Background: an optimization exercise with open tools, aiming at small area. Do not read the settings as production practice. Function was checked by simulation only, so behaviour that the tests miss may differ from the original. Some runs may be left out. An edit can pass the tests and still lose a function that they never use. Treat power and IR drop as tool artefacts here; the default activity estimate runs too high for this design.

### flow/run.sh
#!/bin/bash
# synth_recipe.tcl (not shown) runs the flow's synth.tcl, then flattens the netlist and writes it again
# the make line also repeats each setting of config.mk as NAME=value (left out here)
make -C /OpenROAD-flow-scripts/flow DESIGN_CONFIG=/design/flow/config.mk WORK_HOME=/design/flow/orfs CLKGATE_MAP_FILE= SYNTH_SCRIPT=/design/flow/synth_recipe.tcl finish
### flow/config.mk
export PLATFORM = sky130hd
export DESIGN_NAME = CC
export DESIGN_NICKNAME = CC
export VERILOG_FILES = /design/flow/design.v
export SDC_FILE = /design/flow/constraint.sdc
export NUM_CORES = 4
export LEC_CHECK = 0
export CAP_MARGIN = 20
export CORE_MARGIN = 2
export CORE_UTILIZATION = 40
export PLACE_DENSITY = 0.6
export SLEW_MARGIN = 20
### flow/constraint.sdc
create_clock -name core_clock -period 50.0 [get_ports {clk}]
set_input_delay 10.0000 -clock core_clock [delete_from_list [all_inputs] [get_ports {clk}]]
set_output_delay 10.0000 -clock core_clock [all_outputs]
set_load 0.01 [all_outputs]
### flow/design.v
module CC(
           clk,
           rst_n,
           in_valid,
           mode,
           xi,
           yi,
           out_valid,
           xo,
           yo
       );
input               clk, rst_n, in_valid;
input       [1:0]   mode;
input       [7:0]   xi, yi;
output reg          out_valid;
output reg  [7:0]   xo, yo;
localparam  DIV_LENGTH   = 8;
localparam  DATA_WIDTH   = 8;
localparam  DIV_IN   = 18;
parameter   MULTS_INPUT = 9;
parameter   MULTS_OUT = 17;
localparam R_SQR_BITS = 13;
localparam D_SQR_BITS = 24;
localparam ABS_RESULT_BITS = 17;
localparam CROSS_ADD_BITS = 18;
localparam AB_SQR_BITS = 13;
reg[2:0] currentState, nextState;
localparam IDLE                     = 3'd0;
localparam RD_DATA                  = 3'd1;
localparam OUT_FIRST_POINT          = 3'd2;
localparam MODE0                    = 3'd3;
localparam MODE1                    = 3'd4;
localparam MODE2                    = 3'd5;
wire state_IDLE                      = currentState == IDLE;
wire state_RD_DATA                   = currentState == RD_DATA;
wire state_OUTPUT_FIRST_POINT        = currentState == OUT_FIRST_POINT;
wire state_MODE0                     = currentState == MODE0;
wire state_MODE1                     = currentState == MODE1;
wire state_MODE2                     = currentState == MODE2;
reg signed[DATA_WIDTH-1:0] a1,a2,b1,b2,c1,c2,d1,d2;
reg signed[5:0] a1_m1,a2_m1,b1_m1,b2_m1,c1_m1,c2_m1,d1_m1,d2_m1;
reg signed[DATA_WIDTH-1:0] xul,xur,xdl,xdr;
reg signed[DATA_WIDTH-1:0] xr,xl,xr_ff;
reg signed[DATA_WIDTH-1:0] yu,yd;
reg signed[DATA_WIDTH-1:0] x_ff[0:3];
reg signed[DATA_WIDTH-1:0] y_ff[0:3];
reg signed[7:0] x_ptr,y_ptr;
reg rd_data_done_d;
reg[1:0] mode1_result;
reg[DATA_WIDTH*2-1:0] mode2_result;
reg[1:0] mode_ff;
localparam MODE0_DIV_IN0 = 16;
localparam MODE0_DIV_IN1 = 8;
localparam MODE0_DIV_LENGTH = 8;
localparam MODE0_MULT0_IN0 = 9;
localparam MODE0_MULT0_IN1 = 9;
localparam MODE0_MULT0_LENGTH = 17;
localparam MODE1_MULT0_IN0 = 9;
localparam MODE1_MULT0_IN1 = 9;
localparam MODE1_MULT0_LENGTH = 17;
reg signed[MODE0_MULT0_IN0-1:0]   mode0_mult0_in0;
reg signed[MODE0_MULT0_IN1-1:0]   mode0_mult0_in1;
wire signed[MODE0_MULT0_LENGTH-1:0] mode0_mult0_out;
reg signed[MODE1_MULT0_IN0-1:0]   mode1_mult0_in0;
reg signed[MODE1_MULT0_IN1-1:0]   mode1_mult0_in1;
wire signed[MODE1_MULT0_LENGTH-1:0] mode1_mult0_out;
reg xul_gt_xdl;
reg xur_gt_xdr;
reg signed[DATA_WIDTH:0] xul_xdl_sub;
reg signed[DATA_WIDTH:0] xdr_xur_sub;
reg signed[DATA_WIDTH:0] yu_sub_yd;
reg signed[DATA_WIDTH:0] xdl_sub_xul;
reg signed[DATA_WIDTH:0] xur_sub_xdr;
reg[AB_SQR_BITS-1:0] ab_sqr;
reg signed[AB_SQR_BITS-1:0] ab_sqr_ff;
reg signed[12:0]  d_sqr_first_term_ff;
reg [R_SQR_BITS-1:0] r_square;
reg [D_SQR_BITS-1:0] d_square;
reg [ABS_RESULT_BITS-1:0] abs_result;
reg signed[CROSS_ADD_BITS-1:0] cross_add;
reg [MODE0_DIV_IN0-1:0]   mode0_div0_in0;
reg [MODE0_DIV_IN1-1:0]   mode0_div0_in1;
wire [MODE0_DIV_LENGTH-1:0] mode0_div0_out;
wire read_done_f                = y_ptr == 3;
wire rendering_done_f           = y_ptr == yu & x_ptr == xur;
reg  right_bound_reach_d;
wire right_bound_reach_f        =  ~right_bound_reach_d && x_ptr == xr_ff;
always @(posedge clk or negedge rst_n)
begin
    if(~rst_n)
    begin
        right_bound_reach_d <= 0 ;
    end
    else
    begin
        right_bound_reach_d <= state_MODE0 ? right_bound_reach_f : 1'b0;
    end
end
always @(posedge clk or negedge rst_n)
begin
    if(~rst_n)
    begin
        currentState <= IDLE;
    end
    else
    begin
        currentState <= nextState;
    end
end
always @(*)
begin: NXT_STATE
    nextState = currentState;
    case (currentState)
        IDLE:
        begin
            nextState            = in_valid ? RD_DATA : IDLE;
        end
        RD_DATA :
        begin
            if(read_done_f)
            begin
                case(mode_ff)
                    'd0:
                    begin
                        nextState = (mode_ff == 0) ? OUT_FIRST_POINT: currentState;
                    end
                    'd1:
                    begin
                        nextState = (mode_ff == 1) ? MODE1: currentState;
                    end
                    'd2:
                    begin
                        nextState = (mode_ff == 2) ? MODE2: currentState;
                    end
                endcase
            end
        end
        OUT_FIRST_POINT:
        begin
            nextState = MODE0;
        end
        MODE0:
        begin
            if(rendering_done_f)
            begin
                nextState = IDLE;
            end
        end
        MODE1:
        begin
            nextState            = IDLE;
        end
        MODE2:
        begin
            nextState            = IDLE;
        end
    endcase
end
wire read_data = state_RD_DATA || state_IDLE;
always @(posedge clk)
begin
    if(read_data)
    begin
        if(in_valid)
        begin
            mode_ff <= mode;
            x_ff[y_ptr] <= xi;
            y_ff[y_ptr] <= yi;
        end
    end
end
always @(*)
begin
    xul = x_ff[0];
    xur = x_ff[1];
    xdl = x_ff[2];
    xdr = x_ff[3];
    yu = y_ff[0];
    yd = y_ff[2];
    a1 = x_ff[0];
    a2 = y_ff[0];
    b1 = x_ff[1];
    b2 = y_ff[1];
    c1 = x_ff[2];
    c2 = y_ff[2];
    d1 = x_ff[3];
    d2 = y_ff[3];
    a1_m1 = x_ff[0];
    a2_m1 = y_ff[0];
    b1_m1 = x_ff[1];
    b2_m1 = y_ff[1];
    c1_m1 = x_ff[2];
    c2_m1 = y_ff[2];
    d1_m1 = x_ff[3];
    d2_m1 = y_ff[3];
end
always @(posedge clk or negedge rst_n)
begin
    if(~rst_n)
    begin
        x_ptr <= 0;
        y_ptr <= 0;
        xr_ff <= 0;
    end
    else if(state_RD_DATA || state_IDLE)
    begin
        if(read_done_f)
        begin
            y_ptr <= 0;
        end
        else if(in_valid)
        begin
            y_ptr <= y_ptr + 1;
        end
        case(y_ptr)
            'd2:
                ab_sqr_ff           <= mode0_mult0_out - mode1_mult0_out;
            'd3:
                d_sqr_first_term_ff <= mode0_mult0_out - mode1_mult0_out;
        endcase
    end
    else
    begin
        case({state_OUTPUT_FIRST_POINT,state_MODE0})
            2'b10:
            begin
                x_ptr <= xdl + 1;
                y_ptr <= yd;
                xr_ff <= xdr;
            end
            2'b01:
            begin
                x_ptr <= ~right_bound_reach_d & right_bound_reach_f ? xl        : x_ptr + 1;
                y_ptr <= rendering_done_f ? 0 : (right_bound_reach_f ? y_ptr + 1 : y_ptr);
                xr_ff <= right_bound_reach_d ? xr        : xr_ff;
            end
            default:
            begin
                x_ptr <= x_ptr;
                y_ptr <= y_ptr;
            end
        endcase
    end
end
assign mode0_div0_out  = mode0_div0_in0 / mode0_div0_in1;
assign mode0_mult0_out = mode0_mult0_in0 * mode0_mult0_in1;
assign mode1_mult0_out = mode1_mult0_in0 * mode1_mult0_in1;
always @(*)
begin
    d_square     = 0;
    r_square     = 0;
    mode1_result = 0;
    cross_add    = 0;
    abs_result   = 0;
    mode2_result = 0;
    xl           = 0;
    xr           = 0;
    ab_sqr       = 0;
    mode0_div0_in0 = 0;
    mode0_div0_in1 = 1;
    mode0_mult0_in0 = 0;
    mode0_mult0_in1 = 0;
    mode1_mult0_in0 = 0;
    mode1_mult0_in1 = 0;
    xul_gt_xdl  = 0;
    xur_gt_xdr  = 0;
    yu_sub_yd   = 0;
    xul_xdl_sub = 0;
    xdr_xur_sub = 0;
    xdl_sub_xul    = 0;
    xur_sub_xdr    = 0;
    if(state_RD_DATA)
    begin
        case(y_ptr)
            'd2:
            begin
                mode0_mult0_in0 = a2_m1 - b2_m1;
                mode0_mult0_in1 = a2_m1 - b2_m1;
                mode1_mult0_in0 = a1_m1 - b1_m1;
                mode1_mult0_in1 = b1_m1 - a1_m1;
            end
            'd3:
            begin
                mode0_mult0_in0 = a2_m1 - b2_m1;
                mode0_mult0_in1 = c1_m1 - a1_m1;
                mode1_mult0_in0 = b1_m1 - a1_m1;
                mode1_mult0_in1 = a2_m1 - c2_m1;
            end
        endcase
    end
    else
    begin
        case({state_MODE0,state_MODE1,state_MODE2})
            3'b100:
            begin
                xul_gt_xdl  = (xul >= xdl);
                xur_gt_xdr  = (xur >= xdr);
                yu_sub_yd   = yu - yd;
                xul_xdl_sub = xul-xdl;
                xdr_xur_sub = xdr-xur;
                xdl_sub_xul    = xdl-xul;
                xur_sub_xdr    = xur-xdr;
                mode0_div0_in1 = yu_sub_yd;
                if(~right_bound_reach_d)
                begin
                    if(xul_gt_xdl == 1)
                    begin
                        mode0_mult0_in1 = xul_xdl_sub;
                        if(right_bound_reach_f)
                        begin
                            mode0_mult0_in0 = (y_ptr-yd)+1;
                            mode0_div0_in0 = $unsigned(mode0_mult0_out);
                            xl = xdl + $signed(mode0_div0_out);
                        end
                        else
                        begin
                            mode0_mult0_in0 = y_ptr-yd;
                            mode0_div0_in0 = $unsigned(mode0_mult0_out);
                            xl = xdl + $signed(mode0_div0_out);
                        end
                    end
                    else
                    begin
                        mode0_mult0_in1 = xdl_sub_xul;
                        if(right_bound_reach_f)
                        begin
                            mode0_mult0_in0 = (yu-y_ptr)-1 ;
                            mode0_div0_in0 = $unsigned(mode0_mult0_out);
                            xl = xul + $signed(mode0_div0_out);
                        end
                        else
                        begin
                            mode0_mult0_in0 = (yu-y_ptr);
                            mode0_div0_in0 = $unsigned(mode0_mult0_out);
                            xl = xul + $signed(mode0_div0_out);
                        end
                    end
                end
                else
                begin
                    if(xur_gt_xdr == 1)
                    begin
                        mode0_mult0_in1 = xur_sub_xdr;
                        if(right_bound_reach_f)
                        begin
                            mode0_mult0_in0 = (y_ptr-yd)+1;
                            mode0_div0_in0 = $unsigned(mode0_mult0_out);
                            xr = xdr + $signed(mode0_div0_out);
                        end
                        else
                        begin
                            mode0_mult0_in0 = (y_ptr-yd);
                            mode0_div0_in0 = $unsigned(mode0_mult0_out);
                            xr = xdr + $signed(mode0_div0_out);
                        end
                    end
                    else
                    begin
                        mode0_mult0_in1 = xdr_xur_sub;
                        if(right_bound_reach_f)
                        begin
                            mode0_mult0_in0 = (yu-y_ptr)-1;
                            mode0_div0_in0 = $unsigned(mode0_mult0_out);
                            xr = xur + $signed(mode0_div0_out);
                        end
                        else
                        begin
                            mode0_mult0_in0 = (yu-y_ptr);
                            mode0_div0_in0 = $unsigned(mode0_mult0_out);
                            xr = xur + $signed(mode0_div0_out);
                        end
                    end
                end
            end
            3'b010:
            begin
                mode0_mult0_in0 = d1_m1-c1_m1;
                mode0_mult0_in1 = d1_m1-c1_m1;
                mode1_mult0_in0 = c2_m1-d2_m1;
                mode1_mult0_in1 = d2_m1-c2_m1;
                d_square = (d_sqr_first_term_ff) * (d_sqr_first_term_ff);
                r_square = (mode0_mult0_out) - (mode1_mult0_out);
                ab_sqr = ab_sqr_ff;
                if (d_square > $unsigned(r_square) * $unsigned(ab_sqr))
                begin
                    mode1_result = 0;
                end
                else if(d_square < $unsigned(r_square) * $unsigned(ab_sqr))
                begin
                    mode1_result = 1;
                end
                else
                begin
                    mode1_result = 2;
                end
            end
            3'b001:
            begin
                mode0_mult0_in0 = c1-a1;
                mode0_mult0_in1 = d2-b2;
                mode1_mult0_in0 = c2-a2;
                mode1_mult0_in1 = b1-d1;
                cross_add =  (mode0_mult0_out) + (mode1_mult0_out);
                if( cross_add >= 0)
                begin
                    abs_result = cross_add;
                end
                else
                begin
                    abs_result = ~cross_add + 1;
                end
                mode2_result = abs_result/2;
            end
        endcase
    end
end
always @(posedge clk or negedge rst_n)
begin
    if(~rst_n)
    begin
        out_valid <= 0;
        xo        <= 0;
        yo        <= 0;
    end
    else if(state_IDLE || state_RD_DATA)
    begin
        out_valid <= 0;
        xo        <= 0;
        yo        <= 0;
    end
    else if(state_MODE0 || state_OUTPUT_FIRST_POINT)
    begin
        out_valid <= 1;
        case({state_OUTPUT_FIRST_POINT,state_MODE0})
            2'b10:
            begin
                xo <= xdl;
                yo <= yd;
            end
            2'b01:
            begin
                xo <= x_ptr;
                yo <= y_ptr;
            end
            default:
            begin
                xo <= xo;
                yo <= yo;
            end
        endcase
    end
    else if(state_MODE1 || state_MODE2)
    begin
        if(state_MODE1)
        begin
            out_valid <= 1;
            xo <= 0;
            yo <= mode1_result;
        end
        else
        begin
            out_valid <= 1;
            xo <= mode2_result[15:8];
            yo <= mode2_result[7:0];
        end
    end
    else
    begin
        out_valid <= 0;
        xo        <= 0;
        yo        <= 0;
    end
end
endmodule
==> impl_metrics.py, run 1 <==
metrics = {
    "placement": {
        "hpwl_um": 83960,
        "io_buffers": 37,
        "dp.cells": 5286,
    },
    "grt": {
        "antenna_found_initial": 1,
        "grt.overflow.total": 0,
    },
    "setup_path": {
        "rr_startpoint": "x_ff[1][1]$_DFFE_PP_",
        "reg2reg_to": "x_ptr[7]$_DFFE_PN0P_",
        "cpMostUsedCell": "o21a_1",
        "crit_slowest_cell": "a2111oi_1",
        "cp.depth": 204,
        "cp_max_fo": 28,
        "crit_start": "x_ff[1][1]$_DFFE_PP_",
    },
    "synth": {
        "syn-num-nets": 5106,
        "yosysMostFrequentCell": "inv_1",
        "syn_area_um2": 35560,
        "synth_mux_area_share_pct": 2.171,
        "ys_top_cells_by_area": "fa_1 23%, ha_1 17%, edfxtp_1 7.8%",
    },
    "cts": {
        "post-cts-setup-buffers": 0,
        "cts.sinks": 137,
        "cts_tree": "yes",
        "clk_pin_slew_ps": 80,
        "cts-root-buf": "clkbuf_16",
    },
    "floorplanning": {
        "die_y_um": 302.2,
        "initial_core_util_pct": 40.30,
        "taps": 1165,
    },
    "min_path": {
        "min_to": "xr_ff[1]$_DFFE_PN0P_",
        "hp-class": "register to register",
    },
    "timing": {
        "setup_viol": 0,
        "slew_headroom_pct": 23.21,
        "rsz0062_at_grt": "false",
    },
    "layout": {
        "mostFrequentLayoutCell": "inv_1",
        "biggestRegsByFlops": "x_ff x32, y_ff x32",
        "antenna_cells": 1,
        "layout-drive-gt1-share_pct": 3.636,
        "num-multi-input-gates": 3256,
        "multi_input_area_share_pct": 76.03,
        "layout.cells.non_filler": 5319,
        "syn2layout_area_growth_pct": 6.248,
        "n_all_inverters": 653,
        "utilization_pct": 42.82,
    },
    "job": {
        "drv_cap": 0,
    },
    "routing": {
        "drtIter0Drc": 1917,
        "drc": 0,
        "drt_pass1_iterations": 5,
        "top_layer": "met5",
        "met2WireLength_um": 46620,
    },
    "run_status": {
        "status": "finished clean",
    },
}
**Run 1: routed clock nets over the placement**

Scale bar: 100 um.
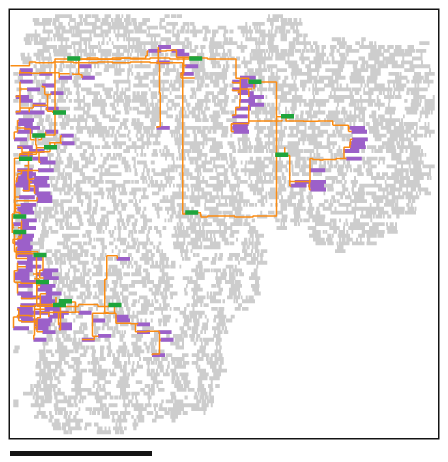
flip-flops: drawn in purple, count 137. clock wires: drawn in orange, length 2340 um. clock drivers: drawn in green, count 17.
There are 18 routed clock nets.
clk_skew: 32.78 ps
Clock Latency Late Sink: 490 ps

**Run 1: register map, names as in the netlist**

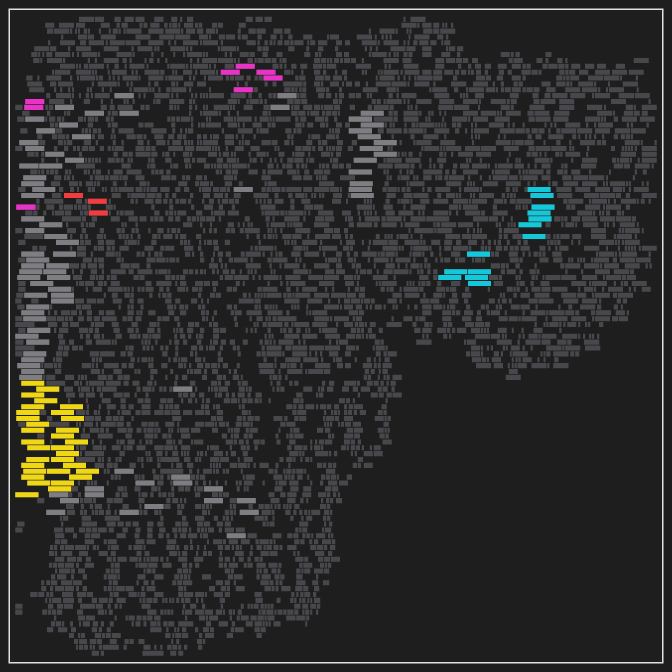
x_ff: drawn in yellow, flops 32. currentState: drawn in red, flops 3. d_sqr_first_term_ff: drawn in cyan, flops 13. xo: drawn in magenta, flops 8.
Another 81 sequential cells are not colored.
sequential cell area share: 10.29%
FF/Latch Area: 3889 um2

**Run 1: the metal 3 layer**

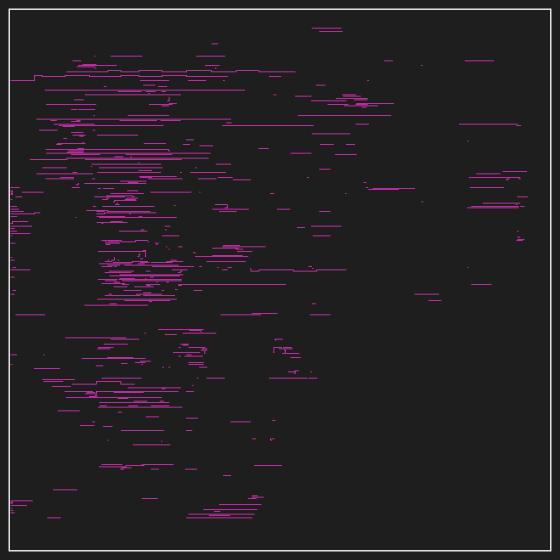
The layer holds 5.1% of the routed length. The layer carries 5140 um of wire. The longest straight run is 112 um. 294 nets have wire on it.
Via Count: 28570
GRT met3 Usage: 2.744%
Routed Wire Length: 100800 um

**Run 1: IR drop over the die**

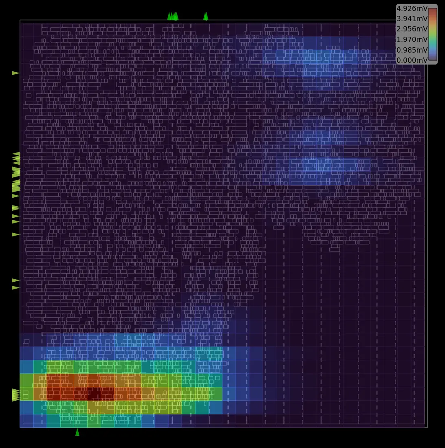

--- run 2 (changed files replaced; the others as in run 1) ---
==> flow/design.v <==
module CC(
           clk,
           rst_n,
           in_valid,
           mode,
           xi,
           yi,
           out_valid,
           xo,
           yo
       );
input               clk, rst_n, in_valid;
input       [1:0]   mode;
input       [7:0]   xi, yi;
output              out_valid;
output      [7:0]   xo, yo;
localparam S_IDLE = 3'd0;
localparam S_CAP  = 3'd1;
localparam S_DIV  = 3'd2;
localparam S_RUN  = 3'd3;
localparam S_MUL  = 3'd4;
localparam S_LOAD = 3'd5;
localparam OP_H  = 3'd0;    
localparam OP_C  = 3'd1;    
localparam OP_R  = 3'd2;    
localparam OP_D  = 3'd3;    
localparam OP_S1 = 3'd4;    
localparam OP_S2 = 3'd5;    
reg [2:0] st;
reg [2:0] op;
reg [3:0] cnt;
reg       ph;
reg [1:0] md;
reg       valid;
reg       gneg;
reg       first;
reg [7:0] X, Y, YU, XL, XR, EL, ER, RL;
reg [8:0] DYm, QL, QR, RR;
reg signed [13:0] MA, MB, SA, SB;
reg signed [15:0] ACC;
assign out_valid = valid;
assign xo = X & {8{valid}};
assign yo = Y & {8{valid}};
wire m0 = md == 2'd0;
wire m1 = md == 2'd1;
wire m2 = md == 2'd2;
wire [1:0] pidx = (st == S_IDLE) ? 2'd0 : cnt[1:0];
wire cmode1 = (st == S_IDLE) ? (mode == 2'd1) : m1;
wire [7:0] xprev = (pidx == 2'd3) ? (cmode1 ? X : XR) : XL;
wire [7:0] yprev = (pidx == 2'd3) ? (cmode1 ? Y : ER) : YU;
wire [8:0] xsub = {xprev[7], xprev} - {xi[7], xi};
wire ycin = ~(pidx == 2'd2 && md == 2'd0);
wire [8:0] ysub = {yprev[7], yprev} + {~yi[7], ~yi} + {8'd0, ycin};
wire [8:0] dtL = {RL, QL[7]};
wire [9:0] duL = {1'b0, dtL} + {2'b11, ~DYm[7:0]};      
wire       dqL = ~duL[9];
wire [8:0] dtR = {RR[7:0], QR[7]};
wire [9:0] duR = {1'b0, dtR} + {2'b11, ~DYm[7:0]};
wire       dqR = ~duR[9];
wire [8:0] etL = EL + RL;
wire [9:0] euL = {1'b0, etL} + {2'b11, ~DYm[7:0]};
wire       ecL = ~euL[9];
wire [7:0] enL = ecL ? euL[7:0] : etL[7:0];
wire [7:0] xnL = XL + QL[7:0] + {7'd0, ecL};
wire [8:0] etR = ER + RR[7:0];
wire [9:0] euR = {1'b0, etR} + {2'b11, ~DYm[7:0]};
wire       ecR = ~euR[9];
wire [7:0] enR = ecR ? euR[7:0] : etR[7:0];
wire [7:0] xnR = XR + QR[7:0] + {7'd0, ecR};
wire row_end  = X == XR;
wire last_row = Y == YU;
wire [3:0] nsteps = (op == OP_D) ? 4'd13 : (op[2] ? 4'd8 : 4'd6);
wire last = cnt == nsteps;
wire mbit = ph ? SB[0] : SA[0];
wire addB = (op == OP_H) || (op == OP_R);
wire mneg = (ph ? ~addB : 1'b0) ^ last ^ gneg;
wire signed [15:0] mc = ph ? MB : MA;
wire signed [15:0] pp = mbit ? (mneg ? -mc : mc) : 16'sd0;
wire signed [15:0] asum = ACC + pp;
wire [13:0] res14 = {ACC[6:0], SA[13:7]};
wire d_zero = (asum == 16'sd0) && (SA[13:1] == 13'd0);
always @(posedge clk or negedge rst_n) begin
    if (!rst_n) begin
        st    <= S_IDLE;
        valid <= 1'b0;
        cnt   <= 4'd0;
    end else begin
        case (st)
            S_IDLE: begin
                valid <= 1'b0;
                if (in_valid) begin
                    st  <= S_CAP;
                    cnt <= 4'd1;
                end
            end
            S_CAP: begin
                cnt <= cnt + 4'd1;
                if (cnt[1:0] == 2'd3) begin
                    cnt <= 4'd0;
                    st  <= m0 ? S_DIV : S_MUL;
                end
            end
            S_DIV: begin
                cnt <= cnt + 4'd1;
                if (cnt == 4'd7) begin
                    st    <= S_RUN;
                    valid <= 1'b1;
                end
            end
            S_RUN: begin
                if (row_end && last_row) begin
                    st    <= S_IDLE;
                    valid <= 1'b0;
                end
            end
            S_MUL: begin
                if (ph) begin
                    cnt <= cnt + 4'd1;
                    if (last) begin
                        cnt <= 4'd0;
                        if (op == OP_D || op == OP_S2) begin
                            st    <= S_IDLE;
                            valid <= 1'b1;
                        end else
                            st <= S_LOAD;
                    end
                end
            end
            S_LOAD: st <= S_MUL;
            default: st <= S_IDLE;
        endcase
    end
end
always @(posedge clk) begin
    if ((st == S_IDLE && in_valid) || st == S_CAP) begin
        case (pidx)
            2'd0: begin
                md <= mode;
                XL <= xi;
                YU <= yi;
                ph <= 1'b0;
                gneg <= 1'b0;
                op <= (mode == 2'd1) ? OP_H : OP_S1;
            end
            2'd1: begin
                XR <= xi;
                ER <= yi;
                MA <= {{5{xsub[8]}}, xsub};
                SA <= {{5{xsub[8]}}, xsub};
                MB <= {{5{ysub[8]}}, ysub};
                SB <= {{5{ysub[8]}}, ysub};
            end
            2'd2: begin
                X  <= xi;
                Y  <= yi;
                XL <= xi;
                QL <= xsub;
                DYm <= ysub;
                if (m2) begin
                    MA <= {{5{xsub[8]}}, xsub};
                    MB <= {{5{ysub[8]}}, ysub};
                end
            end
            2'd3: begin
                XR <= xi;
                QR <= xsub;
                RR <= ysub;
                RL <= QL[8] ? DYm[7:0] : 8'd0;
                ACC <= 16'sd0;
                if (m2) begin
                    SA <= {{5{ysub[8]}}, ysub};
                    SB <= {{5{xsub[8]}}, xsub};
                end
            end
        endcase
        if (pidx == 2'd3 && m0)
            RR <= xsub[8] ? {1'b0, DYm[7:0]} : 9'd0;
    end
    if (st == S_DIV) begin
        RL <= dqL ? duL[7:0] : dtL[7:0];
        QL <= {QL[8], QL[6:0], dqL};
        RR <= {1'b0, dqR ? duR[7:0] : dtR[7:0]};
        QR <= {QR[8], QR[6:0], dqR};
        EL <= 8'd0;
        ER <= 8'd0;
        first <= 1'b1;
    end
    if (st == S_RUN) begin
        if (row_end) begin
            X  <= XL;
            Y  <= Y + 8'd1;
            XR <= xnR;
            ER <= enR;
            first <= 1'b1;
        end else begin
            X <= X + 8'd1;
            if (first) begin
                XL <= xnL;
                EL <= enL;
                first <= 1'b0;
            end
        end
    end
    if (st == S_MUL) begin
        if (ph) begin
            ACC <= asum >>> 1;
            SA  <= {asum[0], SA[13:1]};
            SB  <= SB >>> 1;
        end else begin
            ACC <= asum;
        end
        ph <= ~ph;
    end
    if (st == S_LOAD) begin
        ACC <= 16'sd0;
        case (op)
            OP_H: begin
                {X, Y} <= {{2{res14[13]}}, res14};
                SA <= {{5{DYm[8]}}, DYm};
                SB <= {{5{QL[8]}}, QL};
                op <= OP_C;
            end
            OP_C: begin
                {XL, XR} <= {{2{res14[13]}}, res14};
                MA <= {{5{QR[8]}}, QR};
                SA <= {{5{QR[8]}}, QR};
                MB <= {{5{RR[8]}}, RR};
                SB <= {{5{RR[8]}}, RR};
                op <= OP_R;
            end
            OP_R: begin
                MA <= res14;
                MB <= {XL[5:0], XR};
                SA <= {X[5:0], Y};
                SB <= {XL[5:0], XR};
                op <= OP_D;
            end
            default: begin
                gneg <= ACC[15];
                SA <= {{5{RR[8]}}, RR};
                SB <= {{5{QR[8]}}, QR};
                op <= OP_S2;
            end
        endcase
    end
    if (st == S_MUL && ph && last && op == OP_D) begin
        X <= 8'd0;
        Y <= {6'd0, d_zero, ~asum[15] & ~d_zero};
    end
    if (st == S_MUL && ph && last && op == OP_S2) begin
        X <= asum[8:1];
        Y <= {asum[0], SA[13:7]};
    end
end
endmodule
**Run 2: IR drop over the die**

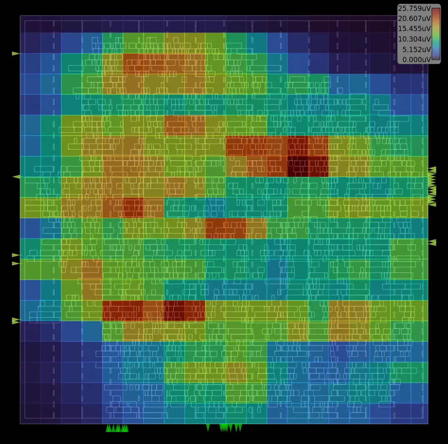

==> impl_metrics.py, run 2 <==
metrics = {
    "run_status": {
        "status": "finished clean",
    },
    "grt": {
        "use_met3_pct": 7.052,
        "antenna_found_initial": 0,
        "grt.overflow.total": 0,
    },
    "min_path": {
        "min_to": "ACC[7]$_SDFFE_PP0P_",
        "hp-class": "register to register",
    },
    "placement": {
        "dp.cells": 2363,
        "hpwl_um": 43090,
        "io_buffers": 37,
    },
    "layout": {
        "seq_share_pct": 26.58,
        "non_clock_buffer_area_share_pct": 3.368,
        "syn2layout_area_growth_pct": 9.238,
        "n_all_inverters": 87,
        "antenna_cells": 0,
        "layout.cells.non_filler": 2396,
        "mostFrequentLayoutCell": "a21oi_1",
        "num-multi-input-gates": 1516,
        "layout-drive-gt1-share_pct": 4.562,
    },
    "cts": {
        "clock_latency_ps": 470,
        "cts-root-buf": "clkbuf_16",
        "post-cts-setup-buffers": 0,
        "cts_resized": 0,
        "clk_pin_slew_ps": 80,
    },
    "synth": {
        "syn_area_um2": 15100,
        "synthXorXnorAreaFrac_pct": 5.676,
        "ys_top_cells_by_area": "dfxtp_1 16%, edfxtp_1 12%, ha_1 8.3%",
        "syn-num-nets": 2030,
        "synth_mux_area_share_pct": 4.971,
        "yosysMostFrequentCell": "a21oi_1",
    },
    "timing": {
        "setup_viol": 0,
        "slew_headroom_pct": 19.01,
        "finalClockSkew_ps": 16.57,
        "rsz0062_at_grt": "false",
    },
    "setup_path": {
        "cp_max_fo": 18,
        "reg2reg_to": "SB[13]$_DFFE_PP_",
        "rr_startpoint": "st[0]$_DFFE_PN0P_",
        "crit_start": "mode[1]",
        "cpMostUsedCell": "o21ai_0",
        "crit_slowest_cell": "o21ai_0",
    },
    "routing": {
        "top_layer": "met5",
        "drtIter0Drc": 1900,
        "via_count": 15160,
        "met2WireLength_um": 25400,
        "drc": 0,
        "drt_pass1_iterations": 9,
    },
    "floorplanning": {
        "die_y_um": 198.3,
        "taps": 511,
    },
}
**Run 2: register map, names as in the netlist**

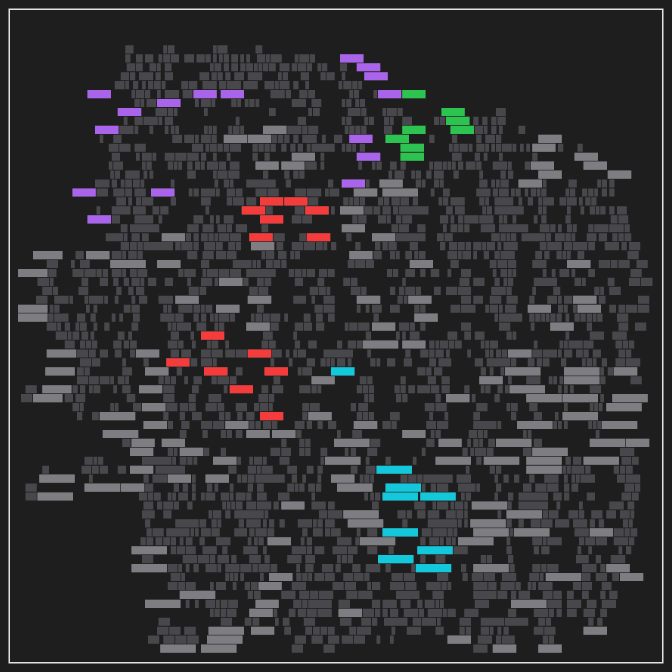
RR: drawn in cyan, flops 9, where south. ACC: drawn in purple, flops 16. X: drawn in green, flops 8. MB: drawn in red, flops 14, where center.
FF/Latch Area: 4384 um2
Core Util, Final: 44.11%

**Run 2: the metal 3 layer**

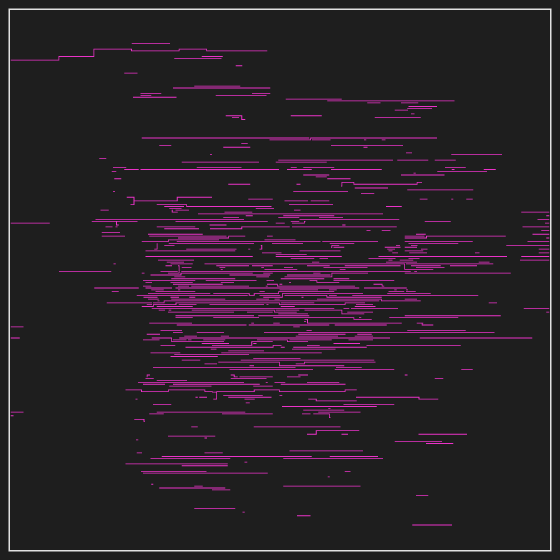

==> run 3: a larger rewrite; changed files in full <==
==> flow/design.v <==
module CC(
           clk,
           rst_n,
           in_valid,
           mode,
           xi,
           yi,
           out_valid,
           xo,
           yo
       );
input               clk, rst_n, in_valid;
input       [1:0]   mode;
input       [7:0]   xi, yi;
output              out_valid;
output      [7:0]   xo, yo;
localparam S_IDLE = 3'd0;
localparam S_CAP  = 3'd1;
localparam S_DIV  = 3'd2;
localparam S_RUN  = 3'd3;
localparam S_MUL  = 3'd4;
localparam S_LD   = 3'd5;
localparam OP_C  = 3'd0;    
localparam OP_H  = 3'd1;    
localparam OP_R0 = 3'd2;    
localparam OP_R  = 3'd3;    
localparam OP_D  = 3'd4;    
localparam OP_S1 = 3'd5;    
localparam OP_S2 = 3'd6;    
reg [2:0] st;
reg [2:0] op;
reg [3:0] cnt;
reg       ph;
reg [1:0] md;
reg       valid;
reg       gneg;
reg       first;
reg [7:0] X, Y, YU;
reg [8:0] DY;
reg [7:0] AX, AR, AE, BX, BR, BE;
reg [8:0] AQ, BQ;
reg signed [13:0] MA, MB, SA, SB;
reg signed [15:0] ACC;
assign out_valid = valid;
assign xo = X & {8{valid}};
assign yo = Y & {8{valid}};
wire m0 = md == 2'd0;
wire m1 = md == 2'd1;
wire m2 = md == 2'd2;
wire cap = (st == S_IDLE && in_valid) || st == S_CAP;
wire [1:0] pidx = (st == S_IDLE) ? 2'd0 : cnt[1:0];
wire p3 = pidx == 2'd3;
wire [7:0] xprev = p3 ? (m1 ? X : BX) : AX;
wire [7:0] yprev = p3 ? (m1 ? Y : BE) : YU;
wire [8:0] xsub = {xprev[7], xprev} + {~xi[7], ~xi} + 9'd1;
wire ycin = ~(pidx == 2'd2 && m0);
wire [8:0] ysub = {yprev[7], yprev} + {~yi[7], ~yi} + {8'd0, ycin};
wire div    = st == S_DIV;
wire render = st == S_RUN;
wire [8:0] et = AE + AR + {7'd0, div & AQ[7]};
wire [9:0] eu = {1'b0, et} + {2'b11, ~DY[7:0]};       
wire       ec = ~eu[9];
wire [7:0] rem_new = ec ? eu[7:0] : et[7:0];
wire div_final = div && cnt[2:0] == 3'd7;
wire [8:0] fQ = div ? {AQ[8], AQ[6:0], ec} : AQ;
wire [7:0] fR = div ? rem_new : AR;
wire [7:0] fE = div_final ? 8'd0 : rem_new;
wire [7:0] fX = AX + (AQ[7:0] & {8{render}}) + {7'd0, render & ec};
wire row_end  = ~first && X == AX;
wire last_row = Y == YU;
wire swap = div_final || (render && (first || row_end));
wire [3:0] nlast = (op == OP_D) ? 4'd13 : (op[2] ? 4'd8 : 4'd7);
wire last = cnt == nlast;
wire mbit = ph ? SB[0] : SA[0];
reg  psign;
always @(*) begin
    case (op)
        OP_C, OP_D: psign = ph;
        OP_H, OP_R: psign = 1'b0;
        default:    psign = ~ph ^ gneg;
    endcase
end
wire mneg = psign ^ last;
wire signed [15:0] mc = ph ? MB : MA;
wire [15:0] ppx = (mc ^ {16{mneg}}) & {16{mbit}};
wire signed [15:0] asum = ACC + ppx + {15'd0, mbit & mneg};
wire [15:0] res = {ACC[7:0], SA[13:6]};
wire d_zero = (ACC == 16'd0) && (SA == 14'd0);
always @(posedge clk or negedge rst_n) begin
    if (!rst_n) begin
        st    <= S_IDLE;
        valid <= 1'b0;
    end else begin
        case (st)
            S_IDLE: begin
                valid <= 1'b0;
                if (in_valid) st <= S_CAP;
            end
            S_CAP:
                if (p3) st <= m0 ? S_DIV : S_MUL;
            S_DIV:
                if (cnt == 4'd15) begin
                    st    <= S_RUN;
                    valid <= 1'b1;
                end
            S_RUN:
                if (row_end && last_row) begin
                    st    <= S_IDLE;
                    valid <= 1'b0;
                end
            S_MUL:
                if (ph && last) st <= S_LD;
            S_LD:
                if (op == OP_D || op == OP_S2) begin
                    st    <= S_IDLE;
                    valid <= 1'b1;
                end else if (op != OP_H)
                    st <= S_MUL;
            default: st <= S_IDLE;
        endcase
    end
end
always @(posedge clk) begin
    if (st == S_IDLE)
        cnt <= 4'd1;
    else if (st == S_CAP && p3)
        cnt <= 4'd0;
    else if (st == S_LD)
        cnt <= 4'd0;
    else if (st != S_MUL || ph)
        cnt <= cnt + 4'd1;
    if (st == S_DIV && cnt == 4'd15)
        first <= 1'b1;
    else if (render)
        first <= row_end;
    if (cap) begin
        case (pidx)
            2'd0: begin
                md   <= mode;
                AX   <= xi;
                YU   <= yi;
                ph   <= 1'b0;
                gneg <= 1'b0;
            end
            2'd1: begin
                BX <= xi;
                BE <= yi;
                MA <= {{5{xsub[8]}}, xsub};
                MB <= {{5{ysub[8]}}, ysub};
            end
            2'd2: begin
                X  <= xi;
                Y  <= yi;
                AX <= xi;
                AQ <= xsub;
                DY <= ysub;
            end
            2'd3: begin
                BX <= xi;
                BQ <= xsub;
                AR <= AQ[8] ? DY[7:0] : 8'd0;
                AE <= AQ[8] ? DY[7:0] : 8'd0;
                BE <= xsub[8] ? DY[7:0] : 8'd0;
                BR <= m0 ? (xsub[8] ? DY[7:0] : 8'd0) : ysub[7:0];
                SA <= {{5{DY[8]}}, DY};
                SB <= {{5{AQ[8]}}, AQ};
                ACC <= 16'sd0;
                op  <= m1 ? OP_C : OP_S1;
                if (m2) begin
                    MA <= {{5{xsub[8]}}, xsub};
                    MB <= {{5{ysub[8]}}, ysub};
                end
            end
        endcase
    end
    if (swap) begin
        AX <= BX; AQ <= BQ; AR <= BR; AE <= BE;
        BX <= fX; BQ <= fQ; BR <= fR; BE <= fE;
    end else if (div) begin
        AQ <= fQ; AR <= fR; AE <= fE;
    end
    if (render) begin
        if (row_end) begin
            X <= BX;
            Y <= Y + 8'd1;
        end else
            X <= X + 8'd1;
    end
    if (st == S_MUL) begin
        if (ph) begin
            ACC <= asum >>> 1;
            SA  <= {asum[0], SA[13:1]};
            SB  <= SB >>> 1;
        end else
            ACC <= asum;
        ph <= ~ph;
    end
    if (st == S_LD) begin
        ACC <= 16'sd0;
        case (op)
            OP_C: begin
                {YU, DY[7:0]} <= res;
                SA <= MA;
                SB <= MB;
                op <= OP_H;
            end
            OP_H: begin
                {X, Y} <= res;
                MA <= {{5{BQ[8]}}, BQ};
                MB <= {{6{BR[7]}}, BR};
                op <= OP_R0;
            end
            OP_R0: begin
                SA <= MA;
                SB <= MB;
                op <= OP_R;
            end
            OP_R: begin
                MA <= res[13:0];
                MB <= {YU[5:0], DY[7:0]};
                SB <= {YU[5:0], DY[7:0]};
                SA <= {X[5:0], Y};
                op <= OP_D;
            end
            OP_D: begin
                X <= 8'd0;
                Y <= {6'd0, d_zero, ~ACC[15] & ~d_zero};
            end
            OP_S1: begin
                gneg <= ACC[15];
                SA <= {{5{DY[8]}}, DY};
                SB <= {{5{AQ[8]}}, AQ};
                op <= OP_S2;
            end
            default:
                {X, Y} <= res;
        endcase
    end
end
endmodule
**Run 3: the metal 3 layer**

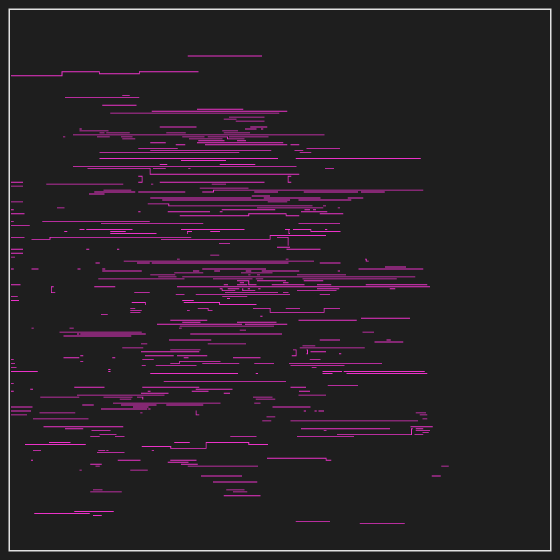
The layer holds 8.9% of the routed length. The wires run mostly horizontal.
GRT met3 Usage: 5.744%
Routed Wire Length: 46830 um
Via Count: 12680

**Run 3: signal wires on met1**

Scale bar: 50 um. Supply wires on this layer in gray.
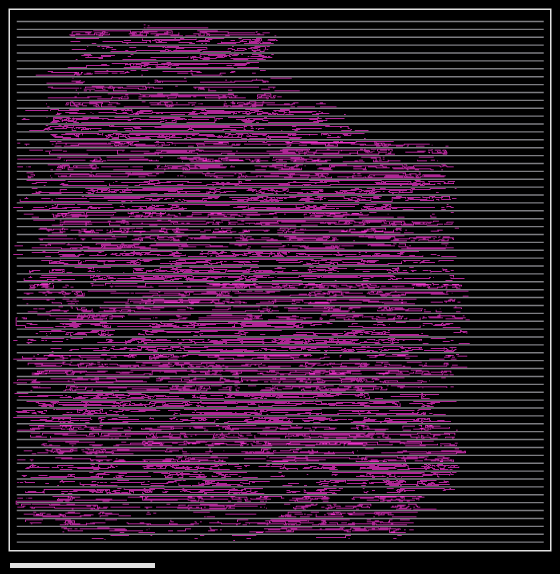
1657 nets have wire on it. The layer holds 41% of the routed length.
met1 Usage GRT: 35.69%

==> impl_metrics.py, run 3 <==
metrics = {
    "cts": {
        "clock_latency_ps": 470,
        "clk_pin_slew_ps": 80,
        "cts-root-buf": "clkbuf_16",
        "cts_resized": 0,
        "post-cts-setup-buffers": 0,
    },
    "layout": {
        "n_all_inverters": 52,
        "antenna_cells": 1,
        "utilization_pct": 44.59,
        "seqCellArea_um2": 4464,
        "mostFrequentLayoutCell": "nand2_1",
        "layout.cells.non_filler": 2102,
        "layout-drive-gt1-share_pct": 4.822,
        "num-multi-input-gates": 1325,
        "syn2layout_area_growth_pct": 9.536,
        "non_clock_buffer_area_share_pct": 3.889,
    },
    "min_path": {
        "min_to": "SB[13]$_DFF_P_",
        "hp-class": "register to register",
    },
    "synth": {
        "yosysMostFrequentCell": "nand2_1",
        "syn_area_um2": 13280,
        "synth_mux_area_share_pct": 4.109,
        "ys_top_cells_by_area": "dfxtp_1 17%, edfxtp_1 16%, nand2_1 6.4%",
    },
    "timing": {
        "slew_headroom_pct": 33.72,
        "rsz0062_at_grt": "false",
        "finalClockSkew_ps": 17.31,
        "setup_viol": 0,
    },
    "grt": {
        "antenna_found_initial": 0,
        "grt.overflow.total": 0,
    },
    "setup_path": {
        "crit_start": "yi[0]",
        "crit_slowest_cell": "clkdlybuf4s50_1",
        "cp_max_fo": 6,
        "critPathBufInv": 1,
    },
    "routing": {
        "drc": 0,
        "drt_pass1_iterations": 6,
        "met2WireLength_um": 21310,
        "drtIter0Drc": 1494,
        "top_layer": "met4",
    },
    "floorplanning": {
        "taps": 442,
        "die_y_um": 186.2,
    },
    "run_status": {
        "status": "finished clean",
    },
    "placement": {
        "hpwl_um": 34380,
        "dp.cells": 2069,
    },
}
**Run 3: routed clock nets over the placement**

Scale bar: 50 um.
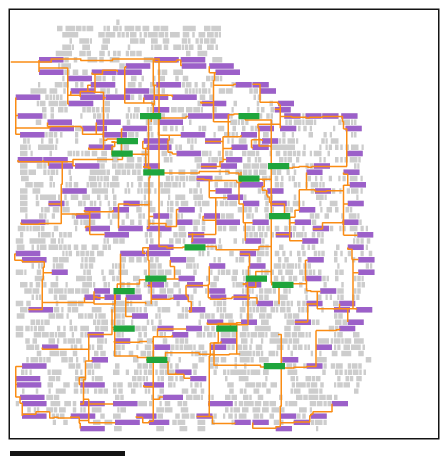

==> run 4: a larger rewrite; changed files in full <==
==> flow/design.v <==
module CC(
           clk,
           rst_n,
           in_valid,
           mode,
           xi,
           yi,
           out_valid,
           xo,
           yo
       );
input               clk, rst_n, in_valid;
input       [1:0]   mode;
input       [7:0]   xi, yi;
output              out_valid;
output      [7:0]   xo, yo;
localparam S_IDLE = 3'd0;
localparam S_CAP  = 3'd1;
localparam S_DIV  = 3'd2;
localparam S_RUN  = 3'd3;
localparam S_MUL  = 3'd4;
localparam S_OUT  = 3'd5;
reg [2:0] st;
reg [1:0] op;
reg [3:0] cnt;
reg [1:0] md;
reg       valid;
reg       gneg;
reg       first;
reg       ph;
reg [7:0] X, Y, YU;
reg [7:0] AX, AR, AE, BX, BR;
reg [8:0] BE;    
reg [13:0] AQ, BQ, DY;
reg [13:0] T1;
reg [15:0] ACC;
assign out_valid = valid;
assign xo = X & {8{valid}};
assign yo = Y & {8{valid}};
wire m0 = md == 2'd0;
wire m1 = md == 2'd1;
wire cap = (st == S_IDLE && in_valid) || st == S_CAP;
wire [1:0] pidx = (st == S_IDLE) ? 2'd0 : cnt[1:0];
wire p1 = cap && pidx == 2'd1;
wire p2 = cap && pidx == 2'd2;
wire p3 = cap && pidx == 2'd3;
wire [7:0] xprev = p3 ? (m1 ? X : BX) : AX;
wire [7:0] yprev = p3 ? (m1 ? Y : BE[7:0]) : YU;
wire [8:0] xsub = {xprev[7], xprev} + {~xi[7], ~xi} + 9'd1;
wire ycin = ~(pidx == 2'd2 && m0);
wire [8:0] ysub = {yprev[7], yprev} + {~yi[7], ~yi} + {8'd0, ycin};
wire [13:0] xsub14 = {{5{xsub[8]}}, xsub};
wire [13:0] ysub14 = {{5{ysub[8]}}, ysub};
wire div    = st == S_DIV;
wire render = st == S_RUN;
wire [8:0] et = AE + AR + {7'd0, div & AQ[7]};
wire [9:0] eu = {1'b0, et} + {2'b11, ~DY[7:0]};       
wire       ec = ~eu[9];
wire [7:0] rem_new = ec ? eu[7:0] : et[7:0];
wire div_final = div && cnt[2:0] == 3'd7;
wire [8:0] fQ = div ? {AQ[8], AQ[6:0], ec} : AQ[8:0];
wire [7:0] fR = div ? rem_new : AR;
wire [7:0] fE = div_final ? 8'd0 : rem_new;
wire [7:0] fX = AX + (AQ[7:0] & {8{render}}) + {7'd0, render & ec};
wire row_end  = ~first && X == AX;
wire last_row = Y == YU;
wire swap = div_final || (render && (first || row_end));
wire mul  = st == S_MUL;
wire smallop = m1 && op != 2'd3;
wire mstep = ~(smallop && cnt > 4'd6);
wire sh    = mul && (ph || !mstep);           
wire last  = sh && cnt == 4'd13;
wire sstep = cnt == (smallop ? 4'd6 : 4'd13);   
wire o0 = op == 2'd0, o1 = op == 2'd1, o2 = op == 2'd2, o3 = op == 2'd3;
reg        bitA, bitB;
reg [13:0] PA, PB;
always @(*) begin
    if (!m1) begin
        bitA = DY[0];  bitB = AQ[0];
        PA = BQ;  PB = {{5{BE[8]}}, BE};
    end else begin
        case (op)
            2'd0: begin bitA = T1[0]; bitB = BX[0]; end
            2'd1: begin bitA = DY[0]; bitB = AQ[0]; end
            2'd2: begin bitA = BQ[0]; bitB = BR[0]; end
            default: begin bitA = T1[0]; bitB = DY[0]; end
        endcase
        case (op)
            2'd0, 2'd1: begin PA = {{6{AR[7]}}, AR}; PB = {{6{AE[7]}}, AE}; end
            2'd2:       begin PA = {{6{AX[7]}}, AX}; PB = {{6{BE[7]}}, BE[7:0]}; end
            default:    begin PA = BQ;               PB = AQ;               end
        endcase
    end
end
wire neg  = (ph ? (m1 ? op[0] : gneg) : (m1 ? 1'b0 : ~gneg)) ^ sstep;
wire mbit = mstep & (ph ? bitB : bitA);
wire [13:0] PM = ph ? PB : PA;
wire [15:0] pp = ({{2{PM[13]}}, PM} ^ {16{neg}}) & {16{mbit}};
wire [15:0] accin = ACC & {16{cnt != 4'd0 || ph}};
wire [15:0] asum = accin + pp + {15'd0, mbit & neg};
wire drop = asum[0];
wire d_zero = (ACC == 16'd0) && (T1 == 14'd0);
always @(posedge clk or negedge rst_n) begin
    if (!rst_n) begin
        st    <= S_IDLE;
        valid <= 1'b0;
    end else begin
        case (st)
            S_IDLE: begin
                valid <= 1'b0;
                if (in_valid) st <= S_CAP;
            end
            S_CAP:
                if (pidx == 2'd3) st <= m0 ? S_DIV : S_MUL;
            S_DIV:
                if (cnt == 4'd15) begin
                    st    <= S_RUN;
                    valid <= 1'b1;
                end
            S_RUN:
                if (row_end && last_row) begin
                    st    <= S_IDLE;
                    valid <= 1'b0;
                end
            S_MUL:
                if (last && (m1 ? o3 : o1)) st <= S_OUT;
            S_OUT: begin
                st    <= S_IDLE;
                valid <= 1'b1;
            end
            default: st <= S_IDLE;
        endcase
    end
end
always @(posedge clk) begin
    if (st == S_IDLE)
        cnt <= 4'd1;
    else if (st == S_CAP && pidx == 2'd3)
        cnt <= 4'd0;
    else if (last)
        cnt <= 4'd0;
    else if (!mul || sh)
        cnt <= cnt + 4'd1;
    ph <= mul && mstep && !ph;
    if (cap)
        op <= 2'd0;
    else if (last)
        op <= op + 2'd1;
    if (div && cnt == 4'd15)
        first <= 1'b1;
    else if (render)
        first <= row_end;
    if (last && o0)
        gneg <= asum[15];
    else if (cap)
        gneg <= 1'b0;
    if (cap && pidx == 2'd0) begin
        md <= mode;
        YU <= yi;
    end
    if (cap && (pidx == 2'd0 || pidx == 2'd2))
        AX <= xi;
    else if (p3 && m1)
        AX <= xsub[7:0];                        
    else if (swap)
        AX <= BX;
    if (p1) begin
        AR <= xsub[7:0];                        
        AE <= ysub[7:0];                        
        T1 <= xsub14;                           
        BE[7:0] <= yi;
    end
    if (p1 || (p3 && !m1))
        BX <= (p1 && m1) ? ysub[7:0] : xi;      
    else if (swap)
        BX <= fX;
    else if (sh && m1 && o0)
        BX <= {BX[7], BX[7:1]};
    if (p2) begin
        X  <= xi;
        Y  <= yi;
        DY <= ysub14;
    end
    if (p2)
        AQ <= xsub14;
    else if (swap)
        AQ[8:0] <= BQ[8:0];
    else if (div)
        AQ[8:0] <= fQ;
    else if (sh && (m1 ? o1 : 1'b1))
        AQ <= {m1 ? drop : AQ[0], AQ[13:1]};
    if (p3)
        BQ <= xsub14;
    else if (swap)
        BQ[8:0] <= fQ;
    else if (sh && m1 && o2)
        BQ <= {drop, BQ[13:1]};
    if (sh && (m1 ? (o1 || o3) : 1'b1))
        DY <= {(m1 || o1) ? drop : DY[0], DY[13:1]};
    if (p3) begin
        if (m0) begin
            AR <= AQ[8] ? DY[7:0] : 8'd0;
            AE <= AQ[8] ? DY[7:0] : 8'd0;
        end
        BR <= m0 ? (xsub[8] ? DY[7:0] : 8'd0) : ysub[7:0];
        BE <= m0 ? {1'b0, xsub[8] ? DY[7:0] : 8'd0} : ysub;
    end else if (swap) begin
        AR <= BR; AE <= BE[7:0];
        BR <= fR; BE[7:0] <= fE;
    end else if (div) begin
        AR <= fR; AE <= fE;
    end else if (sh && m1 && o2)
        BR <= {BR[7], BR[7:1]};
    if (sh && m1 && (o0 || o3))
        T1 <= {drop, T1[13:1]};
    if (sh)
        ACC <= {asum[15], asum[15:1]};
    else if (mul)
        ACC <= asum;
    if (render) begin
        if (row_end) begin
            X <= BX;
            Y <= Y + 8'd1;
        end else
            X <= X + 8'd1;
    end
    if (st == S_OUT) begin
        X <= m1 ? 8'd0 : {ACC[2:0], DY[13:9]};
        Y <= m1 ? {6'd0, d_zero, ~ACC[15] & ~d_zero} : DY[8:1];
    end
end
endmodule
==> flow/config.mk <==
export PLATFORM = sky130hd
export DESIGN_NAME = CC
export DESIGN_NICKNAME = CC
export VERILOG_FILES = /design/flow/design.v
export SDC_FILE = /design/flow/constraint.sdc
export NUM_CORES = 4
export LEC_CHECK = 0
export CAP_MARGIN = 20
export CORE_MARGIN = 2
export CORE_UTILIZATION = 40
export CTS_BUF_LIST = sky130_fd_sc_hd__clkbuf_8
export PLACE_DENSITY = 0.6
export SLEW_MARGIN = 20
**Run 4: routed clock nets over the placement**

Scale bar: 50 um.
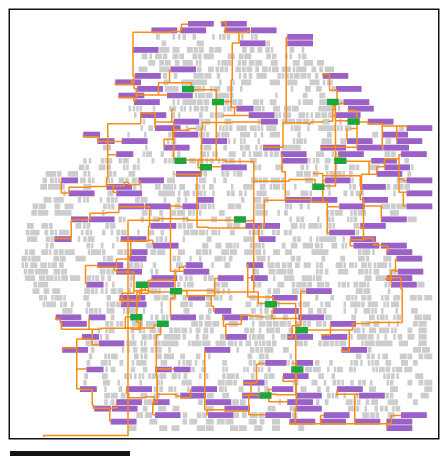
clock wires: drawn in orange, length 2480 um. clock drivers: drawn in green, count 17. flip-flops: drawn in purple, count 160.
There are 18 routed clock nets.
clk_skew: 22.13 ps

==> impl_metrics.py, run 4 <==
metrics = {
    "setup_path": {
        "crit_slowest_cell": "a21boi_1",
        "critPathBufInv": 2,
        "crit_start": "xi[0]",
        "cp_max_fo": 5,
    },
    "grt": {
        "grt_use_met1_pct": 39.20,
        "grt.overflow.total": 0,
        "use_met3_pct": 5.307,
        "antenna_found_initial": 0,
    },
    "placement": {
        "dp.cells": 1787,
        "hpwl_um": 32980,
    },
    "routing": {
        "top_layer": "met4",
        "via_count": 11640,
        "wirelength_um": 44260,
        "met2WireLength_um": 18960,
        "drtIter0Drc": 1500,
    },
    "cts": {
        "cts_resized": 0,
        "post-cts-setup-buffers": 0,
        "cts-root-buf": "clkbuf_8",
        "clock_latency_ps": 500,
        "clk_pin_slew_ps": 100,
    },
    "synth": {
        "syn_area_um2": 12170,
        "yosysMostFrequentCell": "nand2_1",
        "ys_top_cells_by_area": "edfxtp_1 31%, ha_1 6.3%, nand2_1 5.4%",
    },
    "layout": {
        "utilization_pct": 44.62,
        "num-multi-input-gates": 1123,
        "layout-drive-gt1-share_pct": 6.294,
        "mostFrequentLayoutCell": "nand2_1",
        "non_clock_buffer_area_share_pct": 4.122,
        "layout.cells.non_filler": 1820,
    },
    "timing": {
        "rsz0062_at_grt": "false",
        "slew_headroom_pct": 24.88,
        "setup_viol": 0,
    },
    "run_status": {
        "status": "finished clean",
    },
    "floorplanning": {
        "die_y_um": 178.5,
        "taps": 390,
        "io_pins": 38,
    },
    "min_path": {
        "hp-class": "register to register",
    },
}
**Run 4: IR drop over the die**

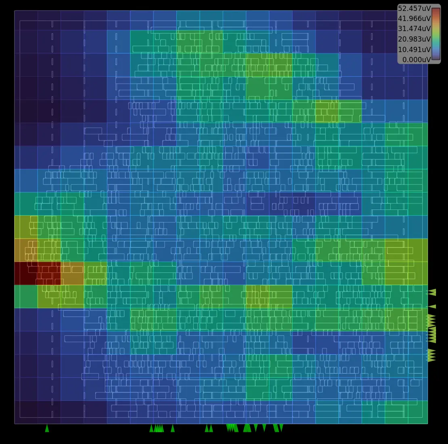

**Run 4: signal wires on met1**

Scale bar: 50 um. Supply wires on this layer in gray.
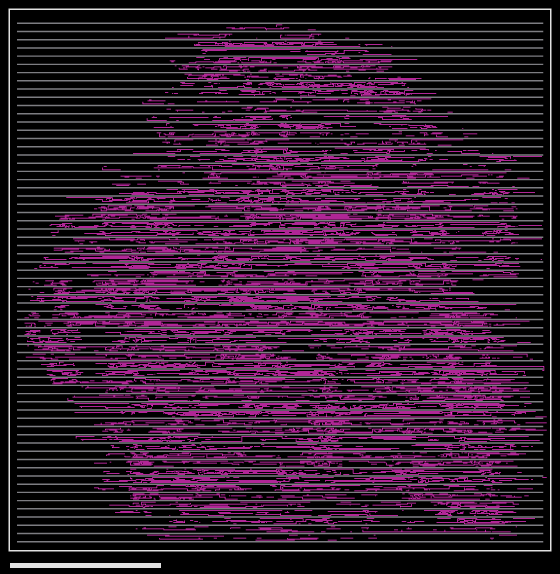

==> inputs of run 5 (changes only) <==
--- a/flow/config.mk
+++ b/flow/config.mk
@@ -10,3 +10,2 @@
 export CORE_UTILIZATION = 40
-export CTS_BUF_LIST = sky130_fd_sc_hd__clkbuf_8
 export PLACE_DENSITY = 0.6
**Run 5: signal wires on met1**

Scale bar: 50 um. Supply wires on this layer in gray.
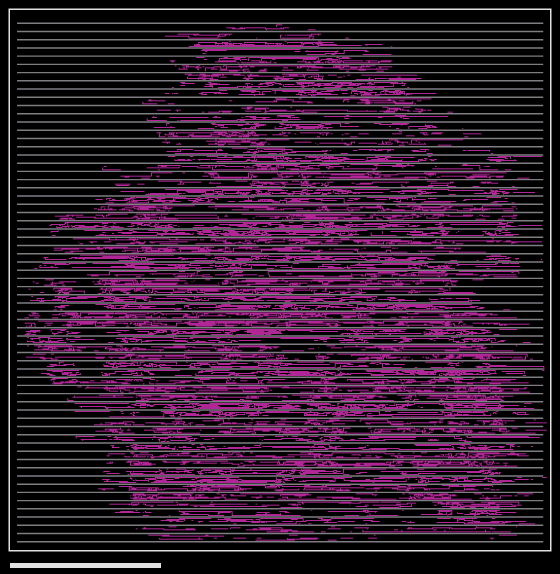
The layer carries 18800 um of wire. The wires run mostly horizontal. The longest straight run is 71.3 um.
met1 Usage GRT: 39.29%
Routed Wire Length: 44340 um

**Run 5: routed clock nets over the placement**

Scale bar: 50 um.
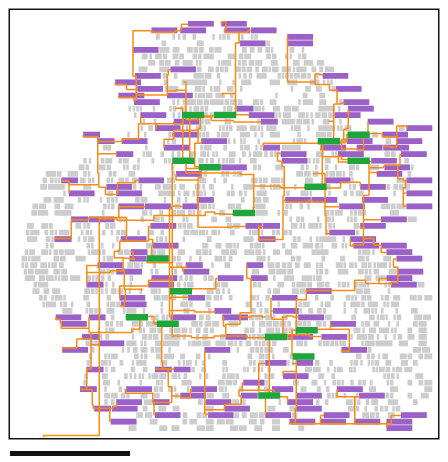
Clock Latency Late Sink: 450 ps
clk_skew: 18.12 ps

==> impl_metrics.py, run 5 <==
metrics = {
    "routing": {
        "met2WireLength_um": 19010,
        "drtIter0Drc": 1649,
        "top_layer": "met4",
    },
    "timing": {
        "slew_headroom_pct": 21.63,
        "setup_viol": 0,
        "rsz0062_at_grt": "false",
    },
    "floorplanning": {
        "io_pins": 38,
        "die_y_um": 178.5,
        "taps": 390,
    },
    "setup_path": {
        "crit_slowest_cell": "a21boi_1",
        "critPathBufInv": 2,
        "crit_start": "xi[0]",
    },
    "layout": {
        "mostFrequentLayoutCell": "nand2_1",
        "layout.cells.non_filler": 1819,
        "non_clock_buffer_area_share_pct": 4.028,
        "utilization_pct": 45.24,
        "layout-drive-gt1-share_pct": 6.228,
    },
    "run_status": {
        "status": "finished clean",
    },
    "cts": {
        "post-cts-setup-buffers": 0,
        "cts-root-buf": "clkbuf_16",
        "clk_pin_slew_ps": 70,
        "cts_resized": 0,
    },
    "synth": {
        "ys_top_cells_by_area": "edfxtp_1 31%, ha_1 6.3%, nand2_1 5.4%",
        "yosysMostFrequentCell": "nand2_1",
        "syn_area_um2": 12170,
    },
    "placement": {
        "hpwl_um": 32980,
        "dp.cells": 1787,
    },
    "grt": {
        "use_met3_pct": 5.435,
        "antenna_found_initial": 1,
        "grt.overflow.total": 0,
    },
    "min_path": {
        "hp-class": "register to register",
    },
}
**Run 5: the metal 3 layer**

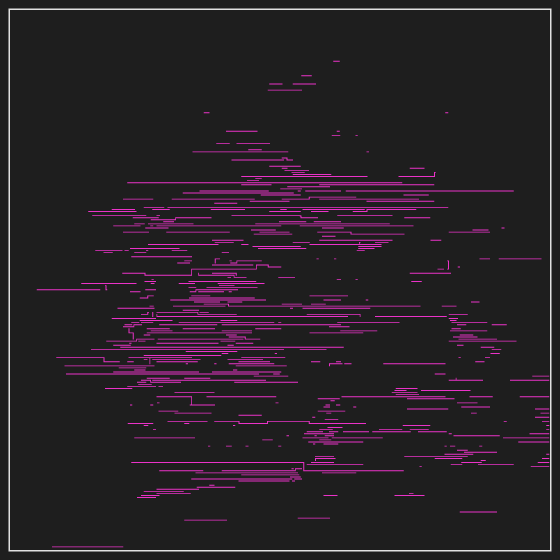

## Run 6: files that changed since run 5, shown whole
==> flow/design.v <==
module CC(
           clk,
           rst_n,
           in_valid,
           mode,
           xi,
           yi,
           out_valid,
           xo,
           yo
       );
input               clk, rst_n, in_valid;
input       [1:0]   mode;
input       [7:0]   xi, yi;
output              out_valid;
output      [7:0]   xo, yo;
localparam S_IDLE = 3'd0;
localparam S_CAP  = 3'd1;
localparam S_DIV  = 3'd2;
localparam S_RUN  = 3'd3;
localparam S_MUL  = 3'd4;
localparam S_OUT  = 3'd5;
reg [2:0] st;
reg [1:0] op;
reg [4:0] cnt;
reg [1:0] md;
reg       valid;
reg       gneg;
reg       first;
reg       ph;
reg [7:0] X, Y, YU;
reg [7:0] AX, AR, AE, BX, BR;
reg [8:0] BE;           
reg [13:0] AQ, BQ, DY;
reg [13:0] T1;
reg [15:0] ACC;
assign out_valid = valid;
assign xo = X;
assign yo = Y & {8{valid}};
wire m0 = md == 2'd0;
wire m1 = md == 2'd1;
wire cap = (st == S_IDLE && in_valid) || st == S_CAP;
wire [1:0] pidx = (st == S_IDLE) ? 2'd0 : cnt[1:0];
wire p0 = cap && pidx == 2'd0;
wire p1 = cap && pidx == 2'd1;
wire p2 = cap && pidx == 2'd2;
wire p3 = cap && pidx == 2'd3;
wire lastm = p3 && !m1;
wire [7:0] xprev = lastm ? BX : AX;
wire [7:0] yprev = lastm ? BE[7:0] : YU;
wire [8:0] xsub = {xprev[7], xprev} + {~xi[7], ~xi} + 9'd1;
wire ycin = ~(pidx == 2'd2 && m0);
wire [8:0] ysub = {yprev[7], yprev} + {~yi[7], ~yi} + {8'd0, ycin};
wire [13:0] xsub14 = {{5{xsub[8]}}, xsub};
wire [13:0] ysub14 = {{5{ysub[8]}}, ysub};
wire div    = st == S_DIV;
wire render = st == S_RUN;
wire dinit  = div && cnt[4:1] == 4'd0;            
wire dlast  = div && cnt[4:1] == 4'd8;            
wire [7:0] initv = DY[7:0] & {8{AQ[8]}};          
wire [8:0] et = AE + AR + {7'd0, div & AQ[7]};
wire [9:0] eu = {1'b0, et} + {2'b11, ~DY[7:0]};   
wire       ec = ~eu[9];
wire [7:0] rem_new = ec ? eu[7:0] : et[7:0];
wire [8:0] fQ = (div && !dinit) ? {AQ[8], AQ[6:0], ec} : AQ[8:0];
wire [7:0] fR = render ? AR : (dinit ? initv : rem_new);
wire [7:0] fE = dinit ? initv : (dlast ? 8'd0 : rem_new);
wire [7:0] fX = AX + (AQ[7:0] & {8{render}}) + {7'd0, render & ec};
wire row_end  = ~first && X == AX;
wire last_row = Y == YU;
wire swap = div || (render && (first || row_end));
wire div_end = div && cnt == 5'd17;
wire mul  = st == S_MUL;
wire o0 = op == 2'd0, o1 = op == 2'd1, o2 = op == 2'd2, o3 = op == 2'd3;
wire smallop = m1 && !o3;
wire mstep = ~(smallop && cnt > 5'd6);
wire sh    = mul && (ph || !mstep);               
wire last  = sh && cnt == 5'd13;
wire sstep = cnt == (smallop ? 5'd6 : 5'd13);     
reg        bitA, bitB;
reg [13:0] PA, PB;
always @(*) begin
    if (!m1) begin
        bitA = DY[0];  bitB = AQ[0];
        PA = BQ;  PB = {{5{BE[8]}}, BE};
    end else begin
        case (op)
            2'd0: begin bitA = T1[0]; bitB = BX[0]; end
            2'd1: begin bitA = DY[0]; bitB = AQ[0]; end
            2'd2: begin bitA = BQ[0]; bitB = BR[0]; end
            default: begin bitA = T1[0]; bitB = DY[0]; end
        endcase
        case (op)
            2'd0, 2'd1: begin PA = {{6{AR[7]}}, AR}; PB = {{6{AE[7]}}, AE}; end
            2'd2:       begin PA = {{6{AX[7]}}, AX}; PB = {{6{BE[7]}}, BE[7:0]}; end
            default:    begin PA = BQ;               PB = AQ;               end
        endcase
    end
end
wire neg  = (ph ? (m1 ? op[0] : gneg) : (m1 ? 1'b0 : ~gneg)) ^ sstep;
wire mbit = mstep & (ph ? bitB : bitA);
wire [13:0] PM = ph ? PB : PA;
wire [15:0] pp = ({{2{PM[13]}}, PM} ^ {16{neg}}) & {16{mbit}};
wire [15:0] accin = ACC & {16{cnt != 5'd0 || ph}};
wire [15:0] asum = accin + pp + {15'd0, mbit & neg};
wire drop = asum[0];
wire d_zero = (ACC == 16'd0) && (T1 == 14'd0);
always @(posedge clk or negedge rst_n) begin
    if (!rst_n)
        X <= 8'd0;
    else if (st == S_OUT)
        X <= m1 ? 8'd0 : {ACC[2:0], DY[13:9]};
    else if (div_end || (render && row_end && !last_row))
        X <= BX;
    else if (render && !row_end)
        X <= X + 8'd1;
    else
        X <= 8'd0;
end
always @(posedge clk or negedge rst_n) begin
    if (!rst_n) begin
        st    <= S_IDLE;
        valid <= 1'b0;
    end else begin
        case (st)
            S_IDLE: begin
                valid <= 1'b0;
                if (in_valid) st <= S_CAP;
            end
            S_CAP:
                if (pidx == 2'd3) st <= m0 ? S_DIV : S_MUL;
            S_DIV:
                if (div_end) begin
                    st    <= S_RUN;
                    valid <= 1'b1;
                end
            S_RUN:
                if (row_end && last_row) begin
                    st    <= S_IDLE;
                    valid <= 1'b0;
                end
            S_MUL:
                if (last && (m1 ? o3 : o1)) st <= S_OUT;
            S_OUT: begin
                st    <= S_IDLE;
                valid <= 1'b1;
            end
            default: st <= S_IDLE;
        endcase
    end
end
always @(posedge clk) begin
    if (st == S_IDLE)
        cnt <= 5'd1;
    else if (p3 || last)
        cnt <= 5'd0;
    else if (!mul || sh)
        cnt <= cnt + 5'd1;
    ph <= mul && mstep && !ph;
    if (cap)
        op <= 2'd0;
    else if (last)
        op <= op + 2'd1;
    if (div_end)
        first <= 1'b1;
    else if (render)
        first <= row_end;
    if (last && o0)
        gneg <= asum[15];
    else if (cap)
        gneg <= 1'b0;
    if (p0)
        md <= mode;
    if (p0 || (p2 && m1))
        YU <= yi;                                 
    if (p2)
        Y <= yi;
    if (p0 || p2)
        AX <= xi;                                 
    else if (p3 && m1)
        AX <= xsub[7:0];                          
    else if (swap)
        AX <= BX;
    if (p1) begin
        AR <= xsub[7:0];                          
        AE <= ysub[7:0];                          
    end else if (swap) begin
        AR <= BR;
        AE <= BE[7:0];
    end
    if (p2)
        AQ <= xsub14;                             
    else if (swap)
        AQ[8:0] <= BQ[8:0];
    else if (sh && (m1 ? o1 : 1'b1))
        AQ <= {m1 ? drop : AQ[0], AQ[13:1]};
    if (p1 || (p3 && !m1))
        BX <= (p1 && m1) ? ysub[7:0] : xi;        
    else if (swap)
        BX <= fX;
    else if (sh && m1 && o0)
        BX <= {BX[7], BX[7:1]};
    if (p3)
        BQ <= xsub14;                             
    else if (swap)
        BQ[8:0] <= fQ;
    else if (sh && m1 && o2)
        BQ <= {drop, BQ[13:1]};
    if (p3)
        BR <= ysub[7:0];                          
    else if (swap)
        BR <= fR;
    else if (sh && m1 && o2)
        BR <= {BR[7], BR[7:1]};
    if (p1)
        BE[7:0] <= yi;                            
    else if (p3)
        BE <= ysub;                               
    else if (swap)
        BE[7:0] <= fE;
    if (p2)
        DY <= ysub14;                             
    else if (sh && (m1 ? (o1 || o3) : 1'b1))
        DY <= {(m1 || o1) ? drop : DY[0], DY[13:1]};
    if (p1)
        T1 <= xsub14;                             
    else if (sh && m1 && (o0 || o3))
        T1 <= {drop, T1[13:1]};
    ACC <= sh ? {asum[15], asum[15:1]} : asum;
    if (st == S_OUT)
        Y <= m1 ? {6'd0, d_zero, ~ACC[15] & ~d_zero} : DY[8:1];
    if (render && row_end)
        Y <= Y + 8'd1;
end
endmodule
**Run 6: the metal 3 layer**

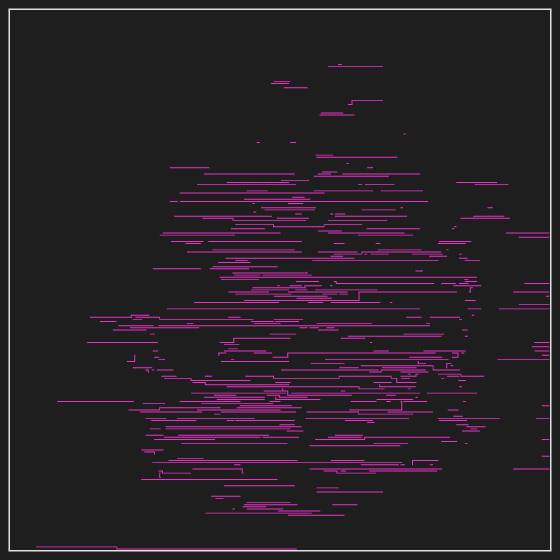
193 nets have wire on it. The layer carries 4480 um of wire. The longest straight run is 87.4 um. The wires run mostly horizontal.
Routed Wire Length: 39070 um
GRT met3 Usage: 5.665%
Via Count: 10250

==> impl_metrics.py, run 6 <==
metrics = {
    "run_status": {
        "status": "finished clean",
    },
    "grt": {
        "grtUsageTotal_pct": 25.82,
        "grt_use_met1_pct": 36.79,
        "grt.overflow.total": 0,
        "grt_pass1_vias": 9573,
        "antenna_found_initial": 0,
    },
    "floorplanning": {
        "taps": 384,
        "io_pins": 38,
        "die_y_um": 174.4,
        "die_x_um": 174.4,
    },
    "routing": {
        "drtIter0Drc": 1371,
        "drc": 0,
        "wl_per_cell_um": 23.38,
        "top_layer": "met4",
        "met2WireLength_um": 16570,
    },
    "setup_path": {
        "cp.depth": 12,
        "crit_slowest_cell": "clkdlybuf4s50_1",
        "crit_start": "yi[0]",
        "reg2reg_slack_ps": 42730,
        "critPathBufInv": 2,
    },
    "placement": {
        "hpwl_um": 28980,
        "dp.cells": 1639,
        "placed_area_um2": 12350,
    },
    "cts": {
        "post-cts-setup-buffers": 0,
        "clock_latency_ps": 450,
        "clk_pin_slew_ps": 70,
        "cts_made_buffers": 17,
        "cts-root-buf": "clkbuf_16",
        "cts_resized": 0,
    },
    "synth": {
        "netlist.top_cell.by_area": "edfxtp_1",
        "ys_top_cells_by_area": "edfxtp_1 32%, ha_1 6.5%, dfxtp_1 4.3%",
        "synth_top_family_by_area": "compound AO/OA/AOI/OAI gates",
        "synthFlopType": "edfxtp_1",
        "syn_area_um2": 11610,
        "ys_types": 74,
    },
    "layout": {
        "utilization_pct": 45.18,
        "layout-drive-gt1-share_pct": 7.382,
        "n_fill_cell": 2728,
        "non_clock_buffer_area_share_pct": 3.793,
        "layout.cells.non_filler": 1671,
        "mostFrequentLayoutCell": "edfxtp_1",
        "seqCellArea_um2": 4524,
        "num-multi-input-gates": 970,
    },
    "timing": {
        "rsz0062_at_grt": "false",
        "slew_headroom_pct": 28.71,
        "setup_viol": 0,
    },
    "min_path": {
        "hp-class": "register to register",
        "hold_start": "DY[9]$_DFFE_PP_",
    },
}
**Run 6: routed clock nets over the placement**

Scale bar: 50 um.
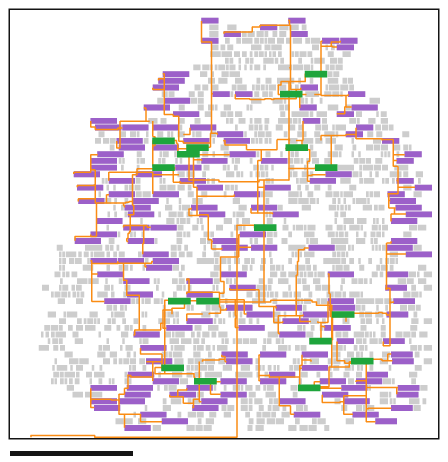
clock wires: drawn in orange, length 2370 um. flip-flops: drawn in purple, count 161. clock drivers: drawn in green, count 17.
There are 18 routed clock nets. Position of the flops: widely spread.
clk_skew: 14.88 ps

**Run 6: signal wires on met1**

Scale bar: 50 um. Supply wires on this layer in gray.
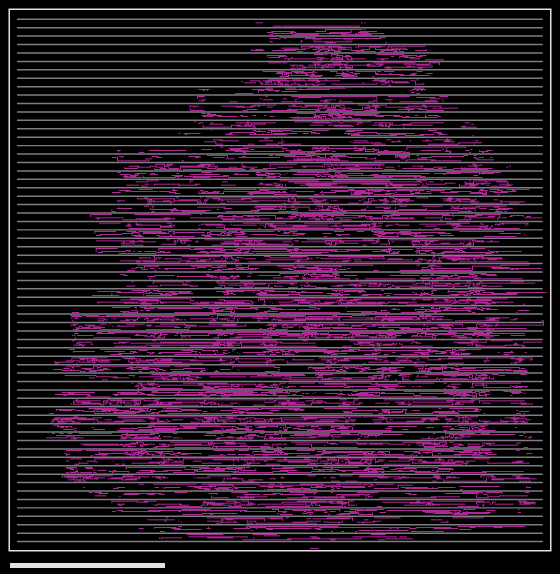

## Run 7: files that changed since run 6, shown whole
==> flow/design.v <==
module CC(
           clk,
           rst_n,
           in_valid,
           mode,
           xi,
           yi,
           out_valid,
           xo,
           yo
       );
input               clk, rst_n, in_valid;
input       [1:0]   mode;
input       [7:0]   xi, yi;
output              out_valid;
output      [7:0]   xo, yo;
localparam S_IDLE = 3'd0;
localparam S_CAP  = 3'd1;
localparam S_DIV  = 3'd2;
localparam S_RUN  = 3'd3;
localparam S_MUL  = 3'd4;
localparam S_OUT  = 3'd5;
reg [2:0] st;
reg [1:0] op;
reg [4:0] cnt;
reg [1:0] md;
reg       valid;
reg       gneg;
reg       first;
reg       ph;
reg [7:0] X, Y, YU;
reg [7:0] AX, AR, AE, BX, BR;
reg [8:0] BE;           
reg [13:0] AQ, BQ, DY;
reg [13:0] T1;
reg [15:0] ACC;
assign out_valid = valid;
assign xo = X;
assign yo = Y & {8{valid}};
wire m0 = md == 2'd0;
wire m1 = md == 2'd1;
wire cap = (st == S_IDLE && in_valid) || st == S_CAP;
wire [1:0] pidx = (st == S_IDLE) ? 2'd0 : cnt[1:0];
wire p0 = cap && pidx == 2'd0;
wire p1 = cap && pidx == 2'd1;
wire p2 = cap && pidx == 2'd2;
wire p3 = cap && pidx == 2'd3;
wire lastm = p3 && !m1;
wire [7:0] xprev = lastm ? BX : AX;
wire [7:0] yprev = lastm ? BE[7:0] : YU;
wire [8:0] xsub = {xprev[7], xprev} + {~xi[7], ~xi} + 9'd1;
wire ycin = ~(pidx == 2'd2 && m0);
wire [8:0] ysub = {yprev[7], yprev} + {~yi[7], ~yi} + {8'd0, ycin};
wire [13:0] xsub14 = {{5{xsub[8]}}, xsub};
wire [13:0] ysub14 = {{5{ysub[8]}}, ysub};
wire div    = st == S_DIV;
wire render = st == S_RUN;
wire dinit  = div && cnt[4:1] == 4'd0;            
wire dlast  = div && cnt[4:1] == 4'd8;            
wire [7:0] initv = DY[7:0] & {8{AQ[8]}};          
wire [8:0] et = AE + AR + {7'd0, div & AQ[7]};
wire [9:0] eu = {1'b0, et} + {2'b11, ~DY[7:0]};   
wire       ec = ~eu[9];
wire [7:0] rem_new = ec ? eu[7:0] : et[7:0];
wire [8:0] fQ = (div && !dinit) ? {AQ[8], AQ[6:0], ec} : AQ[8:0];
wire [7:0] fR = render ? AR : (dinit ? initv : rem_new);
wire [7:0] fE = dinit ? initv : (dlast ? 8'd0 : rem_new);
wire [7:0] fX = AX + (AQ[7:0] & {8{render}}) + {7'd0, render & ec};
wire row_end  = ~first && X == AX;
wire last_row = Y == YU;
wire swap = div || (render && (first || row_end));
wire div_end = div && cnt == 5'd17;
wire mul  = st == S_MUL;
wire o0 = op == 2'd0, o1 = op == 2'd1, o2 = op == 2'd2, o3 = op == 2'd3;
wire smallop = m1 && !o3;
wire mstep = ~(smallop && cnt > 5'd6);
wire sh    = mul && (ph || !mstep);               
wire last  = sh && cnt == 5'd13;
wire sstep = cnt == (smallop ? 5'd6 : 5'd13);     
wire oab = o0 || o1;
wire sA_T1 = m1 && (o0 || o3), sA_DY = !m1 || o1, sA_BQ = m1 && o2;
wire sB_BX = m1 && o0, sB_AQ = !m1 || o1, sB_BR = m1 && o2, sB_DY = m1 && o3;
wire bitA = (sA_T1 & T1[0]) | (sA_DY & DY[0]) | (sA_BQ & BQ[0]);
wire bitB = (sB_BX & BX[0]) | (sB_AQ & AQ[0]) | (sB_BR & BR[0]) | (sB_DY & DY[0]);
wire mbit = mstep & (ph ? bitB : bitA);
wire g0 = mbit & ~ph, g1 = mbit & ph;
wire pAR = g0 & m1 & oab, pAX = g0 & m1 & o2, pBQ = g0 & (!m1 || o3);
wire pAE = g1 & m1 & oab, pBE = g1 & (!m1 || o2), pAQ = g1 & m1 & o3;
wire [15:0] PM = ({16{pAR}} & {{8{AR[7]}}, AR}) | ({16{pAX}} & {{8{AX[7]}}, AX})
               | ({16{pBQ}} & {{2{BQ[13]}}, BQ}) | ({16{pAE}} & {{8{AE[7]}}, AE})
               | ({16{pBE}} & {{7{BE[8]}}, BE}) | ({16{pAQ}} & {{2{AQ[13]}}, AQ});
wire neg  = (ph ? (m1 ? op[0] : gneg) : (m1 ? 1'b0 : ~gneg)) ^ sstep;
wire mneg = mbit & neg;
wire [15:0] pp = PM ^ {16{mneg}};
wire [15:0] accin = ACC & {16{cnt != 5'd0 || ph}};
wire [15:0] asum = accin + pp + {15'd0, mneg};
wire drop = asum[0];
wire d_zero = (ACC == 16'd0) && (T1 == 14'd0);
always @(posedge clk or negedge rst_n) begin
    if (!rst_n)
        X <= 8'd0;
    else if (st == S_OUT)
        X <= m1 ? 8'd0 : {ACC[2:0], DY[13:9]};
    else if (div_end || (render && row_end && !last_row))
        X <= BX;
    else if (render && !row_end)
        X <= X + 8'd1;
    else
        X <= 8'd0;
end
always @(posedge clk or negedge rst_n) begin
    if (!rst_n) begin
        st    <= S_IDLE;
        valid <= 1'b0;
    end else begin
        case (st)
            S_IDLE: begin
                valid <= 1'b0;
                if (in_valid) st <= S_CAP;
            end
            S_CAP:
                if (pidx == 2'd3) st <= m0 ? S_DIV : S_MUL;
            S_DIV:
                if (div_end) begin
                    st    <= S_RUN;
                    valid <= 1'b1;
                end
            S_RUN:
                if (row_end && last_row) begin
                    st    <= S_IDLE;
                    valid <= 1'b0;
                end
            S_MUL:
                if (last && (m1 ? o3 : o1)) st <= S_OUT;
            S_OUT: begin
                st    <= S_IDLE;
                valid <= 1'b1;
            end
            default: st <= S_IDLE;
        endcase
    end
end
wire idle    = st == S_IDLE;
wire cnt_clr = p3 || last;
wire cnt_inc = !idle && !cnt_clr && (!mul || sh);
wire cnt_hld = !idle && !cnt_clr && !cnt_inc;
wire op_inc  = !cap && last;
wire fst_set = div_end;
wire fst_upd = !div_end && render;
wire gn_set  = last && o0;
wire gn_clr  = !gn_set && cap;
wire yu_ld   = p0 || (p2 && m1);
wire out     = st == S_OUT;
wire y_inc   = render && row_end;
wire ax_xi   = p0 || p2;
wire ax_sub  = p3 && m1;
wire ax_sw   = swap;
wire aq_sh   = sh && (m1 ? o1 : 1'b1);
wire bx_ld   = p1 || (p3 && !m1);
wire bx_sh   = sh && m1 && o0;
wire bq_sh   = sh && m1 && o2;
wire dy_sh   = sh && (m1 ? (o1 || o3) : 1'b1);
wire t1_sh   = sh && m1 && (o0 || o3);
wire [7:0] bx_in = (p1 && m1) ? ysub[7:0] : xi;
always @(posedge clk) begin
    cnt   <= ({5{idle}} & (5'd1)) | ({5{cnt_inc}} & (cnt + 5'd1)) | ({5{cnt_hld}} & (cnt));
    ph    <= mul && mstep && !ph;
    op    <= ({2{op_inc}} & (op + 2'd1)) | ({2{!cap && !last}} & (op));
    first <= fst_set | (fst_upd & row_end) | (!fst_set && !fst_upd && first);
    gneg  <= (gn_set & asum[15]) | (!gn_set && !gn_clr && gneg);
    md    <= ({2{p0}} & (mode)) | ({2{!p0}} & (md));
    YU    <= ({8{yu_ld}} & (yi)) | ({8{!yu_ld}} & (YU));
    Y     <= ({8{p2}} & (yi)) | ({8{y_inc}} & (Y + 8'd1))
           | ({8{out}} & (m1 ? {6'd0, d_zero, ~ACC[15] & ~d_zero} : DY[8:1]))
           | ({8{!p2 && !y_inc && !out}} & (Y));
    AX <= ({8{ax_xi}} & (xi)) | ({8{ax_sub}} & (xsub[7:0])) | ({8{ax_sw}} & (BX))
        | ({8{!ax_xi && !ax_sub && !ax_sw}} & (AX));
    AR <= ({8{p1}} & (xsub[7:0])) | ({8{swap}} & (BR)) | ({8{!p1 && !swap}} & (AR));
    AE <= ({8{p1}} & (ysub[7:0])) | ({8{swap}} & (BE[7:0])) | ({8{!p1 && !swap}} & (AE));
    AQ <= ({14{p2}} & (xsub14)) | ({14{swap}} & ({AQ[13:9], BQ[8:0]}))
        | ({14{aq_sh}} & ({m1 ? drop : AQ[0], AQ[13:1]}))
        | ({14{!p2 && !swap && !aq_sh}} & (AQ));
    BX <= ({8{bx_ld}} & (bx_in)) | ({8{swap}} & (fX)) | ({8{bx_sh}} & ({BX[7], BX[7:1]}))
        | ({8{!bx_ld && !swap && !bx_sh}} & (BX));
    BQ <= ({14{p3}} & (xsub14)) | ({14{swap}} & ({BQ[13:9], fQ}))
        | ({14{bq_sh}} & ({drop, BQ[13:1]})) | ({14{!p3 && !swap && !bq_sh}} & (BQ));
    BR <= ({8{p3}} & (ysub[7:0])) | ({8{swap}} & (fR)) | ({8{bq_sh}} & ({BR[7], BR[7:1]}))
        | ({8{!p3 && !swap && !bq_sh}} & (BR));
    BE <= ({9{p1}} & ({BE[8], yi})) | ({9{p3}} & (ysub)) | ({9{swap}} & ({BE[8], fE}))
        | ({9{!p1 && !p3 && !swap}} & (BE));
    DY <= ({14{p2}} & (ysub14)) | ({14{dy_sh}} & ({(m1 || o1) ? drop : DY[0], DY[13:1]}))
        | ({14{!p2 && !dy_sh}} & (DY));
    T1 <= ({14{p1}} & (xsub14)) | ({14{t1_sh}} & ({drop, T1[13:1]})) | ({14{!p1 && !t1_sh}} & (T1));
    ACC <= sh ? {asum[15], asum[15:1]} : asum;
end
endmodule
==> flow/config.mk <==
export PLATFORM = sky130hd
export DESIGN_NAME = CC
export DESIGN_NICKNAME = CC
export VERILOG_FILES = /design/flow/design.v
export SDC_FILE = /design/flow/constraint.sdc
export NUM_CORES = 4
export LEC_CHECK = 0
export CAP_MARGIN = 20
export CORE_MARGIN = 2
export CORE_UTILIZATION = 40
export CTS_BUF_LIST = sky130_fd_sc_hd__clkbuf_8
export GPL_TIMING_DRIVEN = 0
export PLACE_DENSITY = 0.6
export SLEW_MARGIN = 20
**Run 7: signal wires on met1**

Scale bar: 50 um. Supply wires on this layer in gray.
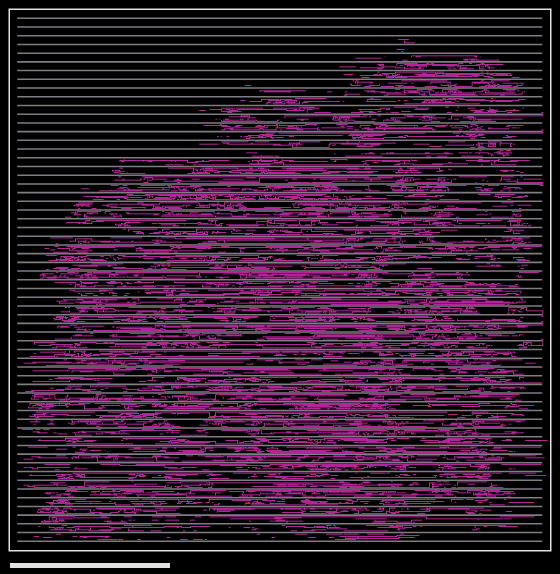
The layer holds 45% of the routed length. The layer carries 17900 um of wire.
met1 Usage GRT: 39.31%
Routed Wire Length: 39630 um
Via Count: 10720

==> impl_metrics.py, run 7 <==
metrics = {
    "run_status": {
        "status": "finished clean",
    },
    "routing": {
        "wl_per_cell_um": 23.55,
        "drtIter0Drc": 1661,
        "met2WireLength_um": 16990,
        "top_layer": "met4",
    },
    "placement": {
        "placed_area_um2": 11630,
        "hpwl_um": 30870,
        "dp.cells": 1651,
    },
    "setup_path": {
        "reg2reg_slack_ps": 43750,
        "crit_slowest_cell": "a31oi_1",
        "crit_start": "yi[0]",
        "cp.depth": 11,
    },
    "synth": {
        "synthFlopType": "dfxtp_1",
        "syn_area_um2": 10830,
        "ys_types": 76,
    },
    "cts": {
        "cts_made_buffers": 17,
        "clock_latency_ps": 510,
        "post-cts-setup-buffers": 0,
        "clk_pin_slew_ps": 120,
        "cts-root-buf": "clkbuf_8",
    },
    "grt": {
        "grtUsageTotal_pct": 27.92,
        "grt.overflow.total": 0,
        "antenna_found_initial": 0,
    },
    "layout": {
        "seqCellArea_um2": 3383,
        "num-multi-input-gates": 983,
        "layout.cells.non_filler": 1683,
        "n_fill_cell": 2704,
        "non_clock_buffer_area_share_pct": 5.159,
    },
    "floorplanning": {
        "taps": 341,
    },
    "timing": {
        "setup_viol": 0,
        "rsz0062_at_grt": "false",
        "finalClockSkew_ps": 29.92,
        "slew_headroom_pct": 21.66,
    },
    "min_path": {
        "hp-class": "register to register",
        "hold_start": "BE[8]$_DFF_P_",
    },
}
**Run 7: IR drop over the die**

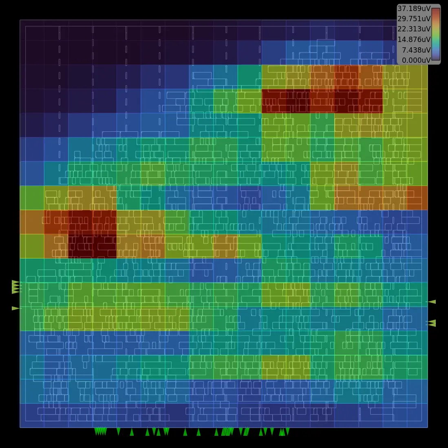

**Run 7: the metal 3 layer**

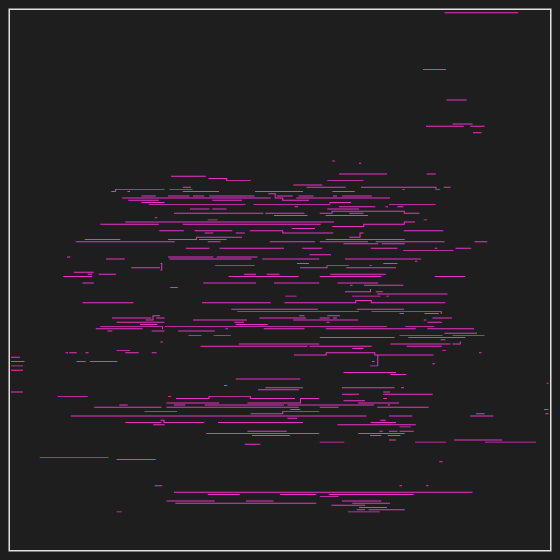

==> inputs of run 8 (changes only) <==
--- a/flow/config.mk
+++ b/flow/config.mk
@@ -11,3 +11,2 @@
 export CTS_BUF_LIST = sky130_fd_sc_hd__clkbuf_8
-export GPL_TIMING_DRIVEN = 0
 export PLACE_DENSITY = 0.6
**Run 8: the metal 3 layer**

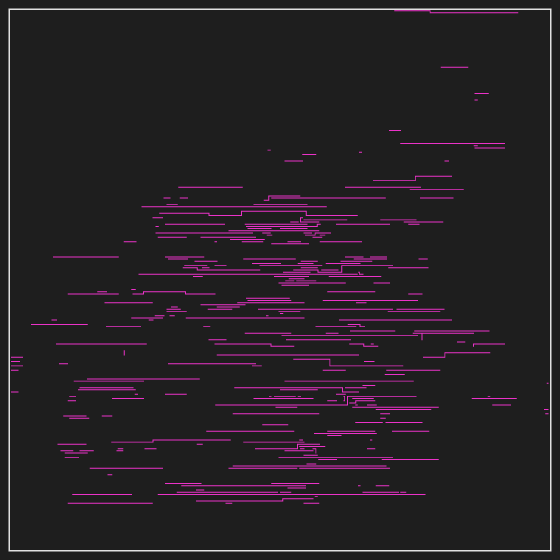
The layer carries 3080 um of wire. The layer holds 8.2% of the routed length.
GRT met3 Usage: 4.957%
Via Count: 10450
Routed Wire Length: 37450 um

==> impl_metrics.py, run 8 <==
metrics = {
    "routing": {
        "wl_per_cell_um": 22.85,
        "met2WireLength_um": 16470,
    },
    "synth": {
        "synth_simple_gate_area_share_pct": 18.45,
        "syn_area_um2": 10830,
        "ys_types": 76,
        "synthFlopType": "dfxtp_1",
        "ys_top_cells_by_area": "dfxtp_1 26%, ha_1 6.9%, a221o_1 5.5%",
    },
    "layout": {
        "n_fill_cell": 2692,
        "multi_input_area_share_pct": 58.52,
        "layout.cells.non_filler": 1639,
        "antenna_cells": 0,
        "syn2layout_area_growth_pct": 10.28,
        "final_cell_mix": "139 x dfxtp_1, 107 x nand2_1, 99 x nor2_1",
        "top_register": "ACC",
        "non_clock_buffer_area_share_pct": 4.360,
        "num-multi-input-gates": 983,
    },
    "cts": {
        "cts_made_buffers": 17,
        "h-tree-depth": 4,
        "cts-root-buf": "clkbuf_8",
        "post-cts-setup-buffers": 0,
        "clock_latency_ps": 500,
        "clk_pin_slew_ps": 100,
    },
    "floorplanning": {
        "taps": 341,
    },
    "placement": {
        "placed_area_um2": 11550,
        "dp.cells": 1607,
        "hpwl_um": 27860,
    },
    "grt": {
        "grt.overflow.total": 0,
        "grtUsageTotal_pct": 26.25,
        "antenna_found_initial": 0,
        "grt_use_met1_pct": 36.69,
    },
    "setup_path": {
        "cp.depth": 11,
        "start_kind": "input port",
        "reg2reg_slack_ps": 43480,
        "crit_slowest_cell": "a31oi_1",
    },
    "min_path": {
        "hp-class": "register to register",
    },
    "timing": {
        "finalClockSkew_ps": 18.15,
        "rsz0062_at_grt": "false",
        "fin_ws_ps": 37350,
    },
    "run_status": {
        "status": "finished clean",
    },
}
**Run 8: register map, names as in the netlist**

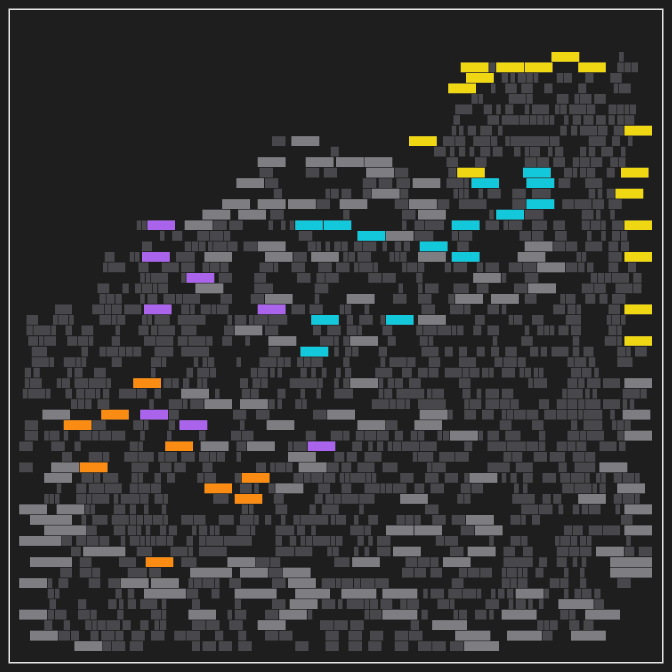
FF/Latch Area: 3383 um2
sequential cell area share: 28.34%
Core Util, Final: 44.67%

**Run 8: routed clock nets over the placement**

Scale bar: 50 um.
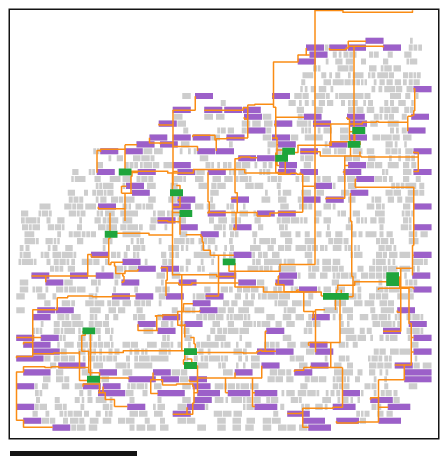

## Run 9: files that changed since run 8, shown whole
==> flow/design.v <==
module CC(
           clk,
           rst_n,
           in_valid,
           mode,
           xi,
           yi,
           out_valid,
           xo,
           yo
       );
input               clk, rst_n, in_valid;
input       [1:0]   mode;
input       [7:0]   xi, yi;
output              out_valid;
output      [7:0]   xo, yo;
localparam S_IDLE = 3'd0;
localparam S_CAP  = 3'd1;
localparam S_DIV  = 3'd2;
localparam S_RUN  = 3'd3;
localparam S_MUL  = 3'd4;
localparam S_OUT  = 3'd5;
reg [2:0] st;
reg [1:0] op;
reg [4:0] cnt;
reg [1:0] md;
reg       valid;
reg       gneg;
reg       first;
reg       ph;
reg [7:0] X, Y, YU;
reg [7:0] AX, AR, AE, BX, BR;
reg [8:0] BE;           
reg [13:0] AQ, BQ, DY;
wire [15:0] ACC = {YU, Y};
assign out_valid = valid;
assign xo = X;
assign yo = Y & {8{valid}};
wire m0 = md == 2'd0;
wire m1 = md == 2'd1;
wire cap = (st == S_IDLE && in_valid) || st == S_CAP;
wire [1:0] pidx = (st == S_IDLE) ? 2'd0 : cnt[1:0];
wire p0 = cap && pidx == 2'd0;
wire p1 = cap && pidx == 2'd1;
wire p2 = cap && pidx == 2'd2;
wire p3 = cap && pidx == 2'd3;
wire lastm = p3 && !m1;
wire [7:0] xprev = ({8{lastm}} & BX) | ({8{~lastm}} & AX);
wire [7:0] yprev = ({8{lastm}} & BE[7:0]) | ({8{~lastm}} & YU);
wire [8:0] xsub = {xprev[7], xprev} + {~xi[7], ~xi} + 9'd1;
wire ycin = ~(pidx == 2'd2 && m0);
wire [8:0] ysub = {yprev[7], yprev} + {~yi[7], ~yi} + {8'd0, ycin};
wire [13:0] xsub14 = {{5{xsub[8]}}, xsub};
wire [13:0] ysub14 = {{5{ysub[8]}}, ysub};
wire div    = st == S_DIV;
wire render = st == S_RUN;
wire dinit  = div && cnt[4:1] == 4'd0;            
wire dlast  = div && cnt[4:1] == 4'd8;            
wire [7:0] initv = DY[7:0] & {8{AQ[8]}};          
wire [8:0] et = AE + AR + {7'd0, div & AQ[7]};
wire [9:0] eu = {1'b0, et} + {2'b11, ~DY[7:0]};   
wire       ec = ~eu[9];
wire [7:0] rem_new = ({8{ec}} & eu[7:0]) | ({8{~ec}} & et[7:0]);
wire qsh = div && !dinit;
wire [8:0] fQ = ({9{qsh}} & {AQ[8], AQ[6:0], ec}) | ({9{~qsh}} & AQ[8:0]);
wire r_new = !render && !dinit;
wire e_new = !dinit && !dlast;
wire [7:0] fR = ({8{render}} & AR) | ({8{dinit}} & initv) | ({8{r_new}} & rem_new);
wire [7:0] fE = ({8{dinit}} & initv) | ({8{e_new}} & rem_new);
wire [7:0] fX = AX + (AQ[7:0] & {8{render}}) + {7'd0, render & ec};
wire row_end  = ~first && X == AX;
wire last_row = Y == YU;
wire swap = div || (render && (first || row_end));
wire div_end = div && cnt == 5'd17;
wire mul  = st == S_MUL;
wire o0 = op == 2'd0, o1 = op == 2'd1, o2 = op == 2'd2, o3 = op == 2'd3;
wire smallop = m1 && !o3;
wire mstep = ~(smallop && cnt > 5'd6);
wire sh    = mul && (ph || !mstep);               
wire last  = sh && cnt == 5'd13;
wire sstep = cnt == (smallop ? 5'd6 : 5'd13);     
wire oab = o0 || o1;
wire [2:0] bi = cnt[2:0];
wire sA_AR = m1 && o0, sA_DY = !m1 || o1, sA_AX = m1 && o2, sA_BX = m1 && o3;
wire sB_AE = m1 && o0, sB_AQ = !m1 || o1, sB_BE = m1 && o2, sB_DY = m1 && o3;
wire bitA = (sA_AR & AR[bi]) | (sA_DY & DY[0]) | (sA_AX & AX[bi]) | (sA_BX & BX[0]);
wire bitB = (sB_AE & AE[bi]) | (sB_AQ & AQ[0]) | (sB_BE & BE[bi]) | (sB_DY & DY[0]);
wire mbit = mstep & (ph ? bitB : bitA);
wire g0 = mbit & ~ph, g1 = mbit & ph;
wire pAR = g0 & m1 & oab, pAX = g0 & m1 & o2, pBQ = g0 & (!m1 || o3);
wire pAE = g1 & m1 & oab, pBE = g1 & (!m1 || o2), pAQ = g1 & m1 & o3;
wire [15:0] PM = ({16{pAR}} & {{8{AR[7]}}, AR}) | ({16{pAX}} & {{8{AX[7]}}, AX})
               | ({16{pBQ}} & {{2{BQ[13]}}, BQ}) | ({16{pAE}} & {{8{AE[7]}}, AE})
               | ({16{pBE}} & {{7{BE[8]}}, BE}) | ({16{pAQ}} & {{2{AQ[13]}}, AQ});
wire neg  = (ph ? (m1 ? op[0] : gneg) : (m1 ? 1'b0 : ~gneg)) ^ sstep;
wire mneg = mbit & neg;
wire [15:0] pp = PM ^ {16{mneg}};
wire [15:0] accin = ACC & {16{cnt != 5'd0 || ph}};
wire [15:0] asum = accin + pp + {15'd0, mneg};
wire drop = asum[0];
wire [15:0] acc_nx = ({16{sh}} & {asum[15], asum[15:1]}) | ({16{~sh}} & asum);
wire d_zero = (ACC == 16'd0) && ({BR[5:0], BX} == 14'd0);
wire x_res = st == S_OUT && !m1;
wire x_bx  = div_end || (render && row_end && !last_row);
wire x_inc = render && !row_end;
always @(posedge clk or negedge rst_n) begin
    if (!rst_n)
        X <= 8'd0;
    else
        X <= ({8{x_res}} & {ACC[2:0], DY[13:9]}) | ({8{x_bx}} & BX) | ({8{x_inc}} & (X + 8'd1));
end
always @(posedge clk or negedge rst_n) begin
    if (!rst_n) begin
        st    <= S_IDLE;
        valid <= 1'b0;
    end else begin
        case (st)
            S_IDLE: begin
                valid <= 1'b0;
                if (in_valid) st <= S_CAP;
            end
            S_CAP:
                if (pidx == 2'd3) st <= m0 ? S_DIV : S_MUL;
            S_DIV:
                if (div_end) begin
                    st    <= S_RUN;
                    valid <= 1'b1;
                end
            S_RUN:
                if (row_end && last_row) begin
                    st    <= S_IDLE;
                    valid <= 1'b0;
                end
            S_MUL:
                if (last && (m1 ? o3 : o1)) st <= S_OUT;
            S_OUT: begin
                st    <= S_IDLE;
                valid <= 1'b1;
            end
            default: st <= S_IDLE;
        endcase
    end
end
wire idle    = st == S_IDLE;
wire cnt_clr = p3 || last;
wire cnt_inc = !idle && !cnt_clr && (!mul || sh);
wire cnt_hld = !idle && !cnt_clr && !cnt_inc;
wire op_inc  = !cap && last;
wire fst_set = div_end;
wire fst_upd = !div_end && render;
wire gn_set  = last && o0;
wire gn_clr  = !gn_set && cap;
wire yu_ld   = p0 || (p2 && m1);
wire out     = st == S_OUT;
wire y_inc   = render && row_end;
wire ax_xi   = p0 || p2;
wire ax_sub  = p3 && m1;
wire ax_sw   = swap;
wire aq_sh   = sh && (m1 ? o1 : 1'b1);
wire bx_ld   = p1 || p3;
wire ch_sh   = sh && m1 && (o0 || o3);
wire bq_sh   = sh && m1 && o2;
wire dy_sh   = sh && (m1 ? (o1 || o3) : 1'b1);
always @(posedge clk) begin
    cnt   <= ({5{idle}} & (5'd1)) | ({5{cnt_inc}} & (cnt + 5'd1)) | ({5{cnt_hld}} & (cnt));
    ph    <= mul && mstep && !ph;
    op    <= ({2{op_inc}} & (op + 2'd1)) | ({2{!cap && !last}} & (op));
    first <= fst_set | (fst_upd & row_end) | (!fst_set && !fst_upd && first);
    gneg  <= (gn_set & asum[15]) | (!gn_set && !gn_clr && gneg);
    md    <= ({2{p0}} & (mode)) | ({2{!p0}} & (md));
    YU    <= ({8{yu_ld}} & (yi)) | ({8{mul}} & (acc_nx[15:8])) | ({8{!yu_ld && !mul}} & (YU));
    Y     <= ({8{p2}} & (yi)) | ({8{y_inc}} & (Y + 8'd1)) | ({8{mul}} & (acc_nx[7:0]))
           | ({8{out & m1}} & ({6'd0, d_zero, ~ACC[15] & ~d_zero})) | ({8{out & ~m1}} & (DY[8:1]))
           | ({8{!p2 && !y_inc && !out && !mul}} & (Y));
    AX <= ({8{ax_xi}} & (xi)) | ({8{ax_sub}} & (xsub[7:0])) | ({8{ax_sw}} & (BX))
        | ({8{!ax_xi && !ax_sub && !ax_sw}} & (AX));
    AR <= ({8{p1}} & (xsub[7:0])) | ({8{swap}} & (BR)) | ({8{!p1 && !swap}} & (AR));
    AE <= ({8{p1}} & (ysub[7:0])) | ({8{swap}} & (BE[7:0])) | ({8{!p1 && !swap}} & (AE));
    AQ <= ({14{p2}} & (xsub14)) | ({14{swap}} & ({AQ[13:9], BQ[8:0]}))
        | ({14{aq_sh}} & ({m1 ? drop : AQ[0], AQ[13:1]}))
        | ({14{!p2 && !swap && !aq_sh}} & (AQ));
    BX <= ({8{bx_ld}} & (xi)) | ({8{swap}} & (fX)) | ({8{ch_sh}} & ({BR[0], BX[7:1]}))
        | ({8{!bx_ld && !swap && !ch_sh}} & (BX));
    BQ <= ({14{p3}} & (xsub14)) | ({14{swap}} & ({BQ[13:9], fQ}))
        | ({14{bq_sh}} & ({drop, BQ[13:1]})) | ({14{!p3 && !swap && !bq_sh}} & (BQ));
    BR <= ({8{swap}} & (fR)) | ({8{ch_sh}} & ({BR[7:6], drop, BR[5:1]}))
        | ({8{!swap && !ch_sh}} & (BR));
    BE <= ({9{p1}} & ({BE[8], yi})) | ({9{p3}} & (ysub)) | ({9{swap}} & ({BE[8], fE}))
        | ({9{!p1 && !p3 && !swap}} & (BE));
    DY <= ({14{p2}} & (ysub14)) | ({14{dy_sh}} & ({(m1 || o1) ? drop : DY[0], DY[13:1]}))
        | ({14{!p2 && !dy_sh}} & (DY));
end
endmodule
**Run 9: routed clock nets over the placement**

Scale bar: 50 um.
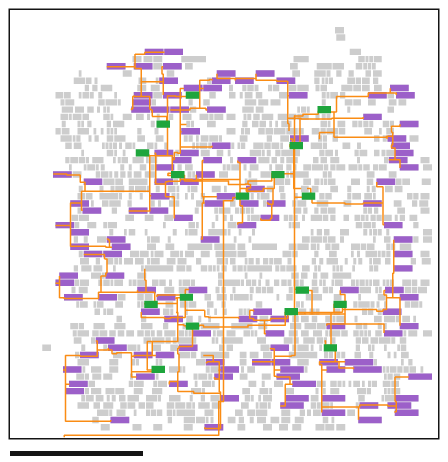
clock wires: drawn in orange, length 1970 um. flip-flops: drawn in purple, count 131. clock drivers: drawn in green, count 17.
Position of the flops: widely spread.
Clock Latency Late Sink: 460 ps
clk_skew: 12.44 ps

==> impl_metrics.py, run 9 <==
metrics = {
    "routing": {
        "wirelength_um": 36150,
        "drtIter0Drc": 1572,
        "met2WireLength_um": 15660,
        "via_count": 9838,
        "wl_per_cell_um": 23.55,
    },
    "grt": {
        "antenna_found_initial": 0,
        "use_met3_pct": 5.419,
        "grtUsageTotal_pct": 27.60,
        "grt_use_met1_pct": 38.44,
        "busiest_layer": "met2",
    },
    "min_path": {
        "hp-class": "register to register",
    },
    "synth": {
        "synthFlopType": "dfxtp_1",
        "ys_top_cells_by_area": "dfxtp_1 24%, ha_1 7.7%, o21ai_0 4.9%",
        "synth_simple_gate_area_share_pct": 17.43,
        "syn_area_um2": 9898,
        "ys_types": 78,
    },
    "timing": {
        "period_share_pct": 25.44,
        "rsz0062_at_grt": "false",
        "clock.fmax_mhz": 78.61,
        "fin_ws_ps": 37280,
        "setup_viol": 0,
    },
    "layout": {
        "antenna_cells": 0,
        "multi_input_area_share_pct": 61.43,
        "n_fill_cell": 2422,
        "n_all_inverters": 61,
        "num-multi-input-gates": 934,
        "final_cell_mix": "117 x dfxtp_1, 107 x nor2_1, 97 x o21ai_0",
        "layout.cells.non_filler": 1535,
        "seqCellArea_um2": 2703,
        "non_clock_buffer_area_share_pct": 4.464,
        "utilization_pct": 45.18,
        "seq_share_pct": 24.60,
        "syn2layout_area_growth_pct": 11.00,
    },
    "floorplanning": {
        "initial_core_util_pct": 40.70,
        "die_area_um2": 26020,
        "taps": 324,
    },
    "placement": {
        "hpwl_um": 27170,
        "dp.cells": 1503,
        "placed_area_um2": 10580,
    },
    "run_status": {
        "status": "finished clean",
    },
    "setup_path": {
        "start_kind": "input port",
        "reg2reg_slack_ps": 43380,
        "cp.depth": 12,
        "crit_slowest_cell": "clkdlybuf4s50_1",
    },
    "cts": {
        "cts_hold_buf": 0,
        "post-cts-setup-buffers": 0,
        "cts_made_buffers": 17,
    },
}
**Run 9: IR drop over the die**

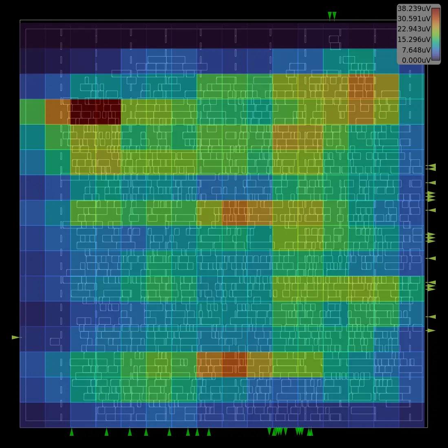

**Run 9: register map, names as in the netlist**

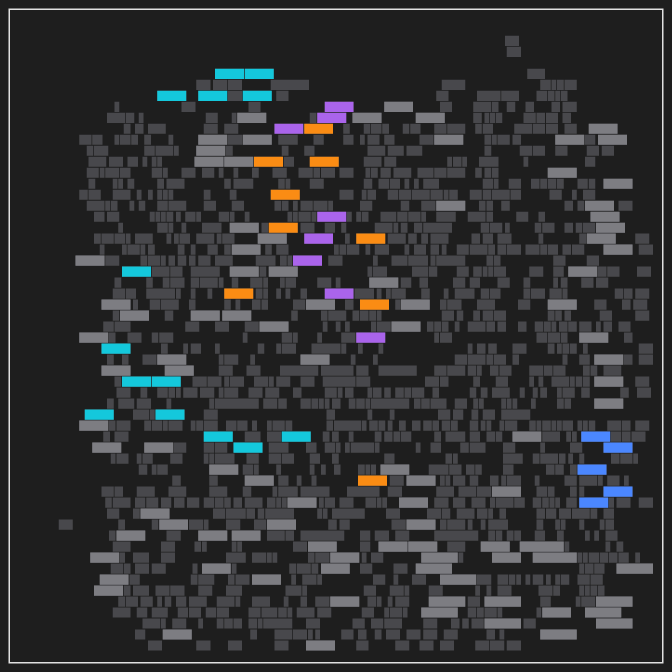

==> inputs of run 10 (changes only) <==
--- a/flow/design.v
+++ b/flow/design.v
@@ -38,2 +38,20 @@
 assign yo = Y & {8{valid}};
+function [16:0] rca;
+    input [15:0] a, b;
+    input        cin;
+    integer k;
+    reg c;
+    begin
+        c = cin;
+        for (k = 0; k < 16; k = k + 1) begin
+            rca[k] = a[k] ^ b[k] ^ c;
+            c = (a[k] & b[k]) | (c & (a[k] ^ b[k]));
+        end
+        rca[16] = c;
+    end
+endfunction
+wire [16:0] xinc = rca({8'd0, X}, 16'd0, 1'b1);
+wire [16:0] yinc = rca({8'd0, Y}, 16'd0, 1'b1);
+wire [16:0] cinc = rca({11'd0, cnt}, 16'd0, 1'b1);
+wire [16:0] oinc = rca({14'd0, op}, 16'd0, 1'b1);
 wire m0 = md == 2'd0;
@@ -49,5 +67,7 @@
 wire [7:0] yprev = ({8{lastm}} & BE[7:0]) | ({8{~lastm}} & YU);
-wire [8:0] xsub = {xprev[7], xprev} + {~xi[7], ~xi} + 9'd1;
+wire [16:0] xsub_w = rca({{8{xprev[7]}}, xprev}, {{8{~xi[7]}}, ~xi}, 1'b1);
+wire [8:0] xsub = xsub_w[8:0];
 wire ycin = ~(pidx == 2'd2 && m0);
-wire [8:0] ysub = {yprev[7], yprev} + {~yi[7], ~yi} + {8'd0, ycin};
+wire [16:0] ysub_w = rca({{8{yprev[7]}}, yprev}, {{8{~yi[7]}}, ~yi}, ycin);
+wire [8:0] ysub = ysub_w[8:0];
 wire [13:0] xsub14 = {{5{xsub[8]}}, xsub};
@@ -59,4 +79,6 @@
 wire [7:0] initv = DY[7:0] & {8{AQ[8]}};          
-wire [8:0] et = AE + AR + {7'd0, div & AQ[7]};
-wire [9:0] eu = {1'b0, et} + {2'b11, ~DY[7:0]};   
+wire [16:0] et_w = rca({8'd0, AE}, {8'd0, AR}, div & AQ[7]);
+wire [8:0] et = et_w[8:0];
+wire [16:0] eu_w = rca({7'd0, et}, {8'hff, ~DY[7:0]}, 1'b0);   
+wire [9:0] eu = eu_w[9:0];
 wire       ec = ~eu[9];
@@ -69,3 +91,4 @@
 wire [7:0] fE = ({8{dinit}} & initv) | ({8{e_new}} & rem_new);
-wire [7:0] fX = AX + (AQ[7:0] & {8{render}}) + {7'd0, render & ec};
+wire [16:0] fX_w = rca({8'd0, AX}, {8'd0, AQ[7:0] & {8{render}}}, render & ec);
+wire [7:0] fX = fX_w[7:0];
 wire row_end  = ~first && X == AX;
@@ -98,3 +121,4 @@
 wire [15:0] accin = ACC & {16{cnt != 5'd0 || ph}};
-wire [15:0] asum = accin + pp + {15'd0, mneg};
+wire [16:0] asum_w = rca(accin, pp, mneg);
+wire [15:0] asum = asum_w[15:0];
 wire drop = asum[0];
@@ -109,3 +133,3 @@
     else
-        X <= ({8{x_res}} & {ACC[2:0], DY[13:9]}) | ({8{x_bx}} & BX) | ({8{x_inc}} & (X + 8'd1));
+        X <= ({8{x_res}} & {ACC[2:0], DY[13:9]}) | ({8{x_bx}} & BX) | ({8{x_inc}} & xinc[7:0]);
 end
@@ -164,5 +188,5 @@
 always @(posedge clk) begin
-    cnt   <= ({5{idle}} & (5'd1)) | ({5{cnt_inc}} & (cnt + 5'd1)) | ({5{cnt_hld}} & (cnt));
+    cnt   <= ({5{idle}} & (5'd1)) | ({5{cnt_inc}} & (cinc[4:0])) | ({5{cnt_hld}} & (cnt));
     ph    <= mul && mstep && !ph;
-    op    <= ({2{op_inc}} & (op + 2'd1)) | ({2{!cap && !last}} & (op));
+    op    <= ({2{op_inc}} & (oinc[1:0])) | ({2{!cap && !last}} & (op));
     first <= fst_set | (fst_upd & row_end) | (!fst_set && !fst_upd && first);
@@ -171,3 +195,3 @@
     YU    <= ({8{yu_ld}} & (yi)) | ({8{mul}} & (acc_nx[15:8])) | ({8{!yu_ld && !mul}} & (YU));
-    Y     <= ({8{p2}} & (yi)) | ({8{y_inc}} & (Y + 8'd1)) | ({8{mul}} & (acc_nx[7:0]))
+    Y     <= ({8{p2}} & (yi)) | ({8{y_inc}} & (yinc[7:0])) | ({8{mul}} & (acc_nx[7:0]))
            | ({8{out & m1}} & ({6'd0, d_zero, ~ACC[15] & ~d_zero})) | ({8{out & ~m1}} & (DY[8:1]))
--- a/flow/config.mk
+++ b/flow/config.mk
@@ -11,2 +11,4 @@
 export CTS_BUF_LIST = sky130_fd_sc_hd__clkbuf_8
+export CTS_CLUSTER_DIAMETER = 100
+export CTS_CLUSTER_SIZE = 30
 export PLACE_DENSITY = 0.6
**Run 10: register map, names as in the netlist**

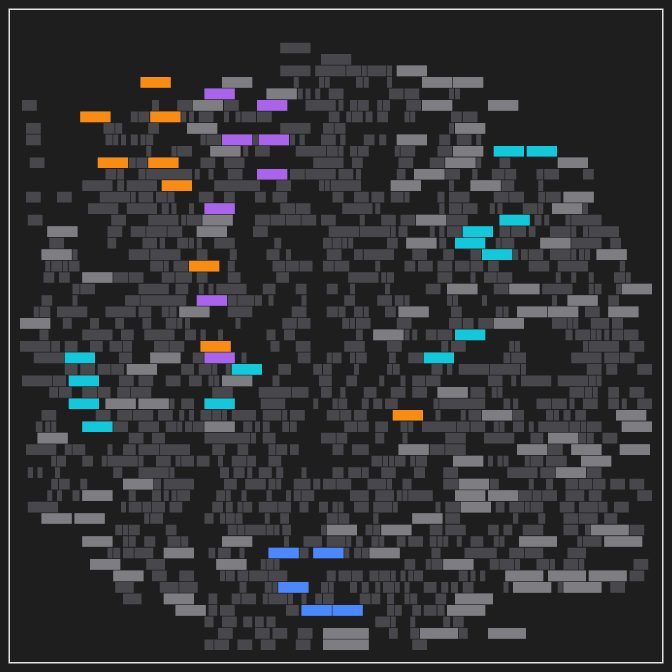
AE: drawn in purple, flops 8. BE: drawn in orange, flops 9. cnt: drawn in blue, flops 5, where south. BQ: drawn in cyan, flops 14.
Another 95 sequential cells are not colored.
FF/Latch Area: 2703 um2

**Run 10: signal wires on met1**

Scale bar: 50 um. Supply wires on this layer in gray.
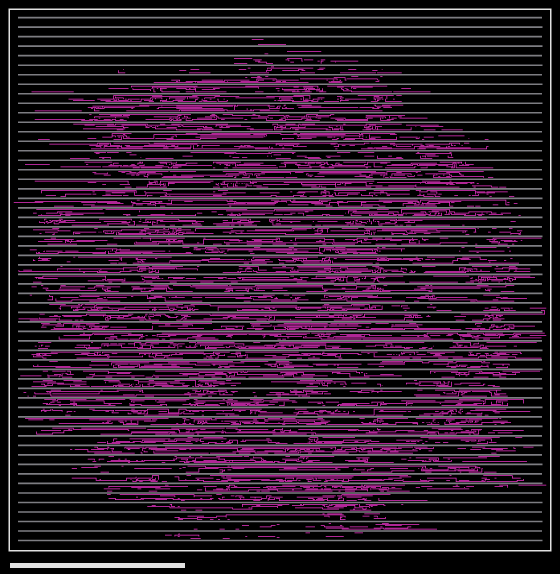
Routed Wire Length: 33990 um
Via Count: 8625
met1 Usage GRT: 39.10%

==> impl_metrics.py, run 10 <==
metrics = {
    "run_status": {
        "status": "finished clean",
    },
    "synth": {
        "ys_types": 71,
        "syn_area_um2": 9062,
        "synthFlopType": "dfxtp_1",
    },
    "floorplanning": {
        "initial_core_util_pct": 40.40,
        "taps": 285,
        "die_area_um2": 23880,
        "io_pins": 38,
    },
    "layout": {
        "syn2layout_area_growth_pct": 12.51,
        "n_fill_cell": 2198,
        "multi_input_area_share_pct": 58.01,
        "non_clock_buffer_area_share_pct": 4.933,
        "layout.cells.non_filler": 1318,
        "n_all_inverters": 64,
        "antenna_cells": 0,
        "num-multi-input-gates": 751,
        "utilization_pct": 45.45,
        "final_cell_mix": "125 x nand2_1, 117 x dfxtp_1, 65 x inv_1",
    },
    "timing": {
        "rsz0062_at_grt": "false",
        "fin_ws_ps": 36100,
        "finalClockSkew_ps": 14.28,
        "clock.fmax_mhz": 71.92,
        "setup_viol": 0,
        "period_share_pct": 27.81,
    },
    "cts": {
        "post-cts-setup-buffers": 0,
        "cts_made_buffers": 17,
    },
    "placement": {
        "placed_area_um2": 9697,
        "dp.cells": 1284,
        "hpwl_um": 25760,
    },
    "grt": {
        "busiest_layer": "met2",
        "use_met3_pct": 5.688,
        "antenna_found_initial": 0,
    },
    "routing": {
        "drtIter0Drc": 1221,
        "wl_per_cell_um": 25.79,
        "met2WireLength_um": 15010,
    },
    "min_path": {
        "hp-class": "register to register",
    },
    "setup_path": {
        "start_kind": "input port",
        "cp.depth": 13,
    },
}

==> screenshots <==
The metal 3 layer.
Plate I
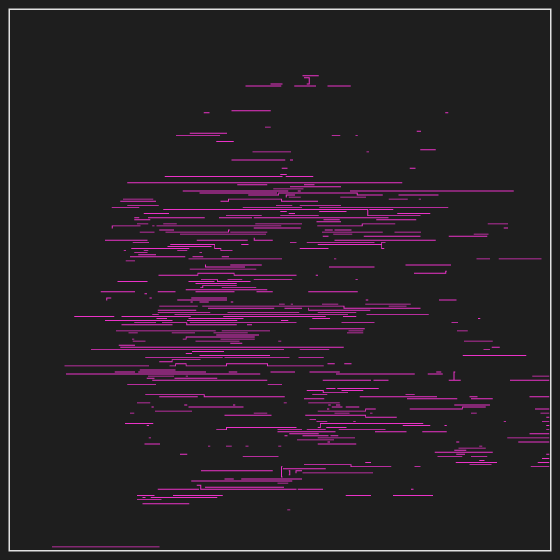
Plate II
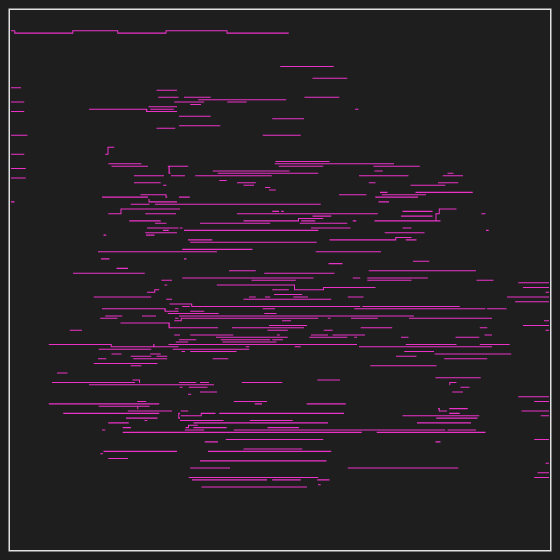
Plate III
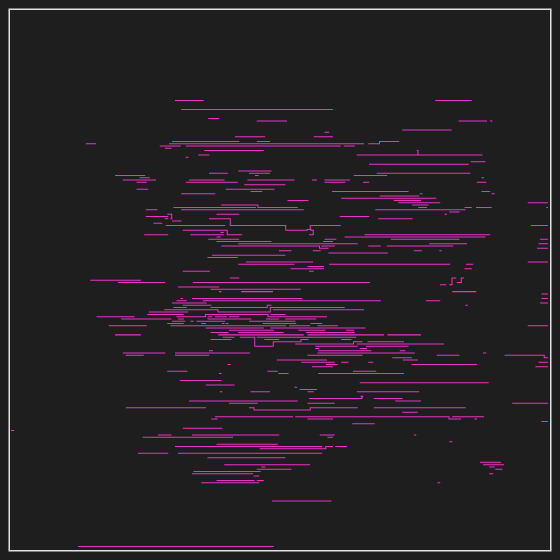
- run 10 = Plate II
- run 9 = Plate III
- run 4 = Plate I


## Gallery

Routed clock nets over the placement.
Scale bar: 50 um.
panel A
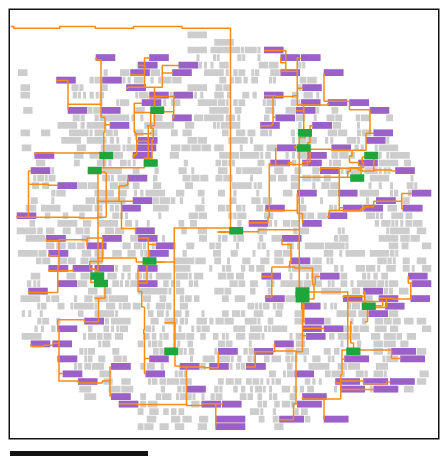
panel B
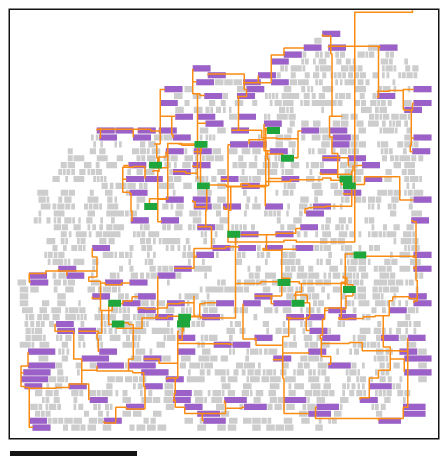
panel C
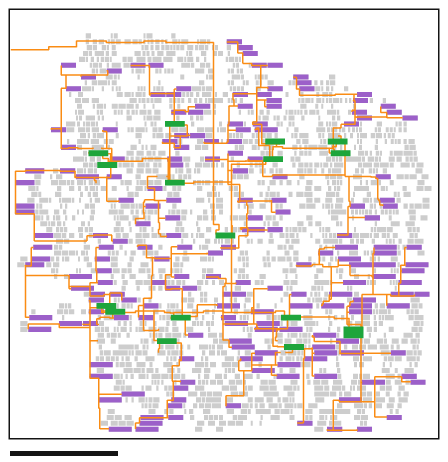
Panel A comes from run 10.
Panel C comes from run 2.
Panel B comes from run 7.

Key to panel A:
clock wires: drawn in orange, length 2010 um. clock drivers: drawn in green, count 17. flip-flops: drawn in purple, count 131.
Position of the flops: widely spread. There are 18 routed clock nets.

[port drivers added, routing unchanged]
The results above use ideal ports. As a check the final layouts listed here were re-extracted and re-timed, cells and wires unchanged. Step 1 (the two cells are an assumption about what drives the block):
set clk [get_ports {clk}]
set_driving_cell -lib_cell sky130_fd_sc_hd__clkbuf_16 $clk
set_driving_cell -lib_cell sky130_fd_sc_hd__buf_2 [delete_from_list [all_inputs] $clk]
Step 2, shift: input delay + t, output delay - t, t = (earliest + latest rising clock arrival at the registers) / 2. This alone moves slack from input paths to output paths. a / b / c = ideal / step 1 / step 2; a / b = the first two.
run	t, ns	slack for setup (ns)	worst hold slack (ns)	clock arrival spread, ns	worst data-port slew with drivers (ns)
run 1	0.542	5.358 / 5.358 / 5.358	0.536 / 0.536 / 0.536	0.033 / 0.033	0.05
run 2	0.514	35.819 / 35.855 / 35.341	0.462 / 0.462 / 0.462	0.018 / 0.018	0.04
run 3	0.510	37.563 / 37.592 / 37.082	0.497 / 0.497 / 0.497	0.017 / 0.017	0.04
run 4	0.536	37.209 / 37.230 / 36.694	0.532 / 0.532 / 0.532	0.023 / 0.023	0.04
run 5	0.494	37.175 / 37.201 / 36.707	0.531 / 0.531 / 0.531	0.019 / 0.020	0.04
run 6	0.492	37.264 / 37.291 / 36.798	0.530 / 0.530 / 0.530	0.016 / 0.015	0.04
run 7	0.541	36.943 / 36.968 / 36.427	0.510 / 0.510 / 0.510	0.030 / 0.030	0.04
run 8	0.542	37.352 / 37.383 / 36.841	0.501 / 0.501 / 0.501	0.019 / 0.019	0.05
run 9	0.499	37.279 / 37.296 / 36.796	0.478 / 0.478 / 0.478	0.013 / 0.013	0.03
run 10	0.510	36.096 / 36.115 / 35.605	0.489 / 0.489 / 0.489	0.014 / 0.014	0.04
After both steps every run listed still meets setup and hold. The setup slack of run 7, which loses most, moves by +0.025 ns with the drivers and by -0.516 ns with both steps.
